What follows belongs to an exercise in optimizing a design on an open flow for small area; a production flow would make more cautious choices. The RTL was checked by simulation tests, not by an equivalence proof against the original design. Not every run is shown, and edits may drop behaviour that the tests do not exercise.

**Run 1: sequential cells coloured by instance or generate block**

Other sequential cells in the stronger grey, the rest of the logic in the fainter grey.
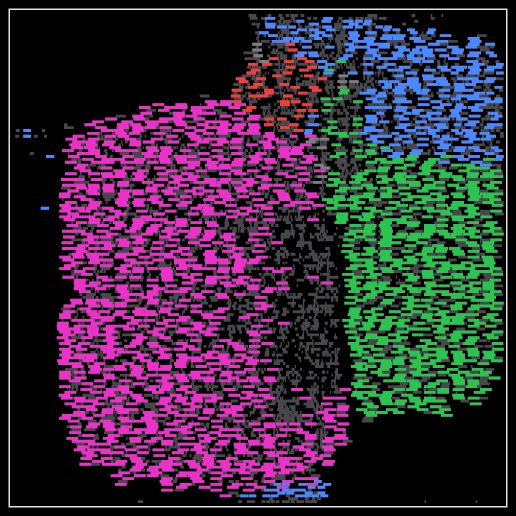
**Run 1: zoomed window**

Region (342, 342) to (362, 362) um. Cells in grey, sequential cells in the stronger grey; small squares are vias.
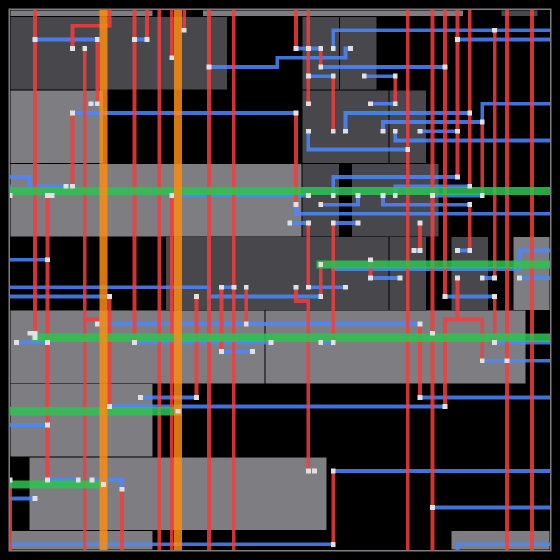
**Run 1: metal 1**

Cells faint in the background.
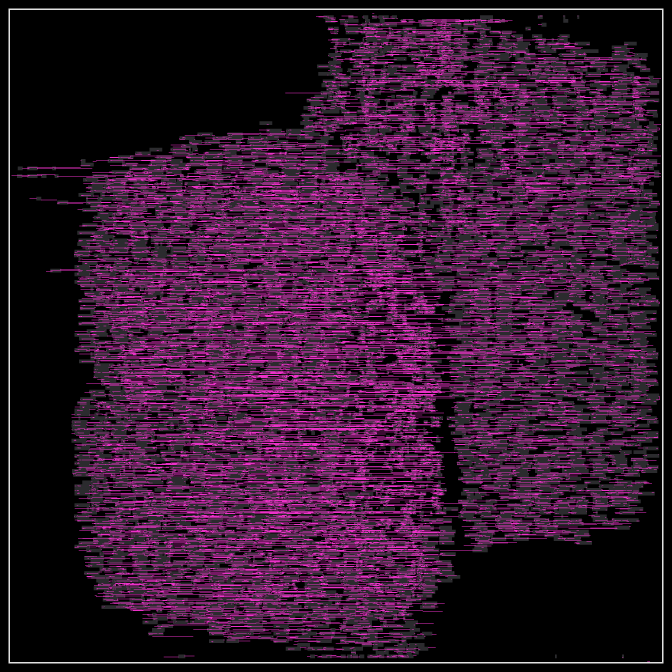
$ cat config.mk
export PLATFORM = sky130hd
export DESIGN_NAME = mst_fifo_top
export DESIGN_NICKNAME = mst_fifo_top
export VERILOG_FILES = /design/flow/design.v
export SDC_FILE = /design/flow/constraint.sdc
export NUM_CORES = 4
export LEC_CHECK = 0
export CAP_MARGIN = 20
export CORE_MARGIN = 2
export CORE_UTILIZATION = 40
export SLEW_MARGIN = 20
$ cat run.sh
#!/bin/bash
# synth_recipe.tcl (not shown) runs the flow's synth.tcl, then flattens the netlist and writes it again
# the make line also repeats each setting of config.mk as NAME=value (left out here)
make -C /OpenROAD-flow-scripts/flow DESIGN_CONFIG=/design/flow/config.mk WORK_HOME=/design/flow/orfs CLKGATE_MAP_FILE= SYNTH_SCRIPT=/design/flow/synth_recipe.tcl finish
$ cat constraint.sdc
create_clock -name core_clock -period 10.0 [get_ports {CLK}]
set_input_delay 2.0000 -clock core_clock [delete_from_list [all_inputs] [get_ports {CLK}]]
set_output_delay 2.0000 -clock core_clock [all_outputs]
set_load 0.01 [all_outputs]
$ cat design.v
module mst_fifo_io (
  input wire HRST_N,
  input wire SRST_N,
  input wire MLTCN,  
  input wire STREN,  
  input wire ERDIS,  
  input wire [3:0] MST_RD_N,	 
  input wire [3:0] MST_WR_N,    
  input wire R_OOB,
  input wire W_OOB, 
  input wire CLK,
  input wire [31:0] DATA_I,
  input wire [3:0]  BE_I,
  output wire [31:0] DATA_O,
  output wire [3:0]  BE_O,
  output wire DT_OE_N,
  output wire BE_OE_N,
  input wire RXF_N,   	 
  input wire TXE_N,
  output wire WR_N,     
  output wire SIWU_N,
  output wire RD_N,
  output wire OE_N,
  output wire [3:0] debug_sig,
  output wire [3:0] seq_err, 
  input wire [31:0] tp_data,
  input wire [3:0]  tp_be,
  input wire tp_dt_oe_n,
  input wire tp_be_oe_n,
  input wire tp_siwu_n,
  input wire tp_wr_n,      
  input wire tp_rd_n,
  input wire tp_oe_n,
  input wire [3:0] tp_debug_sig,  
  input wire [3:0] tp_seq_err, 
  output wire [31:0] tc_data,
  output wire [3:0]  tc_be,
  output wire tc_rst_n,
  output wire tc_clk,
  output wire tc_txe_n,
  output wire tc_rxf_n,
  output wire tc_mltcn,
  output wire tc_stren,
  output wire tc_erdis,  
  output wire tc_r_oob,
  output wire tc_w_oob,  
  output wire [3:0] tc_mst_rd_n,
  output wire [3:0] tc_mst_wr_n
);
  assign tc_clk 	= CLK; 
  assign tc_data  	= DATA_I;
  assign tc_be  	= BE_I;
  assign DATA_O 	= tp_data;
  assign BE_O 		= tp_be;
  assign DT_OE_N	= tp_dt_oe_n;
  assign BE_OE_N	= tp_be_oe_n;
  assign tc_txe_n 	= TXE_N;
  assign tc_rxf_n 	= RXF_N;
  assign SIWU_N  	= tp_siwu_n;
  assign WR_N 		= tp_wr_n;
  assign RD_N    	= tp_rd_n;
  assign OE_N    	= tp_oe_n;
  assign tc_rst_n 		= SRST_N & HRST_N; 
  assign tc_mltcn		= MLTCN;
  assign tc_stren		= STREN;
  assign tc_erdis		= ERDIS;  
  assign tc_r_oob		= R_OOB; 
  assign tc_w_oob		= W_OOB; 
  assign tc_mst_rd_n		= MST_RD_N;
  assign tc_mst_wr_n		= MST_WR_N;
  assign debug_sig		= tp_debug_sig;	
  assign seq_err		= tp_seq_err;
endmodule 
module mst_fifo_fsm (
  input  rst_n,
  input  clk,
  input  txe_n,
  input  rxf_n,
  input  [31:0] idata,
  input  [3:0]  ibe,
  input  mltcn,
  input  stren,
  input  r_oob,
  input  w_oob,
  output  reg [31:0] odata,
  output  reg [3:0]  obe,
  output  reg dt_oe_n,
  output  reg be_oe_n,
  output  reg wr_n,
  output  reg rd_n,
  output  reg oe_n,
  output  rvalid_o,
  output  [1:0] chan,
  output  [31:0] chk_data,
  input	  [3:0] chk_err,
  input  [3:0] ififoafull,
  input  [3:0] ififonempt,
  output  ififowr,
  output  [35:0] ififo_wdat,
  output wire prefena,
  output wire prefreq,
  input [ 3:0]  prefnempt,
  input [35:0]  prefdout
);
  localparam IDLE	= 2'd0;
  localparam MTRD	= 2'd1;
  localparam MDLE	= 2'd2;
  localparam MTWR	= 2'd3;
  reg [1:0] nxt_state, cur_stap1, cur_stap2, cur_stap3, cur_stap4;
  wire [1:0] cur_state;
  reg  mst_p1, mst_p2, mst_p3, mst_p4;
  wire [3:0] imst_rd_n;
  wire [3:0] imst_wr_n;
  wire       mst_wr_n_p4;
  wire [3:0] ibuf_ful;
  wire [3:0] ibuf_nep;
  reg  [1:0] ichannel;
  reg  [3:0]  rem_v;
  reg  [35:0] rem_d [3:0];
  reg  [31:0] odata_p1;
  reg  [31:0] odata_p2;
  reg  [3:0]  obe_p1;
  reg  [3:0]  obe_p2;
  reg  rxf_n_p1;
  reg  rxf_n_p2;
  reg  txe_n_p1;
  reg  w_oob_p1;
  reg  w_oob_p2;
  reg  r_oob_p1;
  reg  r_oob_p2;
  reg  r_oob_p3;
  reg  w_1byte;
  reg  w_1flag;
  assign imst_rd_n = {4{mst_p2}};
  assign imst_wr_n = {4{mst_p2}};
  assign mst_wr_n_p4 = mst_p4;
  assign ibuf_ful  = ififoafull;
  assign ibuf_nep  = ififonempt | prefnempt | rem_v;
  reg [3:0] irxf_n;
  reg [3:0] itxe_n;
  always @ (posedge clk or negedge rst_n)
  begin
    if (~rst_n)
    begin
      irxf_n	<=	4'hf;
      itxe_n 	<=	4'hf;
    end
    else if (((cur_stap2 == IDLE) || (cur_stap2 == MDLE)) && (!txe_n) && wr_n)
      begin
        irxf_n    <= mltcn ? idata[15:12] : {3'b111,rxf_n};
        itxe_n    <= mltcn ? idata[11:8]  : {3'b111,txe_n};
      end
  end
  always @ (posedge clk or negedge rst_n)
  begin
    if (~rst_n)
      w_1byte <= 1'b0;
    else if (r_oob_p2 & (!r_oob_p3))
      w_1byte <= 1'b1;
    else if (w_1byte && (cur_stap1 == IDLE) && (cur_stap2 == MTWR))
      w_1byte <= 1'b0;
    else if (!r_oob_p2)
      w_1byte <= 1'b0;
  end
  always @ (posedge clk or negedge rst_n)
  begin
    if (~rst_n)
      w_1flag <= 1'b0;
    else if (!r_oob_p2)
      w_1flag <= 1'b0;
    else if (w_1byte & (cur_stap2 == MTWR))
      w_1flag <= 1'b1;
  end
  reg [3:0] ifsm_cond;
  wire r_oobe;
  assign r_oobe = r_oob_p2 | ((!mltcn) & (!wr_n) & (obe != 4'hF));
  always @ (posedge clk or negedge rst_n)
  begin
    if (~rst_n)
      ifsm_cond <= 4'h0;
    else if (!mltcn)
    begin
      ifsm_cond[0] <= (cur_stap1 == IDLE) & (!imst_rd_n[0]) & (!rxf_n)& (!ibuf_ful[0]);
      ifsm_cond[1] <= (cur_state == MTRD) & ( imst_rd_n[0]  | (rxf_n  & (!rxf_n_p1))  | ibuf_ful[0]) ;
      ifsm_cond[2] <= (cur_state == MDLE) & (!imst_wr_n[0]) & (!txe_n)& (ibuf_nep[0]  | stren | w_1byte) & (!w_1flag);
      ifsm_cond[3] <= (cur_stap3 == MTWR) & ( imst_wr_n[0]  | (txe_n  & (!txe_n_p1))  | r_oobe |
		                            ((!ififonempt[0]) & (!stren) & (!prefnempt[0]))) ;
    end
    else
    begin
      ifsm_cond[0] <= (!imst_rd_n[ichannel]) & (!irxf_n[ichannel])  & (!ibuf_ful[ichannel]) & (cur_stap3 == IDLE);
      ifsm_cond[1] <= ( imst_rd_n[ichannel]  | (rxf_n & (!rxf_n_p1))|   ibuf_ful[ichannel]) & (cur_state == MTRD);
      ifsm_cond[2] <= (!imst_wr_n[ichannel]) & (!itxe_n[ichannel])  & (ibuf_nep[ichannel] | stren) & (cur_stap3 == MDLE);
      ifsm_cond[3] <= ( imst_wr_n[ichannel]  | (rxf_n & (!rxf_n_p1))|
			((!ififonempt[ichannel]) & (!stren) & (!prefnempt[ichannel]))) & (cur_stap3 == MTWR);
    end
  end
  always @ (posedge clk, negedge rst_n)
  begin
    if (~rst_n) begin
      cur_stap1 <= IDLE;
      cur_stap2 <= IDLE;
      cur_stap3 <= IDLE;
      cur_stap4 <= IDLE;
    end
    else begin
      cur_stap1 <= cur_state;
      cur_stap2 <= cur_stap1;
      cur_stap3 <= cur_stap2;
      cur_stap4 <= cur_stap3;
    end
  end
  assign cur_state = nxt_state;
  always @ (posedge clk, negedge rst_n)
  begin
    if (~rst_n)
      nxt_state <= IDLE;
    else if (chk_err != 4'b0000)
      nxt_state <= MDLE;
    else
      case (cur_state)
        IDLE : nxt_state <= ifsm_cond[0] ? MTRD : (((cur_stap4 == IDLE) & (cur_stap3 == IDLE)  &
                                                 (cur_stap2 == IDLE) & (cur_stap1 == IDLE)) ? MDLE : IDLE);
        MTRD : nxt_state <= ifsm_cond[1] ? MDLE : MTRD;
        MDLE : nxt_state <= ifsm_cond[2] ? MTWR : (((cur_stap4 == MDLE) & (cur_stap3 == MDLE)  &
                                                 (cur_stap2 == MDLE) & (cur_stap1 == MDLE)) ? IDLE : MDLE);
        MTWR : nxt_state <= (ifsm_cond[3] | (r_oobe & (!wr_n))) ? IDLE : MTWR;
      endcase
  end
  always @ (posedge clk or negedge rst_n)
  begin
    if (~rst_n)
      ichannel <= 2'b00;
    else if (!mltcn)
      ichannel <= 2'b00;
    else if ((cur_stap1 == IDLE) & (cur_stap2 != IDLE))
      ichannel <= ichannel + 1'b1;
  end
reg  [31:0] rdata;
reg  [3:0] rbe;
reg  rvalid;
wire [31:0] wdata;
wire [3:0] wbe;
wire [36:0] remain_c = {rem_v[ichannel], rem_d[ichannel]};
  always @ (posedge clk or negedge rst_n)
  begin
    if (~rst_n)
    begin
      odata	<= 32'hFFFF_FFFF;
      obe	<=  4'hF;
    end
    else if ((cur_state == MTWR) || (cur_stap1 == MTWR))
      if (!mltcn)
      begin
        odata <= r_oobe ? 32'h0000_0036 : (remain_c[36] ? remain_c[31:0]  : wdata[31:0]);
        obe   <= r_oobe ? 4'h1          : (remain_c[36] ? remain_c[35:32] : wbe);
      end
      else
      begin
        if ((cur_stap1 != MTWR) | (cur_stap2 != MTWR))
        begin
          odata[31:16] <= 16'hffff;
          odata[15:8]  <= odata[15:8];
          odata[7:0]   <= {6'b000000,ichannel} + 1'b1;
          obe          <= 4'h1;
        end
        else
        begin
          odata <= remain_c[36] ? remain_c[31:0]  : wdata[31:0];
          obe   <= remain_c[36] ? remain_c[35:32] : wbe;
        end
      end
    else if ((cur_state == MTRD) & mltcn)
      begin
        odata[31:16] <= 16'hffff;
        odata[15:8]  <= odata[15:8];
        odata[7:0]   <= {6'b000000,ichannel} + 1'b1;
        obe	     <= 4'h0;
      end
    else if ((cur_stap2 == IDLE) | (cur_stap2 == MDLE))
    begin
      odata	<= 32'hFFFF_FFFF;
      obe	<=  4'hF;
    end
  end
  always @ (posedge clk)
  begin
    rdata <= idata;
    rbe   <= ibe;
  end
  always @ (posedge clk or negedge rst_n)
  begin
    if (~rst_n)
      rvalid    <= 'b0;
    else if (cur_stap1 == MTRD)
    begin
      if (mltcn)
        rvalid	<= (rxf_n | wr_n) ? 1'b0 : 1'b1;
      else
        rvalid 	<= (rxf_n | rd_n) ? 1'b0 : (!w_oob_p2);
    end
    else
      rvalid    <= 'b0;
  end
  always @ (posedge clk or negedge rst_n)
  begin
    if (~rst_n)
    begin
      dt_oe_n	<= 'b1;
      be_oe_n 	<= 'b1;
      wr_n	<= 'b1;
      rd_n	<= 'b1;
      oe_n	<= 'b1;
    end
    else
    begin
      if ((cur_state == IDLE) || (cur_state == MDLE))
      begin
        dt_oe_n	<= mltcn;
        be_oe_n	<= 'b0;
        wr_n	<= 'b1;
        rd_n	<= 'b1;
        oe_n	<= 'b1;
      end
      else if (cur_state == MTRD)
        if (!mltcn)
        begin
          dt_oe_n 	<= 'b1;
          be_oe_n 	<= 'b1;
          wr_n		<= 'b1;
          rd_n		<= (rxf_n_p1 | oe_n) ? 1'b1 : 1'b0;
          oe_n		<=  rxf_n_p1         ? 1'b1 : 1'b0;
        end
        else
        begin
          be_oe_n 	<= !(cur_stap1 == IDLE);
          wr_n		<= (rxf_n_p1 & (!rxf_n_p2)) ? 1'b1 : ((cur_stap1 == IDLE)?  1'b0 : wr_n);
          rd_n		<= 1'b1;
          oe_n		<= 1'b1;
        end
      else if (cur_state == MTWR)
        if (!mltcn)
        begin
      	  dt_oe_n	<= 1'b0;
      	  be_oe_n 	<= 1'b0;
          if ((cur_stap3 == MTWR) && (cur_stap4 == MDLE))
            wr_n        <= 1'b0;
          else if (((!prefnempt[0]) & (!stren)) | r_oobe | txe_n)
	    wr_n 	<= 1'b1;
      	  rd_n		<= 'b1;
      	  oe_n		<= 'b1;
        end
        else
        begin
          dt_oe_n	<= wr_n;
          be_oe_n 	<= 1'b0;
          if (rxf_n_p1 & (!rxf_n_p2))
            wr_n	<= 1'b1;
          else if (cur_stap1 == MDLE)
            wr_n	<= 1'b0;
          else if ((!rxf_n_p1) & (((!stren) & (!prefnempt[ichannel])) | ifsm_cond[3]))
            wr_n	<= 1'b1;
          rd_n		<= 1'b1;
          oe_n		<= 1'b1;
        end
    end
  end
  wire readburst;
  reg  readburst_p1;
  wire rd245;
  wire rd600;
  wire rema600;
  assign rd245 = (!mltcn) && (!txe_n) && (prefnempt[0] | stren) && (!r_oobe) && (cur_stap3 == MTWR)
                          && (!rem_v[0]) && (!mst_wr_n_p4) && prefena;
  assign rd600 =   mltcn  && (!wr_n) && (prefnempt[ichannel] | stren) && (cur_stap3 == MTWR);
  assign rema600 = (!remain_c[36]) & (cur_stap2 == MTWR) & (cur_stap3 != MTWR) & mltcn;
  assign readburst  = rd245 | rd600;
  wire rem_clr = ((cur_stap3 == MTWR) && (cur_stap4 == MDLE) && (!mltcn)) ||
                 ((cur_stap2 == MTWR) && (cur_stap3 == MDLE) && mltcn);
  wire rem_ld2 = (!wr_n & txe_n    & readburst_p1 & !mltcn)  |
                 ( wr_n & rxf_n_p1 & readburst_p1 & mltcn )  |
                 (!wr_n & rxf_n_p1 & readburst_p1 & mltcn );
  wire rem_ld1 = (!wr_n & !rxf_n_p1 & !readburst    & mltcn) |
                 ( wr_n & !rxf_n_p1 &  readburst_p1 & mltcn);
  always @ (posedge clk or negedge rst_n)
  begin
    if (~rst_n)
      rem_v <= 4'd0;
    else if (rem_clr)
      rem_v[ichannel] <= 1'b0;
    else if (rem_ld2 | rem_ld1)
      rem_v[ichannel] <= 1'b1;
  end
  always @ (posedge clk)
  begin
    if (!rem_clr & (rem_ld2 | rem_ld1))
      rem_d[ichannel] <= rem_ld2 ? {obe_p2,odata_p2} : {obe,odata};
  end
  always @ (posedge clk or negedge rst_n)
  begin
    if (~rst_n)
    begin
      readburst_p1<= 1'b0;
      rxf_n_p1	  <= 1'b1;
      rxf_n_p2    <= 1'b1;
      txe_n_p1	  <= 1'b1;
      w_oob_p1    <= 1'b0;
      w_oob_p2    <= 1'b0;
      r_oob_p1    <= 1'b0;
      r_oob_p2    <= 1'b0;
      r_oob_p3    <= 1'b0;
      mst_p1      <= 1'b1;
      mst_p2      <= 1'b1;
      mst_p3      <= 1'b1;
      mst_p4      <= 1'b1;
    end
    else
    begin
      readburst_p1<= readburst;
      rxf_n_p1    <= rxf_n;
      rxf_n_p2    <= rxf_n_p1;
      txe_n_p1    <= txe_n;
      w_oob_p1    <= w_oob;
      w_oob_p2    <= w_oob_p1;
      r_oob_p1    <= r_oob;
      r_oob_p2    <= r_oob_p1;
      r_oob_p3    <= r_oob_p2;
      mst_p1      <= 1'b0;
      mst_p2      <= mst_p1;
      mst_p3      <= mst_p2;
      mst_p4      <= mst_p3;
    end
  end
  always @ (posedge clk)
  begin
    odata_p1    <= odata;
    odata_p2    <= odata_p1;
    obe_p1      <= obe;
    obe_p2      <= obe_p1;
  end
assign rvalid_o = rvalid;
assign chan     = ichannel;
assign chk_data = rdata;
assign prefena = (cur_state == MTWR);
assign prefreq = readburst | rema600;
assign wdata   = prefdout[31:0];
assign wbe     = prefdout[35:32];
assign ififowr  	= rvalid & (!stren);
assign ififo_wdat 	= {rbe,rdata};
endmodule
module mst_fifo_ctl #(
  parameter CAW = 3,           
  parameter AW  = CAW + 2      
  ) ( 
  input  clk,
  input  rst_n,
  input  mltcn, 
  input  fiford,    
  input  [1:0] fifordid,  
  input  fifowr,
  input  [1:0] fifowrid,     
  output reg [3:0] fifoafull,  
  output wire [3:0] fifonempt,  
  input  [35:0] fifo_din,
  output wire [35:0] fifo_dout, 
  output  wire mem_we,           
  output  wire [AW-1:0] mem_a,     
  output  wire [35:0] mem_d,	 
  input   wire [35:0] mem_q	 
  );
wire mem_re;
reg [AW-1:0] wrcnt0;
reg [CAW-1:0] wrcnt1;
reg [CAW-1:0] wrcnt2;
reg [CAW-1:0] wrcnt3;
reg [CAW-1:0] wrcnt;
reg [AW-1:0] rdcnt0;
reg [CAW-1:0] rdcnt1;
reg [CAW-1:0] rdcnt2;
reg [CAW-1:0] rdcnt3;
reg [CAW-1:0] rdcnt;
wire [AW-1:0] mem_wa;
assign      mem_wa = mltcn ? {fifowrid,wrcnt} : wrcnt0;
wire [AW-1:0] mem_ra;
assign      mem_ra = mltcn ? {fifordid,rdcnt} : rdcnt0;
always @ (*)  
  begin 
  case (fifowrid)
    2'b00: wrcnt = wrcnt0[CAW-1:0];
    2'b01: wrcnt = wrcnt1;
    2'b10: wrcnt = wrcnt2;
    2'b11: wrcnt = wrcnt3;
  endcase
  end  
always @ (*)  
  begin 
  case (fifordid)
    2'b00: rdcnt = rdcnt0[CAW-1:0];
    2'b01: rdcnt = rdcnt1;
    2'b10: rdcnt = rdcnt2;
    2'b11: rdcnt = rdcnt3;
  endcase
  end 
assign mem_a = mem_we ? mem_wa : mem_ra;
assign mem_d = fifo_din;
assign fifo_dout = mem_q; 
always @(posedge clk or negedge rst_n)
  begin
  if(!rst_n)
    wrcnt0 <= {AW{1'b0}};   
  else if (mem_we & (fifowrid == 2'b00)) 
    wrcnt0 <= wrcnt0 + 1'b1;
  end
always @(posedge clk or negedge rst_n)
  begin
  if(!rst_n)
    wrcnt1 <= {CAW{1'b0}};   
  else if (mem_we & (fifowrid == 2'b01)) 
    wrcnt1 <= wrcnt1 + 1'b1;
  end
always @(posedge clk or negedge rst_n)
  begin
  if(!rst_n)
    wrcnt2 <= {CAW{1'b0}};   
  else if (mem_we & (fifowrid == 2'b10)) 
    wrcnt2 <= wrcnt2 + 1'b1;
  end
always @(posedge clk or negedge rst_n)
  begin
  if(!rst_n)
    wrcnt3 <= {CAW{1'b0}};   
  else if (mem_we & (fifowrid == 2'b11)) 
    wrcnt3 <= wrcnt3 + 1'b1;
  end
always @(posedge clk or negedge rst_n)
  begin
  if(!rst_n)
    rdcnt0 <= {AW{1'b0}};   
  else if (mem_re & (fifordid == 2'b00)) 
    rdcnt0 <= rdcnt0 + 1'b1;
  end
always @(posedge clk or negedge rst_n)
  begin
  if(!rst_n)
    rdcnt1 <= {CAW{1'b0}};   
  else if (mem_re & (fifordid == 2'b01)) 
    rdcnt1 <= rdcnt1 + 1'b1;
  end
always @(posedge clk or negedge rst_n)
  begin
  if(!rst_n)
    rdcnt2 <= {CAW{1'b0}};   
  else if (mem_re & (fifordid == 2'b10)) 
    rdcnt2 <= rdcnt2 + 1'b1;
  end
always @(posedge clk or negedge rst_n)
  begin
  if(!rst_n)
    rdcnt3 <= {CAW{1'b0}};   
  else if (mem_re & (fifordid == 2'b11)) 
    rdcnt3 <= rdcnt3 + 1'b1;
  end
wire [3:0] fifofull;
wire full;
assign full  =   fifofull[fifowrid];
wire notempty;
assign notempty    =   fifonempt[fifordid];
assign mem_we      =   fifowr & (!full);
assign mem_re      =   fiford & (notempty);
reg [AW:0] fifolen0;
reg [CAW:0] fifolen1;
reg [CAW:0] fifolen2;
reg [CAW:0] fifolen3;
assign fifonempt[0] = |fifolen0;
assign fifonempt[1] = |fifolen1;
assign fifonempt[2] = |fifolen2;
assign fifonempt[3] = |fifolen3; 
assign fifofull[0] = mltcn ? fifolen0[CAW] : fifolen0[AW];
assign fifofull[1] = mltcn ? fifolen1[CAW] : 1'b0;
assign fifofull[2] = mltcn ? fifolen2[CAW] : 1'b0; 
assign fifofull[3] = mltcn ? fifolen3[CAW] : 1'b0; 
always @ (posedge clk or negedge rst_n)
  begin 
    if (!rst_n) 
      fifolen0 <= {(AW+1){1'b0}};
    else if (mem_we & (fifowrid == 2'b00))
      fifolen0 <= fifolen0 + 1'b1;
    else if (mem_re & (fifordid == 2'b00))
      fifolen0 <= fifolen0 - 1'b1;
  end 
always @ (posedge clk or negedge rst_n)
  begin 
    if (!rst_n) 
      fifolen1 <= {(CAW+1){1'b0}};
    else if (mem_we & (fifowrid == 2'b01))
      fifolen1 <= fifolen1 + 1'b1;
    else if (mem_re & (fifordid == 2'b01))
      fifolen1 <= fifolen1 - 1'b1;
  end 
always @ (posedge clk or negedge rst_n)
  begin 
    if (!rst_n) 
      fifolen2 <= {(CAW+1){1'b0}};
    else if (mem_we & (fifowrid == 2'b10))
      fifolen2 <= fifolen2 + 1'b1;
    else if (mem_re & (fifordid == 2'b10))
      fifolen2 <= fifolen2 - 1'b1;
  end 
always @ (posedge clk or negedge rst_n)
  begin 
    if (!rst_n) 
      fifolen3 <= {(CAW+1){1'b0}};
    else if (mem_we & (fifowrid == 2'b11))
      fifolen3 <= fifolen3 + 1'b1;
    else if (mem_re & (fifordid == 2'b11))
      fifolen3 <= fifolen3 - 1'b1;
  end 
always @ (posedge clk or negedge rst_n)
  begin 
    if (!rst_n)
      fifoafull <= 4'h0;
    else if (mltcn) 
      begin
      fifoafull[0] <= (fifolen0 >= (1 << CAW) - 5);
      fifoafull[1] <= (fifolen1 >= (1 << CAW) - 5);
      fifoafull[2] <= (fifolen2 >= (1 << CAW) - 5);
      fifoafull[3] <= (fifolen3 >= (1 << CAW) - 5);
      end
    else  
      begin
      fifoafull[0] <= (fifolen0 >= (1 << AW) - 5);
      fifoafull[1] <= 1'b0;
      fifoafull[2] <= 1'b0; 
      fifoafull[3] <= 1'b0;
      end
  end 
endmodule
module mst_sp_ram #(
  parameter AW = 5,
  parameter DW = 36
  ) (
  input  wire [AW-1:0] address,
  input  wire          clock,
  input  wire [DW-1:0] data,
  input  wire          wren,
  output wire [DW-1:0] q,
  input  wire          stren,
  input  wire [1:0]    chan,
  input  wire          gen_we,
  input  wire [31:0]   gen_d,
  input  wire          chk_we,
  input  wire [31:0]   chk_d,
  output wire [31:0]   hi_q
);
  reg [DW-1:0] mem [0:(1<<AW)-1];
  reg [AW-1:0] addr_r;
  wire [3:0]    wa    = stren ? {2'b00, chan} : address[3:0];
  wire          we_lo = stren ? gen_we : (wren & !address[4]);
  wire          we_hi = stren ? chk_we : (wren &  address[4]);
  wire [DW-1:0] d_lo  = stren ? {data[DW-1:32], gen_d} : data;
  wire [DW-1:0] d_hi  = stren ? {data[DW-1:32], chk_d} : data;
  integer r;
  always @(posedge clock)
  begin
    for (r = 0; r < 16; r = r + 1)
    begin
      if (we_lo && (wa == r))
        mem[r] <= d_lo;
      if (we_hi && (wa == r))
        mem[r+16] <= d_hi;
    end
    addr_r <= address;
  end
  wire [3:0]    ra   = stren ? {2'b00, chan} : addr_r[3:0];
  wire [DW-1:0] lo_w = mem[{1'b0, ra}];
  wire [DW-1:0] hi_w = mem[{1'b1, ra}];
  assign q    = (addr_r[4] & !stren) ? hi_w : lo_w;
  assign hi_q = hi_w[31:0];
endmodule
module mst_data_gen (
  input rst_n,
  input clk,
  input req,               
  input [1:0] chan,
  input [31:0] row,        
  output [31:0] gen_val,   
  output [31:0] gen_nxt    
);
  reg [3:0] vld;
  assign gen_val = row | {32{~vld[chan]}};
  assign gen_nxt = gen_val + 1'b1;
  always @ (posedge clk or negedge rst_n)
  begin
    if (!rst_n)
      vld <= 4'h0;
    else if (req)
      vld[chan] <= 1'b1;
  end
endmodule
module mst_data_chk (
  input  rst_n,
  input  clk,
  input  erdis,
  input  vld,               
  input  [1:0] chan,
  input  [31:0] rdata,
  input  [31:0] row,        
  output upd,               
  output [31:0] cmp_nxt,
  output wire [3:0] seq_err
);
  reg [3:0] cvld;
  reg [3:0] cmp_err;
  wire [31:0] cmp_val = row & {32{cvld[chan]}};
  wire        go      = vld & !cmp_err[chan] & !erdis;
  wire        match   = (rdata == cmp_val);
  assign cmp_nxt = cmp_val + 1'b1;
  assign upd     = go & match;
  assign seq_err = cmp_err & {4{!erdis}};
  always @ (posedge clk or negedge rst_n)
  begin
    if (!rst_n)
    begin
      cvld    <= 4'h0;
      cmp_err <= 4'h0;
    end
    else if (go)
    begin
      if (match)
        cvld[chan] <= 1'b1;
      else
        cmp_err[chan] <= 1'b1;
    end
  end
endmodule
module mst_pre_fet
    (
     input clk,
     input rst_n,
     input rxf_n,
     input mltcn,
     input wr_n,
     input prefena,             
     input prefreq,             
     input prefmod,             
     input [1:0] prefchn,       
     output [3:0] prefnempt,    
     output [35:0] prefdout,    
     output ififord,            
     input [3:0] ifnempt,       
     input [35:0] prefdin,      
     output genreq              
     );
reg     [35:0]  pref_dat [15:0];
reg     [2:0]   pref_len [3:0];
reg     [1:0]   wrcnt    [3:0];
reg     [3:0]   wrapped;
wire [2:0] len_c   = pref_len[prefchn];
wire [1:0] wrcnt_c = wrcnt[prefchn];
assign  prefnempt[0]    =   (pref_len[0] != 3'd0);
assign  prefnempt[1]    =   (pref_len[1] != 3'd0);
assign  prefnempt[2]    =   (pref_len[2] != 3'd0);
assign  prefnempt[3]    =   (pref_len[3] != 3'd0);
wire    nempt_c  = (len_c != 3'd0);
wire    full_c   = len_c[2];
reg     datareq_p1;
wire    write;
assign  write       =   (datareq_p1 & !full_c);
reg wr_n_p1;
always @(posedge clk or negedge rst_n)
begin
  if (~rst_n)
    wr_n_p1	<= 1'b0;
  else
    wr_n_p1 <= wr_n;
end
reg wr_start;
always @(posedge clk or negedge rst_n)
begin
  if (~rst_n)
    wr_start <= 1'b0;
  else if (!wr_n && wr_n_p1)
    wr_start <= 1'b1;
  else
    wr_start <= 1'b0;
end
wire    rd245;
wire    rd600;
assign  rd245       =   prefreq & nempt_c;
assign  rd600       =   (!rxf_n | (wr_start & prefreq)) & nempt_c;
wire    rd          =   mltcn ? rd600 : rd245;
always @(posedge clk)
begin
  if (write)
    pref_dat[{prefchn, wrcnt_c}] <= prefdin;
end
integer i;
always @(posedge clk or negedge rst_n)
begin
  if(!rst_n)
  begin
    for (i = 0; i < 4; i = i + 1)
    begin
      wrcnt[i]    <= 2'b00;
      pref_len[i] <= 3'b000;
    end
    wrapped <= 4'h0;
  end
  else
  begin
    if (write)
    begin
      wrcnt[prefchn] <= wrcnt_c + 1'b1;
      if (wrcnt_c == 2'b11)
        wrapped[prefchn] <= 1'b1;
    end
    case ({rd, write})
      2'b01:   pref_len[prefchn] <= len_c + 1'b1;
      2'b10:   pref_len[prefchn] <= len_c - 1'b1;
      default: ;
    endcase
  end
end
wire [1:0] rdcnt_c = wrcnt_c - len_c[1:0];
assign prefdout = pref_dat[{prefchn, rdcnt_c}] & {36{wrapped[prefchn] | nempt_c}};
wire prenotful_c = (len_c < 3'd3);
wire datareq;
assign datareq = prefena && prenotful_c && (ifnempt[prefchn] | prefmod) ;
assign ififord = datareq && (!prefmod);
always @(posedge clk or negedge rst_n)
begin
  if(!rst_n)
    datareq_p1 <= 1'b0;
  else
    datareq_p1 <= datareq;
end
assign genreq = datareq & prefmod;
endmodule
module mst_fifo_top (
  input wire HRST_N,
  input wire MLTCN,  
  input wire STREN,  
  input wire ERDIS,  
  input wire R_OOB,
  input wire W_OOB,  
  input wire WAKEUP_N, 
  input wire CLK,
  input wire [31:0] DATA_I,   
  input wire [3:0]  BE_I,
  output wire [31:0] DATA_O,  
  output wire [3:0]  BE_O,
  output wire DT_OE_N,        
  output wire BE_OE_N,        
  input wire RXF_N,     
  input wire TXE_N,
  output wire WR_N,     
  output wire SIWU_N,
  output wire RD_N,
  output wire OE_N,
  output wire [3:0] debug_sig,
  output wire [3:0] STRER
);
  assign debug_sig[0]   = WAKEUP_N; 
  assign debug_sig[3:1] = 3'b101;
  wire [31:0] tp_data;
  wire [3:0]  tp_be;
  wire tp_dt_oe_n;
  wire tp_be_oe_n;
  wire tp_siwu_n;
  wire tp_wr_n;      
  wire tp_rd_n;
  wire tp_oe_n;
  wire [3:0] tp_debug_sig;
  wire [3:0] tp_seq_err;
  wire [31:0] tc_data;
  wire [3:0]  tc_be;
  wire tc_rst_n;
  wire tc_clk;
  wire tc_txe_n;
  wire tc_rxf_n;
  wire tc_mltcn;
  wire tc_stren;
  wire tc_bus16;
  wire tc_erdis;
  wire tc_r_oob;
  wire tc_w_oob;
  wire [3:0] tc_mst_rd_n;
  wire [3:0] tc_mst_wr_n; 
  mst_fifo_io i0_io (
    .HRST_N	(HRST_N),
    .SRST_N	(1'b1),
    .MLTCN	(MLTCN), 
    .STREN	(STREN), 
    .ERDIS	(ERDIS), 
    .MST_RD_N	(4'h0),   
    .MST_WR_N	(4'h0), 
    .R_OOB	(R_OOB), 
    .W_OOB	(W_OOB), 
    .CLK		(CLK),
    .DATA_I	(DATA_I),
    .BE_I	(BE_I),
    .DATA_O	(DATA_O),
    .BE_O	(BE_O),
    .DT_OE_N	(DT_OE_N),
    .BE_OE_N	(BE_OE_N),
    .RXF_N	(RXF_N),   
    .TXE_N	(TXE_N),
    .WR_N	(WR_N),
    .SIWU_N	(SIWU_N),
    .RD_N	(RD_N),
    .OE_N	(OE_N),
    .debug_sig	(),  
    .seq_err	(STRER),
    .tp_data	(tp_data),
    .tp_be	(tp_be),
    .tp_dt_oe_n	(tp_dt_oe_n),
    .tp_be_oe_n	(tp_be_oe_n),
    .tp_siwu_n	(tp_siwu_n),
    .tp_wr_n	(tp_wr_n),   
    .tp_rd_n	(tp_rd_n),
    .tp_oe_n	(tp_oe_n),
    .tp_debug_sig(tp_debug_sig),
    .tp_seq_err	(tp_seq_err),
    .tc_data	(tc_data),
    .tc_be	(tc_be),
    .tc_rst_n	(tc_rst_n),
    .tc_clk	(tc_clk),
    .tc_txe_n	(tc_txe_n),
    .tc_rxf_n	(tc_rxf_n),
    .tc_mltcn	(tc_mltcn),
    .tc_stren	(tc_stren),
    .tc_erdis	(tc_erdis),
    .tc_r_oob	(tc_r_oob),
    .tc_w_oob	(tc_w_oob),
    .tc_mst_rd_n(tc_mst_rd_n),
    .tc_mst_wr_n(tc_mst_wr_n) 
  );
  wire rvalid;
  wire [1:0] chan;
  wire [31:0] chk_data;
  wire ififord;
  wire ififowr;
  wire [3:0] ififoafull;
  wire [3:0] ififonempt;
  wire [35:0] ififo_wdat;
  wire [35:0] ififo_rdat;
  wire prefena;
  wire prefreq;
  wire[ 3:0]  prefnempt;
  wire[35:0]  prefdout;
  wire[35:0]  prefdin;
  wire        genreq;
  mst_fifo_fsm i1_fsm (
    .rst_n	(tc_rst_n),
    .clk		(tc_clk),
    .txe_n	(tc_txe_n),
    .rxf_n	(tc_rxf_n),
    .idata	(tc_data),
    .ibe		(tc_be),
    .mltcn	(tc_mltcn),
    .stren	(tc_stren),
    .r_oob	(tc_r_oob),
    .w_oob	(tc_w_oob),
    .odata	(tp_data),
    .obe		(tp_be),
    .dt_oe_n(tp_dt_oe_n),
    .be_oe_n(tp_be_oe_n),
    .wr_n	(tp_wr_n),
    .rd_n	(tp_rd_n),
    .oe_n	(tp_oe_n),
    .rvalid_o	(rvalid),
    .chan	(chan),
    .chk_data	(chk_data),
    .chk_err	(tp_seq_err),
    .ififoafull	(ififoafull),
    .ififonempt	(ififonempt),
    .ififowr	(ififowr),
    .ififo_wdat	(ififo_wdat),
    .prefena   (prefena),
    .prefreq   (prefreq),
    .prefnempt (prefnempt),
    .prefdout  (prefdout)
  );
  assign tp_siwu_n    = 1'b1;
  assign tp_debug_sig = 4'b1010;
   mst_pre_fet i2_pref (
    .clk      (tc_clk),
    .rst_n    (tc_rst_n),
    .rxf_n    (tc_rxf_n),
    .mltcn    (tc_mltcn),
    .wr_n     (tp_wr_n),
    .prefena  (prefena),
    .prefreq  (prefreq),
    .prefmod  (tc_stren),
    .prefchn  (chan),
    .prefnempt(prefnempt),
    .prefdout (prefdout),
    .ififord  (ififord),
    .ifnempt  (ififonempt),
    .prefdin  (prefdin),
    .genreq   (genreq)
     );
  wire chk_rst_n;
  assign chk_rst_n = (!tc_w_oob) & tc_rst_n;
  wire chk_upd;
  wire [31:0] chk_nxt;
  wire [31:0] chk_row;
  mst_data_chk i3_chk(
    .rst_n	(chk_rst_n),
    .clk	(tc_clk),
    .erdis 	(tc_erdis),
    .vld	(rvalid & tc_stren),
    .chan	(chan),
    .rdata	(chk_data),
    .row	(chk_row),
    .upd	(chk_upd),
    .cmp_nxt	(chk_nxt),
    .seq_err	(tp_seq_err)
  );
  wire gen_rst_n;
  assign gen_rst_n = (!tc_r_oob) & tc_rst_n;
  wire [31:0] gen_val;
  wire [31:0] gen_nxt;
  mst_data_gen i4_gen(
    .rst_n	(gen_rst_n),
    .clk	(tc_clk),
    .req	(genreq),
    .chan	(chan),
    .row	(ififo_rdat[31:0]),
    .gen_val	(gen_val),
    .gen_nxt	(gen_nxt)
  );
  assign prefdin = tc_stren ? {4'hf, gen_val} : ififo_rdat;
  wire mem_w;
  wire [4:0] mem_a;
  wire [35:0] mem_d;
  wire [35:0] mem_q;
  mst_fifo_ctl i5_ctl(
    .clk	(tc_clk),
    .rst_n	(tc_rst_n),
    .mltcn	(tc_mltcn),
    .fiford	(ififord),
    .fifordid	(chan),
    .fifowr	(ififowr),
    .fifowrid	(chan),
    .fifoafull	(ififoafull),
    .fifonempt	(ififonempt),
    .fifo_din	(ififo_wdat),
    .fifo_dout	(ififo_rdat),
    .mem_we	(mem_w),
    .mem_a	(mem_a),
    .mem_d	(mem_d),
    .mem_q	(mem_q)
    );
  mst_sp_ram i6_ram (
    .address	(mem_a),
    .clock	(tc_clk),
    .data	(mem_d),
    .wren	(mem_w),
    .q		(mem_q),
    .stren	(tc_stren),
    .chan	(chan),
    .gen_we	(genreq),
    .gen_d	(gen_nxt),
    .chk_we	(chk_upd),
    .chk_d	(chk_nxt),
    .hi_q	(chk_row)
  );
endmodule 
==> flow_metrics.tcl, run 1 <==
set metrics [dict create \
    status "complete, no violations" \
    clock_latency_ns 0.91 \
    postSynthAreaPerCell_um2 16.5 \
    finalWorstSetupSlack_ns 2.19 \
    final_common_cell "edfxtp_1" \
    inv_count 61 \
    grt_setup_unrepaired "false" \
    ant_nets 0 \
    clk_path_buf_depth 3 \
    worst_hold_path.num_cells 0 \
    crit_buf_inv 2 \
    max-cap-violations 0 \
    placementRows 170 \
    dr_wl_met2_um 133000 \
    critPathSlowestCell "a222oi_1" \
    hold_class "reg2reg" \
    critPathLaunchType "primary input" \
    drive_gt1_share_pct 19.6 \
    buf_share_pct 2.72 \
    hpwl_um 179000 \
    async_flop_share_pct 8.06 \
    grt_first_pass_wirelength_um 400000 \
    antenna_found_initial 18 \
    dr_wl_met3_um 28900 \
    post-cts-setup-buffers 0 \
    synth_common_cells "edfxtp_1, nand2_1, nor2_1" \
    finClkSkew_ns 0.0895 \
    multi_input_area_mm2 0.0224 \
    num-clock-buffers 277 \
    critPathRequiredTime_ns 10.48 \
    yosysMostFrequentCell "edfxtp_1" \
    grtUsageTotal_pct 25.8 \
    cp-end-kind "flop" \
    synth_cell_types 118 \
    multi_input_area_share_pct 22.6 \
    synth.area.top_cells "edfxtp_1, mux4_2, dfrtp_1" \
    syn_area_mm2 0.0865 \
    port_buffers 89 \
    cts.clk_slew.worst_paths_ns 0.07 \
    top_usage_layer "met2" \
    drv_slew 0 \
    clkCellAreaFrac_pct 7.31 \
    met3_usage_pct 5.78 \
    register_area_mm2 0.0629 \
]
Notes on 'sequential cells coloured by instance or generate block' above:
blue -> i1_fsm  # sequential cells 333, where north-east
green -> i2_pref  # sequential cells 603, where east
red -> i5_ctl  # sequential cells 50, where north
magenta -> i6_ram  # sequential cells 1157
Non-Filler Instances: 8486
die area: 0.220 mm2
fin util: 46.1%

Notes on 'zoomed window' above:
blue -> met1
green -> met3
red -> met2
orange -> met4
netlist names of flops here include = i1_fsm.rem_d (3), i1_fsm.odata (1)
sequential cells in the window = 4
cells with their middle in the window = 14
most frequent = edfxtp_1 (3)

Notes on 'metal 1' above:
wire length on this layer = 108 mm
share of all routed wire = 37%
longest straight run = 103 um
GR Layer Usage met1: 33.3%
via count: 52800
Post-Route WL: 288000 um

--- run 2 (diff from run 1) ---
--- a/design.v
+++ b/design.v
@@ -100,7 +100,10 @@
   output wire prefena,
   output wire prefreq,
   input [ 3:0]  prefnempt,
-  input [35:0]  prefdout
+  input [35:0]  prefdout,     
+  output [3:0]  rem_valid,
+  output [3:0]  rem_we,
+  output [35:0] rem_din
 );
   localparam IDLE	= 2'd0;
   localparam MTRD	= 2'd1;
@@ -116,7 +119,6 @@
   wire [3:0] ibuf_nep;
   reg  [1:0] ichannel;
   reg  [3:0]  rem_v;
-  reg  [35:0] rem_d [3:0];
   reg  [31:0] odata_p1;
   reg  [31:0] odata_p2;
   reg  [3:0]  obe_p1;
@@ -241,7 +243,7 @@
 reg  rvalid;
 wire [31:0] wdata;
 wire [3:0] wbe;
-wire [36:0] remain_c = {rem_v[ichannel], rem_d[ichannel]};
+wire        remain_v = rem_v[ichannel];
   always @ (posedge clk or negedge rst_n)
   begin
     if (~rst_n)
@@ -252,8 +254,8 @@
     else if ((cur_state == MTWR) || (cur_stap1 == MTWR))
       if (!mltcn)
       begin
-        odata <= r_oobe ? 32'h0000_0036 : (remain_c[36] ? remain_c[31:0]  : wdata[31:0]);
-        obe   <= r_oobe ? 4'h1          : (remain_c[36] ? remain_c[35:32] : wbe);
+        odata <= r_oobe ? 32'h0000_0036 : wdata[31:0];
+        obe   <= r_oobe ? 4'h1          : wbe;
       end
       else
       begin
@@ -266,8 +268,8 @@
         end
         else
         begin
-          odata <= remain_c[36] ? remain_c[31:0]  : wdata[31:0];
-          obe   <= remain_c[36] ? remain_c[35:32] : wbe;
+          odata <= wdata[31:0];
+          obe   <= wbe;
         end
       end
     else if ((cur_state == MTRD) & mltcn)
@@ -373,7 +375,7 @@
   assign rd245 = (!mltcn) && (!txe_n) && (prefnempt[0] | stren) && (!r_oobe) && (cur_stap3 == MTWR)
                           && (!rem_v[0]) && (!mst_wr_n_p4) && prefena;
   assign rd600 =   mltcn  && (!wr_n) && (prefnempt[ichannel] | stren) && (cur_stap3 == MTWR);
-  assign rema600 = (!remain_c[36]) & (cur_stap2 == MTWR) & (cur_stap3 != MTWR) & mltcn;
+  assign rema600 = (!remain_v) & (cur_stap2 == MTWR) & (cur_stap3 != MTWR) & mltcn;
   assign readburst  = rd245 | rd600;
   wire rem_clr = ((cur_stap3 == MTWR) && (cur_stap4 == MDLE) && (!mltcn)) ||
                  ((cur_stap2 == MTWR) && (cur_stap3 == MDLE) && mltcn);
@@ -382,20 +384,30 @@
                  (!wr_n & rxf_n_p1 & readburst_p1 & mltcn );
   wire rem_ld1 = (!wr_n & !rxf_n_p1 & !readburst    & mltcn) |
                  ( wr_n & !rxf_n_p1 &  readburst_p1 & mltcn);
+  integer k;
   always @ (posedge clk or negedge rst_n)
   begin
     if (~rst_n)
       rem_v <= 4'd0;
-    else if (rem_clr)
-      rem_v[ichannel] <= 1'b0;
-    else if (rem_ld2 | rem_ld1)
-      rem_v[ichannel] <= 1'b1;
-  end
-  always @ (posedge clk)
-  begin
-    if (!rem_clr & (rem_ld2 | rem_ld1))
-      rem_d[ichannel] <= rem_ld2 ? {obe_p2,odata_p2} : {obe,odata};
+    else
+      for (k = 0; k < 4; k = k + 1)
+        if (ichannel == k)
+        begin
+          if (rem_clr)
+            rem_v[k] <= 1'b0;
+          else if (rem_ld2 | rem_ld1)
+            rem_v[k] <= 1'b1;
+        end
   end
+  genvar g;
+  generate
+    for (g = 0; g < 4; g = g + 1)
+    begin : g_rem_we
+      assign rem_we[g] = !rem_clr & (rem_ld2 | rem_ld1) & (ichannel == g);
+    end
+  endgenerate
+  assign rem_din   = rem_ld2 ? {obe_p2,odata_p2} : {obe,odata};
+  assign rem_valid = rem_v;
   always @ (posedge clk or negedge rst_n)
   begin
     if (~rst_n)
@@ -451,18 +463,18 @@
 module mst_fifo_ctl #(
   parameter CAW = 3,           
   parameter AW  = CAW + 2      
-  ) ( 
+  ) (
   input  clk,
   input  rst_n,
-  input  mltcn, 
-  input  fiford,    
-  input  [1:0] fifordid,  
+  input  mltcn,
+  input  fiford,
+  input  [1:0] fifordid,
   input  fifowr,
-  input  [1:0] fifowrid,     
+  input  [1:0] fifowrid,
   output reg [3:0] fifoafull,  
   output wire [3:0] fifonempt,  
   input  [35:0] fifo_din,
-  output wire [35:0] fifo_dout, 
+  output wire [35:0] fifo_dout,
   output  wire mem_we,           
   output  wire [AW-1:0] mem_a,     
   output  wire [35:0] mem_d,	 
@@ -473,93 +485,57 @@
 reg [CAW-1:0] wrcnt1;
 reg [CAW-1:0] wrcnt2;
 reg [CAW-1:0] wrcnt3;
-reg [CAW-1:0] wrcnt;
-reg [AW-1:0] rdcnt0;
-reg [CAW-1:0] rdcnt1;
-reg [CAW-1:0] rdcnt2;
-reg [CAW-1:0] rdcnt3;
-reg [CAW-1:0] rdcnt;
-wire [AW-1:0] mem_wa;
-assign      mem_wa = mltcn ? {fifowrid,wrcnt} : wrcnt0;
-wire [AW-1:0] mem_ra;
-assign      mem_ra = mltcn ? {fifordid,rdcnt} : rdcnt0;
-always @ (*)  
-  begin 
+reg [AW:0] fifolen0;
+reg [CAW:0] fifolen1;
+reg [CAW:0] fifolen2;
+reg [CAW:0] fifolen3;
+reg [AW-1:0] wrsel;
+reg [AW-1:0] lensel;
+always @ (*)
+  begin
   case (fifowrid)
-    2'b00: wrcnt = wrcnt0[CAW-1:0];
-    2'b01: wrcnt = wrcnt1;
-    2'b10: wrcnt = wrcnt2;
-    2'b11: wrcnt = wrcnt3;
-  endcase
-  end  
-always @ (*)  
-  begin 
-  case (fifordid)
-    2'b00: rdcnt = rdcnt0[CAW-1:0];
-    2'b01: rdcnt = rdcnt1;
-    2'b10: rdcnt = rdcnt2;
-    2'b11: rdcnt = rdcnt3;
+    2'b00: begin wrsel = wrcnt0;                 lensel = fifolen0[AW-1:0];         end
+    2'b01: begin wrsel = {{(AW-CAW){1'b0}}, wrcnt1}; lensel = {{(AW-CAW-1){1'b0}}, fifolen1}; end
+    2'b10: begin wrsel = {{(AW-CAW){1'b0}}, wrcnt2}; lensel = {{(AW-CAW-1){1'b0}}, fifolen2}; end
+    2'b11: begin wrsel = {{(AW-CAW){1'b0}}, wrcnt3}; lensel = {{(AW-CAW-1){1'b0}}, fifolen3}; end
   endcase
-  end 
+  end
+wire [AW-1:0] rdsel = wrsel - lensel;
+wire [AW-1:0] mem_wa;
+assign      mem_wa = mltcn ? {fifowrid,wrsel[CAW-1:0]} : wrsel;
+wire [AW-1:0] mem_ra;
+assign      mem_ra = mltcn ? {fifordid,rdsel[CAW-1:0]} : rdsel;
 assign mem_a = mem_we ? mem_wa : mem_ra;
 assign mem_d = fifo_din;
-assign fifo_dout = mem_q; 
+assign fifo_dout = mem_q;
 always @(posedge clk or negedge rst_n)
   begin
   if(!rst_n)
-    wrcnt0 <= {AW{1'b0}};   
-  else if (mem_we & (fifowrid == 2'b00)) 
+    wrcnt0 <= {AW{1'b0}};
+  else if (mem_we & (fifowrid == 2'b00))
     wrcnt0 <= wrcnt0 + 1'b1;
   end
 always @(posedge clk or negedge rst_n)
   begin
   if(!rst_n)
-    wrcnt1 <= {CAW{1'b0}};   
-  else if (mem_we & (fifowrid == 2'b01)) 
+    wrcnt1 <= {CAW{1'b0}};
+  else if (mem_we & (fifowrid == 2'b01))
     wrcnt1 <= wrcnt1 + 1'b1;
   end
 always @(posedge clk or negedge rst_n)
   begin
   if(!rst_n)
-    wrcnt2 <= {CAW{1'b0}};   
-  else if (mem_we & (fifowrid == 2'b10)) 
+    wrcnt2 <= {CAW{1'b0}};
+  else if (mem_we & (fifowrid == 2'b10))
     wrcnt2 <= wrcnt2 + 1'b1;
   end
 always @(posedge clk or negedge rst_n)
   begin
   if(!rst_n)
-    wrcnt3 <= {CAW{1'b0}};   
-  else if (mem_we & (fifowrid == 2'b11)) 
+    wrcnt3 <= {CAW{1'b0}};
+  else if (mem_we & (fifowrid == 2'b11))
     wrcnt3 <= wrcnt3 + 1'b1;
   end
-always @(posedge clk or negedge rst_n)
-  begin
-  if(!rst_n)
-    rdcnt0 <= {AW{1'b0}};   
-  else if (mem_re & (fifordid == 2'b00)) 
-    rdcnt0 <= rdcnt0 + 1'b1;
-  end
-always @(posedge clk or negedge rst_n)
-  begin
-  if(!rst_n)
-    rdcnt1 <= {CAW{1'b0}};   
-  else if (mem_re & (fifordid == 2'b01)) 
-    rdcnt1 <= rdcnt1 + 1'b1;
-  end
-always @(posedge clk or negedge rst_n)
-  begin
-  if(!rst_n)
-    rdcnt2 <= {CAW{1'b0}};   
-  else if (mem_re & (fifordid == 2'b10)) 
-    rdcnt2 <= rdcnt2 + 1'b1;
-  end
-always @(posedge clk or negedge rst_n)
-  begin
-  if(!rst_n)
-    rdcnt3 <= {CAW{1'b0}};   
-  else if (mem_re & (fifordid == 2'b11)) 
-    rdcnt3 <= rdcnt3 + 1'b1;
-  end
 wire [3:0] fifofull;
 wire full;
 assign full  =   fifofull[fifowrid];
@@ -567,73 +543,69 @@
 assign notempty    =   fifonempt[fifordid];
 assign mem_we      =   fifowr & (!full);
 assign mem_re      =   fiford & (notempty);
-reg [AW:0] fifolen0;
-reg [CAW:0] fifolen1;
-reg [CAW:0] fifolen2;
-reg [CAW:0] fifolen3;
 assign fifonempt[0] = |fifolen0;
 assign fifonempt[1] = |fifolen1;
 assign fifonempt[2] = |fifolen2;
-assign fifonempt[3] = |fifolen3; 
+assign fifonempt[3] = |fifolen3;
 assign fifofull[0] = mltcn ? fifolen0[CAW] : fifolen0[AW];
 assign fifofull[1] = mltcn ? fifolen1[CAW] : 1'b0;
-assign fifofull[2] = mltcn ? fifolen2[CAW] : 1'b0; 
-assign fifofull[3] = mltcn ? fifolen3[CAW] : 1'b0; 
+assign fifofull[2] = mltcn ? fifolen2[CAW] : 1'b0;
+assign fifofull[3] = mltcn ? fifolen3[CAW] : 1'b0;
 always @ (posedge clk or negedge rst_n)
-  begin 
-    if (!rst_n) 
+  begin
+    if (!rst_n)
       fifolen0 <= {(AW+1){1'b0}};
     else if (mem_we & (fifowrid == 2'b00))
       fifolen0 <= fifolen0 + 1'b1;
     else if (mem_re & (fifordid == 2'b00))
       fifolen0 <= fifolen0 - 1'b1;
-  end 
+  end
 always @ (posedge clk or negedge rst_n)
-  begin 
-    if (!rst_n) 
+  begin
+    if (!rst_n)
       fifolen1 <= {(CAW+1){1'b0}};
     else if (mem_we & (fifowrid == 2'b01))
       fifolen1 <= fifolen1 + 1'b1;
     else if (mem_re & (fifordid == 2'b01))
       fifolen1 <= fifolen1 - 1'b1;
-  end 
+  end
 always @ (posedge clk or negedge rst_n)
-  begin 
-    if (!rst_n) 
+  begin
+    if (!rst_n)
       fifolen2 <= {(CAW+1){1'b0}};
     else if (mem_we & (fifowrid == 2'b10))
       fifolen2 <= fifolen2 + 1'b1;
     else if (mem_re & (fifordid == 2'b10))
       fifolen2 <= fifolen2 - 1'b1;
-  end 
+  end
 always @ (posedge clk or negedge rst_n)
-  begin 
-    if (!rst_n) 
+  begin
+    if (!rst_n)
       fifolen3 <= {(CAW+1){1'b0}};
     else if (mem_we & (fifowrid == 2'b11))
       fifolen3 <= fifolen3 + 1'b1;
     else if (mem_re & (fifordid == 2'b11))
       fifolen3 <= fifolen3 - 1'b1;
-  end 
+  end
 always @ (posedge clk or negedge rst_n)
-  begin 
+  begin
     if (!rst_n)
       fifoafull <= 4'h0;
-    else if (mltcn) 
+    else if (mltcn)
       begin
       fifoafull[0] <= (fifolen0 >= (1 << CAW) - 5);
       fifoafull[1] <= (fifolen1 >= (1 << CAW) - 5);
       fifoafull[2] <= (fifolen2 >= (1 << CAW) - 5);
       fifoafull[3] <= (fifolen3 >= (1 << CAW) - 5);
       end
-    else  
+    else
       begin
       fifoafull[0] <= (fifolen0 >= (1 << AW) - 5);
       fifoafull[1] <= 1'b0;
-      fifoafull[2] <= 1'b0; 
+      fifoafull[2] <= 1'b0;
       fifoafull[3] <= 1'b0;
       end
-  end 
+  end
 endmodule
 module mst_sp_ram #(
   parameter AW = 5,
@@ -647,9 +619,9 @@
   input  wire          stren,
   input  wire [1:0]    chan,
   input  wire          gen_we,
-  input  wire [31:0]   gen_d,
+  input  wire          gen_sel,    
+  input  wire [31:0]   gen_src,
   input  wire          chk_we,
-  input  wire [31:0]   chk_d,
   output wire [31:0]   hi_q
 );
   reg [DW-1:0] mem [0:(1<<AW)-1];
@@ -657,17 +629,17 @@
   wire [3:0]    wa    = stren ? {2'b00, chan} : address[3:0];
   wire          we_lo = stren ? gen_we : (wren & !address[4]);
   wire          we_hi = stren ? chk_we : (wren &  address[4]);
-  wire [DW-1:0] d_lo  = stren ? {data[DW-1:32], gen_d} : data;
-  wire [DW-1:0] d_hi  = stren ? {data[DW-1:32], chk_d} : data;
+  wire [31:0]   base  = gen_sel ? gen_src : data[31:0];
+  wire [DW-1:0] d_w   = {data[DW-1:32], base + {31'd0, stren}};
   integer r;
   always @(posedge clock)
   begin
     for (r = 0; r < 16; r = r + 1)
     begin
       if (we_lo && (wa == r))
-        mem[r] <= d_lo;
+        mem[r] <= d_w;
       if (we_hi && (wa == r))
-        mem[r+16] <= d_hi;
+        mem[r+16] <= d_w;
     end
     addr_r <= address;
   end
@@ -682,13 +654,10 @@
   input clk,
   input req,               
   input [1:0] chan,
-  input [31:0] row,        
-  output [31:0] gen_val,   
-  output [31:0] gen_nxt    
+  output vld_c             
 );
   reg [3:0] vld;
-  assign gen_val = row | {32{~vld[chan]}};
-  assign gen_nxt = gen_val + 1'b1;
+  assign vld_c   = vld[chan];
   always @ (posedge clk or negedge rst_n)
   begin
     if (!rst_n)
@@ -706,7 +675,6 @@
   input  [31:0] rdata,
   input  [31:0] row,        
   output upd,               
-  output [31:0] cmp_nxt,
   output wire [3:0] seq_err
 );
   reg [3:0] cvld;
@@ -714,7 +682,6 @@
   wire [31:0] cmp_val = row & {32{cvld[chan]}};
   wire        go      = vld & !cmp_err[chan] & !erdis;
   wire        match   = (rdata == cmp_val);
-  assign cmp_nxt = cmp_val + 1'b1;
   assign upd     = go & match;
   assign seq_err = cmp_err & {4{!erdis}};
   always @ (posedge clk or negedge rst_n)
@@ -749,7 +716,10 @@
      output ififord,            
      input [3:0] ifnempt,       
      input [35:0] prefdin,      
-     output genreq              
+     output genreq,             
+     input [3:0]  rem_v,        
+     input [3:0]  rem_we,       
+     input [35:0] rem_din
      );
 reg     [35:0]  pref_dat [15:0];
 reg     [2:0]   pref_len [3:0];
@@ -822,7 +792,26 @@
   end
 end
 wire [1:0] rdcnt_c = wrcnt_c - len_c[1:0];
-assign prefdout = pref_dat[{prefchn, rdcnt_c}] & {36{wrapped[prefchn] | nempt_c}};
+wire [3:0] rsel = {prefchn, rdcnt_c};
+reg [35:0] rem_d [3:0];
+integer j;
+always @(posedge clk)
+begin
+  for (j = 0; j < 4; j = j + 1)
+    if (rem_we[j])
+      rem_d[j] <= rem_din;
+end
+wire gate = (wrapped[prefchn] | nempt_c) & !rem_v[prefchn];
+reg [35:0] pd_or;
+integer k;
+always @(*) begin
+  pd_or = 36'd0;
+  for (k = 0; k < 16; k = k + 1)
+    pd_or = pd_or | (pref_dat[k] & {36{(rsel == k) & gate}});
+  for (k = 0; k < 4; k = k + 1)
+    pd_or = pd_or | (rem_d[k] & {36{(prefchn == k) & rem_v[k]}});
+end
+assign prefdout = pd_or;
 wire prenotful_c = (len_c < 3'd3);
 wire datareq;
 assign datareq = prefena && prenotful_c && (ifnempt[prefchn] | prefmod) ;
@@ -950,6 +939,9 @@
   wire[35:0]  prefdout;
   wire[35:0]  prefdin;
   wire        genreq;
+  wire [3:0]  rem_valid;
+  wire [3:0]  rem_we;
+  wire [35:0] rem_din;
   mst_fifo_fsm i1_fsm (
     .rst_n	(tc_rst_n),
     .clk		(tc_clk),
@@ -979,7 +971,10 @@
     .prefena   (prefena),
     .prefreq   (prefreq),
     .prefnempt (prefnempt),
-    .prefdout  (prefdout)
+    .prefdout  (prefdout),
+    .rem_valid (rem_valid),
+    .rem_we    (rem_we),
+    .rem_din   (rem_din)
   );
   assign tp_siwu_n    = 1'b1;
   assign tp_debug_sig = 4'b1010;
@@ -998,12 +993,14 @@
     .ififord  (ififord),
     .ifnempt  (ififonempt),
     .prefdin  (prefdin),
-    .genreq   (genreq)
+    .genreq   (genreq),
+    .rem_v    (rem_valid),
+    .rem_we   (rem_we),
+    .rem_din  (rem_din)
      );
   wire chk_rst_n;
   assign chk_rst_n = (!tc_w_oob) & tc_rst_n;
   wire chk_upd;
-  wire [31:0] chk_nxt;
   wire [31:0] chk_row;
   mst_data_chk i3_chk(
     .rst_n	(chk_rst_n),
@@ -1014,23 +1011,20 @@
     .rdata	(chk_data),
     .row	(chk_row),
     .upd	(chk_upd),
-    .cmp_nxt	(chk_nxt),
     .seq_err	(tp_seq_err)
   );
   wire gen_rst_n;
   assign gen_rst_n = (!tc_r_oob) & tc_rst_n;
-  wire [31:0] gen_val;
-  wire [31:0] gen_nxt;
+  wire        gen_vld;
   mst_data_gen i4_gen(
     .rst_n	(gen_rst_n),
     .clk	(tc_clk),
     .req	(genreq),
     .chan	(chan),
-    .row	(ififo_rdat[31:0]),
-    .gen_val	(gen_val),
-    .gen_nxt	(gen_nxt)
+    .vld_c	(gen_vld)
   );
-  assign prefdin = tc_stren ? {4'hf, gen_val} : ififo_rdat;
+  assign prefdin = {ififo_rdat[35:32] | {4{tc_stren}},
+                    ififo_rdat[31:0]  | {32{tc_stren & !gen_vld}}};
   wire mem_w;
   wire [4:0] mem_a;
   wire [35:0] mem_d;
@@ -1061,9 +1055,9 @@
     .stren	(tc_stren),
     .chan	(chan),
     .gen_we	(genreq),
-    .gen_d	(gen_nxt),
+    .gen_sel	(tc_stren & !rvalid),
+    .gen_src	(prefdin[31:0]),
     .chk_we	(chk_upd),
-    .chk_d	(chk_nxt),
     .hi_q	(chk_row)
   );
 endmodule 
==> flow/run.sh (new file) <==
#!/bin/bash
# Layout flow: the standard flow (standard.sh) with these changes.
#  - Synthesis is the standard flow's own script (synth_recipe.tcl) with an area-oriented
#    ABC mapping script (flow/area.abc) in place of ORFS's speed script.
#    Everything else, and every register, is as in the standard synthesis.
#  - Clock tree synthesis uses clkbuf_8 cells in clusters of up to 16 sinks
#    and 55 um, and inserts no dummy loads.
#  - Every input and output port still gets its buffer, a buf_1.
# Each tool's full output goes to a log file in this folder.
set -euo pipefail
W=$(pwd)
cat > "$W/own_synth.tcl" <<EOT
proc abc {args} {
  set i [lsearch -exact \$args -script]
  if {\$i >= 0} { set args [lreplace \$args [expr {\$i+1}] [expr {\$i+1}] $W/flow/area.abc] }
  puts "own_synth: abc \$args"
  yosys abc {*}\$args
}
source $W/synth_recipe.tcl
EOT
CTS="-sink_clustering_enable -repair_clock_nets -buf_list sky130_fd_sc_hd__clkbuf_8 -sink_clustering_size 16 -sink_clustering_max_diameter 55 -dont_use_dummy_load"
bash "$W/standard.sh" "SYNTH_SCRIPT=$W/own_synth.tcl" "CTS_ARGS=$CTS" "BUFFER_PORTS_ARGS=-buffer_cell sky130_fd_sc_hd__buf_1" finish > "$W/standard_flow.log" 2>&1
# keep the tools' own logs beside this flow's log
cp -r "$W/orfs/logs" "$W/orfs_logs" 2>/dev/null || true
==> flow/area.abc (new file) <==
strash
&get -n
&fraig -x
&put
scorr
dc2
strash
dc2
strash
&get -n
&dch -f
&nf -R 1000
&put
&get -n
&dch -f
&nf -R 1000
&put
&get -n
&dch -f
&nf -R 1000
&put
==> standard.sh (new file) <==
#!/bin/bash
# synth_recipe.tcl (not shown) runs the flow's synth.tcl, then flattens the netlist and writes it again
# the make line also repeats each setting of config.mk as NAME=value (left out here)
make -C /OpenROAD-flow-scripts/flow DESIGN_CONFIG=/design/flow/config.mk WORK_HOME=/design/flow/orfs CLKGATE_MAP_FILE= SYNTH_SCRIPT=/design/flow/synth_recipe.tcl "${@:-finish}"
--- a/config.mk
+++ b/config.mk
@@ -7,5 +7,6 @@
 export LEC_CHECK = 0
 export CAP_MARGIN = 20
 export CORE_MARGIN = 2
-export CORE_UTILIZATION = 40
+export CORE_UTILIZATION = 65
+export GPL_ROUTABILITY_DRIVEN = 0
 export SLEW_MARGIN = 20
removed: run.sh
**Run 2: metal 1**

Cells faint in the background.
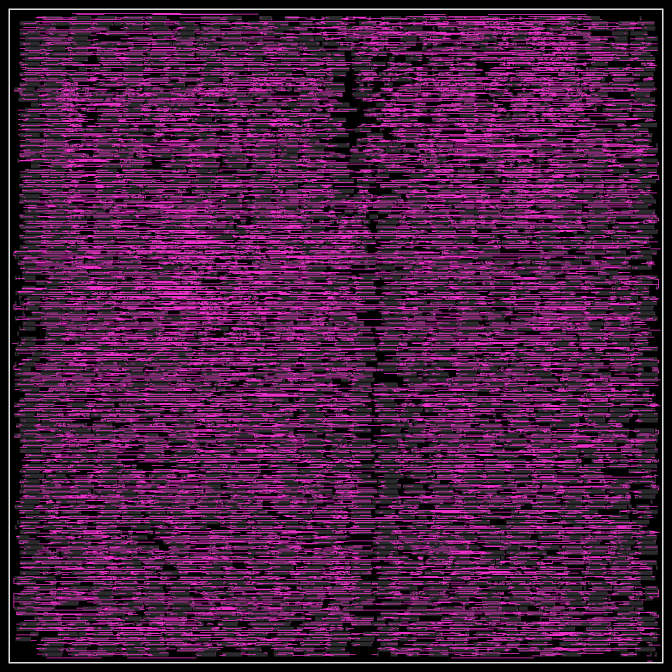
share of all routed wire = 34%
longest straight run = 119 um

**Run 2: wiring by layer**

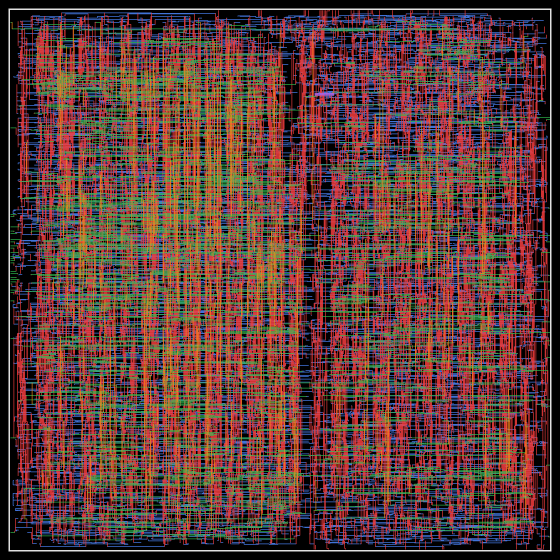
purple -> met5  # wire length 11.0 um
red -> met2  # wire length 113 mm
green -> met3  # wire length 34.9 mm
orange -> met4  # wire length 13500 um
blue -> met1  # wire length 83.8 mm

==> flow_metrics.tcl, run 2 <==
set metrics [dict create \
    post-cts-setup-buffers 0 \
    finClkSkew_ns 0.0812 \
    async_flop_share_pct 7.46 \
    final_common_cell "edfxtp_1" \
    dr_wl_met3_um 34900 \
    inv_count 47 \
    syn_area_mm2 0.0771 \
    dr_wl_met2_um 113000 \
    clock_latency_ns 0.96 \
    grt_use_met1_pct 55.5 \
    synth_common_cells "edfxtp_1, a222oi_1, nand2_1" \
    cts.clk_slew.worst_paths_ns 0.10 \
    port_buffers 89 \
    clkCellAreaFrac_pct 2.62 \
    register_area_mm2 0.0626 \
    synth_cell_types 58 \
    hpwl_um 144000 \
    finalWorstSetupSlack_ns 1.14 \
    drv_slew 0 \
    placementRows 126 \
    clk_path_buf_depth 3 \
    synth.area.top_cells "edfxtp_1, a222oi_1, dfrtp_1" \
    critPathSlowestCell "o21ai_0" \
    postSynthAreaPerCell_um2 18.5 \
    grt_setup_unrepaired "false" \
    buf_share_pct 2.94 \
    crit_buf_inv 2 \
    critPathRequiredTime_ns 10.67 \
    max-cap-violations 0 \
    wirelength_um 245000 \
    grtUsageTotal_pct 40.4 \
    status "complete, no violations" \
]
**Run 2: sequential cells coloured by instance or generate block**

Other sequential cells in the stronger grey, the rest of the logic in the fainter grey.
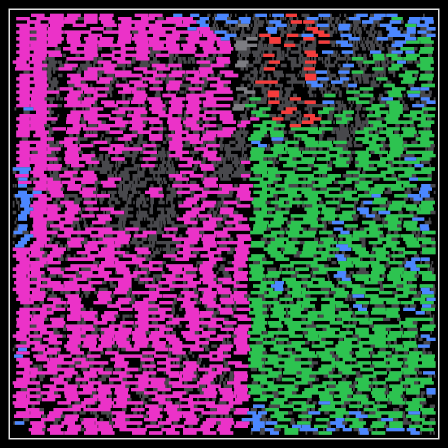
magenta -> i6_ram  # sequential cells 1157
blue -> i1_fsm  # sequential cells 193, where widely spread
green -> i2_pref  # sequential cells 747
red -> i5_ctl  # sequential cells 36
die area: 0.121 mm2
Non-Filler Instances: 6222
fin util: 71.6%

--- run 3 (diff from run 2) ---
--- a/config.mk
+++ b/config.mk
@@ -8,5 +8,4 @@
 export CAP_MARGIN = 20
 export CORE_MARGIN = 2
 export CORE_UTILIZATION = 65
-export GPL_ROUTABILITY_DRIVEN = 0
 export SLEW_MARGIN = 20
**Run 3: sequential cells coloured by instance or generate block**

Other sequential cells in the stronger grey, the rest of the logic in the fainter grey.
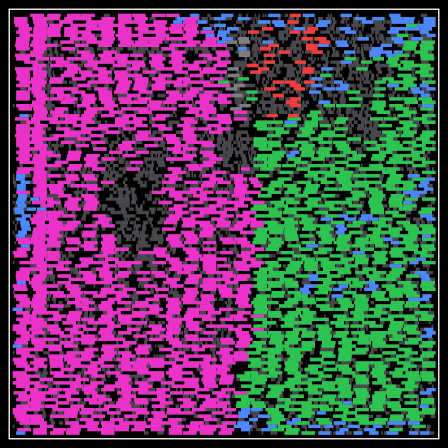
magenta -> i6_ram  # sequential cells 1157
green -> i2_pref  # sequential cells 747
blue -> i1_fsm  # sequential cells 193, where widely spread
red -> i5_ctl  # sequential cells 36
not coloured = 12

**Run 3: wiring by layer**

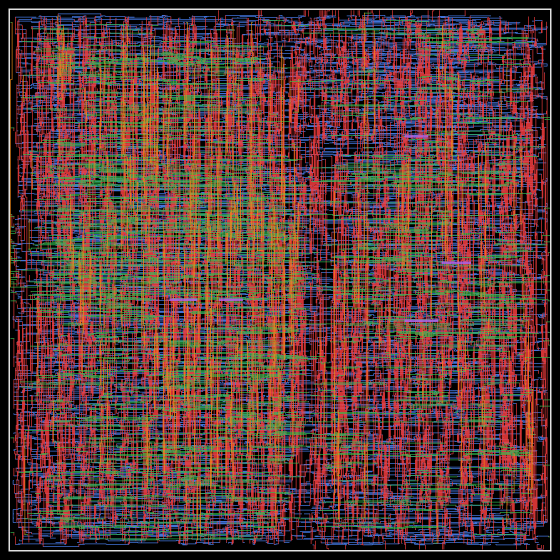
purple -> met5  # wire length 81.9 um
red -> met2  # wire length 111 mm
green -> met3  # wire length 34.4 mm
orange -> met4  # wire length 12100 um
blue -> met1  # wire length 83.9 mm
All-Layer GR Usage: 40.0%
DR WL/cell: 38.9 um
Post-Route WL: 242000 um
via count: 47300

==> flow_metrics.tcl, run 3 <==
set metrics [dict create \
    dieArea_mm2 0.121 \
    dr_wl_met2_um 111000 \
    cts.clk_slew.worst_paths_ns 0.10 \
    critPathRequiredTime_ns 10.62 \
    dr_wl_met3_um 34400 \
    synth_common_cells "edfxtp_1, a222oi_1, nand2_1" \
    status "complete, no violations" \
    inv_count 47 \
    post-cts-setup-buffers 0 \
    finalNonFillerCells 6225 \
    port_buffers 89 \
    hpwl_um 142000 \
    syn_area_mm2 0.0771 \
    crit_buf_inv 4 \
    synth_cell_types 58 \
    placementRows 126 \
    synth.area.top_cells "edfxtp_1, a222oi_1, dfrtp_1" \
    max-cap-violations 0 \
    clkCellAreaFrac_pct 2.64 \
    fin_util_pct 71.7 \
    drv_slew 0 \
    clk_path_buf_depth 3 \
    clock_latency_ns 0.96 \
    grt_setup_unrepaired "false" \
    async_flop_share_pct 7.46 \
    synth_fa_ha_area_share_pct 0.714 \
    register_area_mm2 0.0626 \
    buf_share_pct 2.97 \
]
**Run 3: metal 1**

Cells faint in the background.
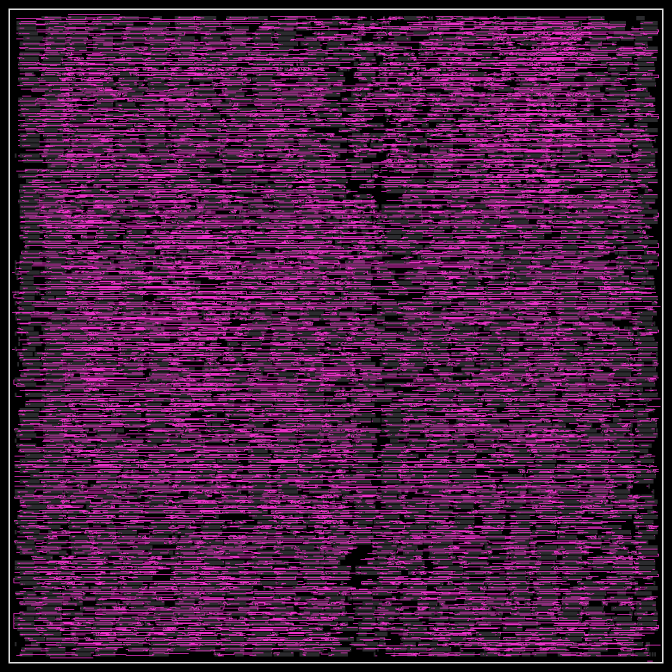
longest straight run = 115 um
nets with wire on the layer = 4581
main direction = horizontal
GR Layer Usage met1: 55.3%

--- run 4 (diff from run 3) ---
--- a/config.mk
+++ b/config.mk
@@ -7,5 +7,6 @@
 export LEC_CHECK = 0
 export CAP_MARGIN = 20
 export CORE_MARGIN = 2
-export CORE_UTILIZATION = 65
+export CORE_UTILIZATION = 75
+export PLACE_DENSITY = 0.85
 export SLEW_MARGIN = 20
**Run 4: metal 1**

Cells faint in the background.
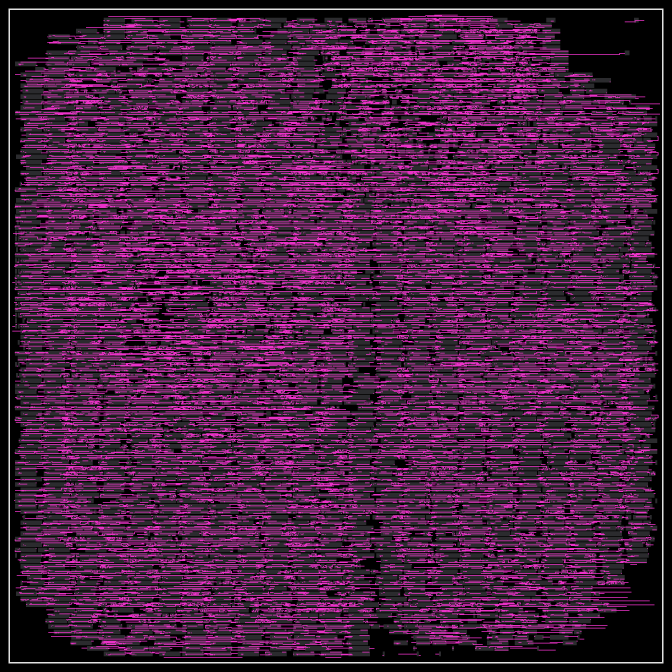
share of all routed wire = 29%
wire length on this layer = 68.7 mm
main direction = horizontal
longest straight run = 125 um
nets with wire on the layer = 4533
via count: 48700
GR Layer Usage met1: 57.7%
Post-Route WL: 235000 um

**Run 4: sequential cells coloured by instance or generate block**

Other sequential cells in the stronger grey, the rest of the logic in the fainter grey.
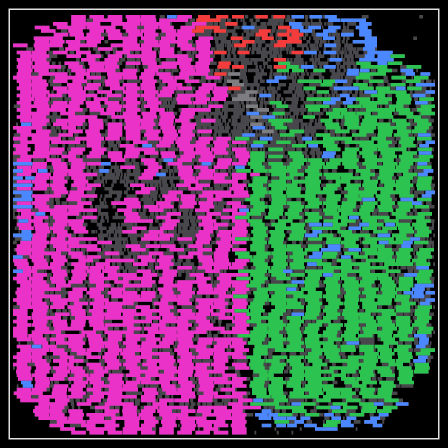
red -> i5_ctl  # sequential cells 36, where north
blue -> i1_fsm  # sequential cells 193, where widely spread
magenta -> i6_ram  # sequential cells 1157
green -> i2_pref  # sequential cells 747
die area: 0.105 mm2
fin util: 82.4%
Non-Filler Instances: 6002

==> flow_metrics.tcl, run 4 <==
set metrics [dict create \
    status "complete, no violations" \
    grt_setup_unrepaired "false" \
    cts.clk_slew.worst_paths_ns 0.09 \
    wire_per_inst_um 39.2 \
    die_h_um 325 \
    start_util_pct 75.7 \
    largest_reg_flops 1152 \
    grtUsageTotal_pct 44.9 \
    synth_fa_ha_area_share_pct 0.714 \
    dr.max_layer_used "met5" \
    grtUsageMet2_pct 66.7 \
    inv_count 47 \
    synth-seq-area-share_pct 81.1 \
    async_flop_share_pct 7.46 \
    synth.area.top_cells "edfxtp_1, a222oi_1, dfrtp_1" \
    clkCellAreaFrac_pct 2.62 \
    drv_slew 0 \
    tap_cells 1368 \
    crit_buf_inv 2 \
    wl_met1_um 68700 \
    synth_common_cells "edfxtp_1, a222oi_1, nand2_1" \
    critPathRequiredTime_ns 10.55 \
    max-cap-violations 0 \
    dr_wl_met2_um 103000 \
    post-cts-setup-buffers 0 \
    dpl.cell_count 5837 \
    port_buffers 89 \
    clk_path_buf_depth 3 \
    placementRows 117 \
    seq_area_share_pct 74.5 \
    hpwl_um 134000 \
    syn_area_mm2 0.0771 \
    largest_register "i6_ram.mem" \
    register_area_mm2 0.0626 \
    synth_cell_types 58 \
    hold_class "reg2reg" \
    place_ws_ns 0.500 \
    buf_share_pct 2.54 \
    dr_wl_met3_um 43500 \
]
**Run 4: wiring by layer**

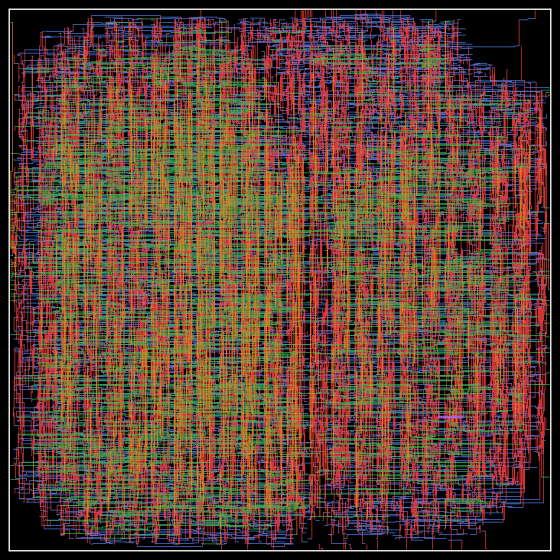
blue -> met1  # wire length 68.7 mm
orange -> met4  # wire length 19900 um
purple -> met5  # wire length 13.8 um
green -> met3  # wire length 43.5 mm
red -> met2  # wire length 103 mm

--- run 5 (diff from run 4) ---
--- a/config.mk
+++ b/config.mk
@@ -7,6 +7,6 @@
 export LEC_CHECK = 0
 export CAP_MARGIN = 20
 export CORE_MARGIN = 2
-export CORE_UTILIZATION = 75
-export PLACE_DENSITY = 0.85
+export CORE_UTILIZATION = 82
+export PLACE_DENSITY = 0.9
 export SLEW_MARGIN = 20
**Run 5: placement view**

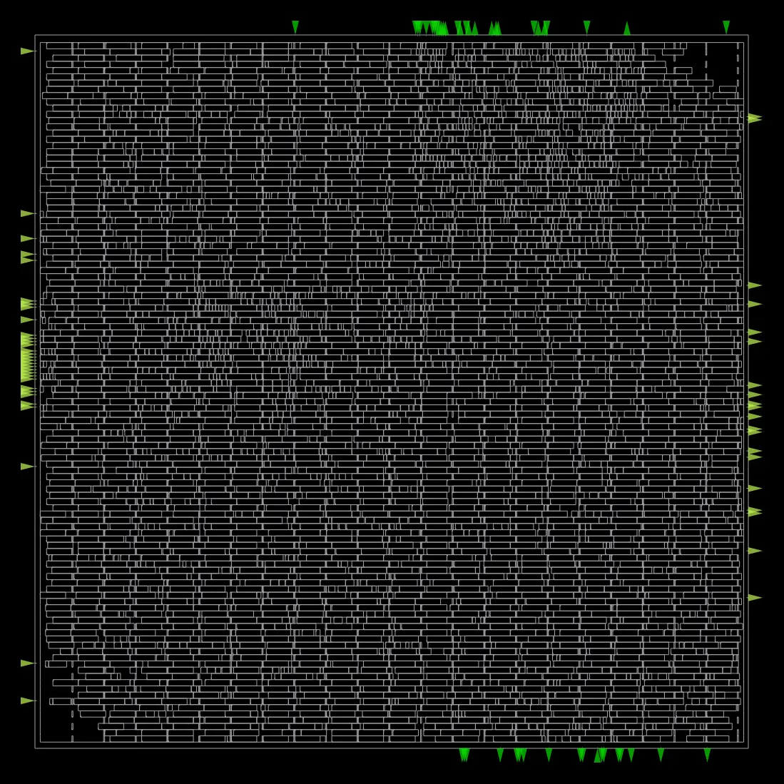
num rows: 112
Seq Cell Count: 2145
Placeable Area: 0.0933 mm2
FILL cells: 3197

**Run 5: wiring by layer**

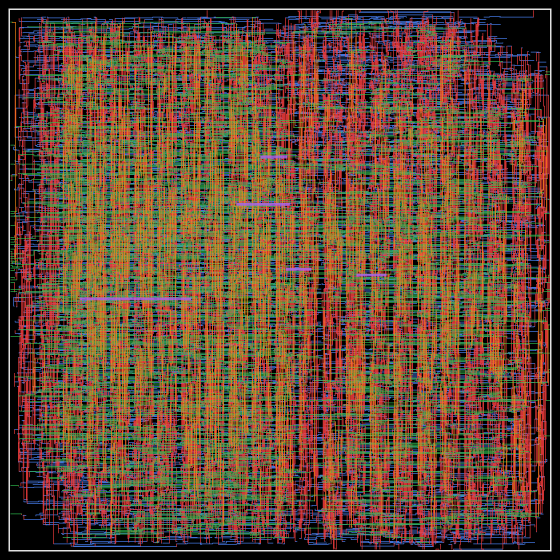
red -> met2  # wire length 107 mm
green -> met3  # wire length 51.3 mm
orange -> met4  # wire length 26.1 mm
blue -> met1  # wire length 66.6 mm
purple -> met5  # wire length 134 um

==> flow_metrics.tcl, run 5 <==
set metrics [dict create \
    status "complete, no violations" \
    synth_common_cells "edfxtp_1, a222oi_1, nand2_1" \
    dpl.cell_count 5724 \
    largest_register "i6_ram.mem" \
    die_h_um 311 \
    port_buffers 89 \
    dr.max_layer_used "met5" \
    seq_area_share_pct 74.8 \
    vias 51400 \
    inv_count 47 \
    buf_share_pct 2.55 \
    register_area_mm2 0.0626 \
    place_ws_ns 0.567 \
    critPathRequiredTime_ns 10.60 \
    synth-seq-area-share_pct 81.1 \
    hold_class "reg2reg" \
    wire_per_inst_um 42.7 \
    max-cap-violations 0 \
    post-cts-setup-buffers 0 \
    synth_cell_types 58 \
    grtUsageMet2_pct 75.7 \
    drv_slew 0 \
]
**Run 5: sequential cells coloured by instance or generate block**

Other sequential cells in the stronger grey, the rest of the logic in the fainter grey.
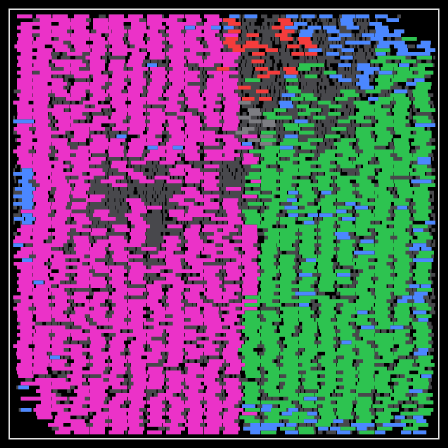
green -> i2_pref  # sequential cells 747
magenta -> i6_ram  # sequential cells 1157
red -> i5_ctl  # sequential cells 36, where north
blue -> i1_fsm  # sequential cells 193, where widely spread
not coloured = 12
fin util: 89.6%
die area: 0.0965 mm2
Non-Filler Instances: 5884

[re-timing with driven ports]
In the flow no input, the clock included, has a driving cell. The finished layouts below were timed again as built, in two steps.
Step 1 (the two cells are an assumption about what drives the block):
set clk [get_ports {CLK}]
set_driving_cell -lib_cell sky130_fd_sc_hd__clkbuf_16 $clk
set_driving_cell -lib_cell sky130_fd_sc_hd__buf_2 [delete_from_list [all_inputs] $clk]
Step 2 also shifts input and output timing later by t, the mid clock arrival at the registers, as if the neighbouring blocks saw the same clock.
a / b / c = ideal / step 1 / step 2; a / b = the first two.
run | t (ns) | slack for setup (ns) | worst setup path at the end | latest minus earliest clock arrival (ns) | pins driven straight from the clock port
run 1 | 0.952 | 2.194 / 2.243 / 1.291 | input to register | 0.089 / 0.090 | 1
run 2 | 0.994 | 1.137 / 1.195 / 0.201 | input to register | 0.081 / 0.081 | 1
run 3 | 0.986 | 1.530 / 1.575 / 0.589 | input to register | 0.092 / 0.092 | 1
run 4 | 0.945 | 1.370 / 1.419 / 0.474 | input to register | 0.081 / 0.082 | 1
run 5 | 0.944 | 0.631 / 0.664 / -0.280 | input to register | 0.101 / 0.100 | 1
With both steps, setup timing fails in run 5, where it was met with ideal ports. The setup slack of run 3, which loses most, moves by +0.045 ns with the drivers and by -0.941 ns with both steps.
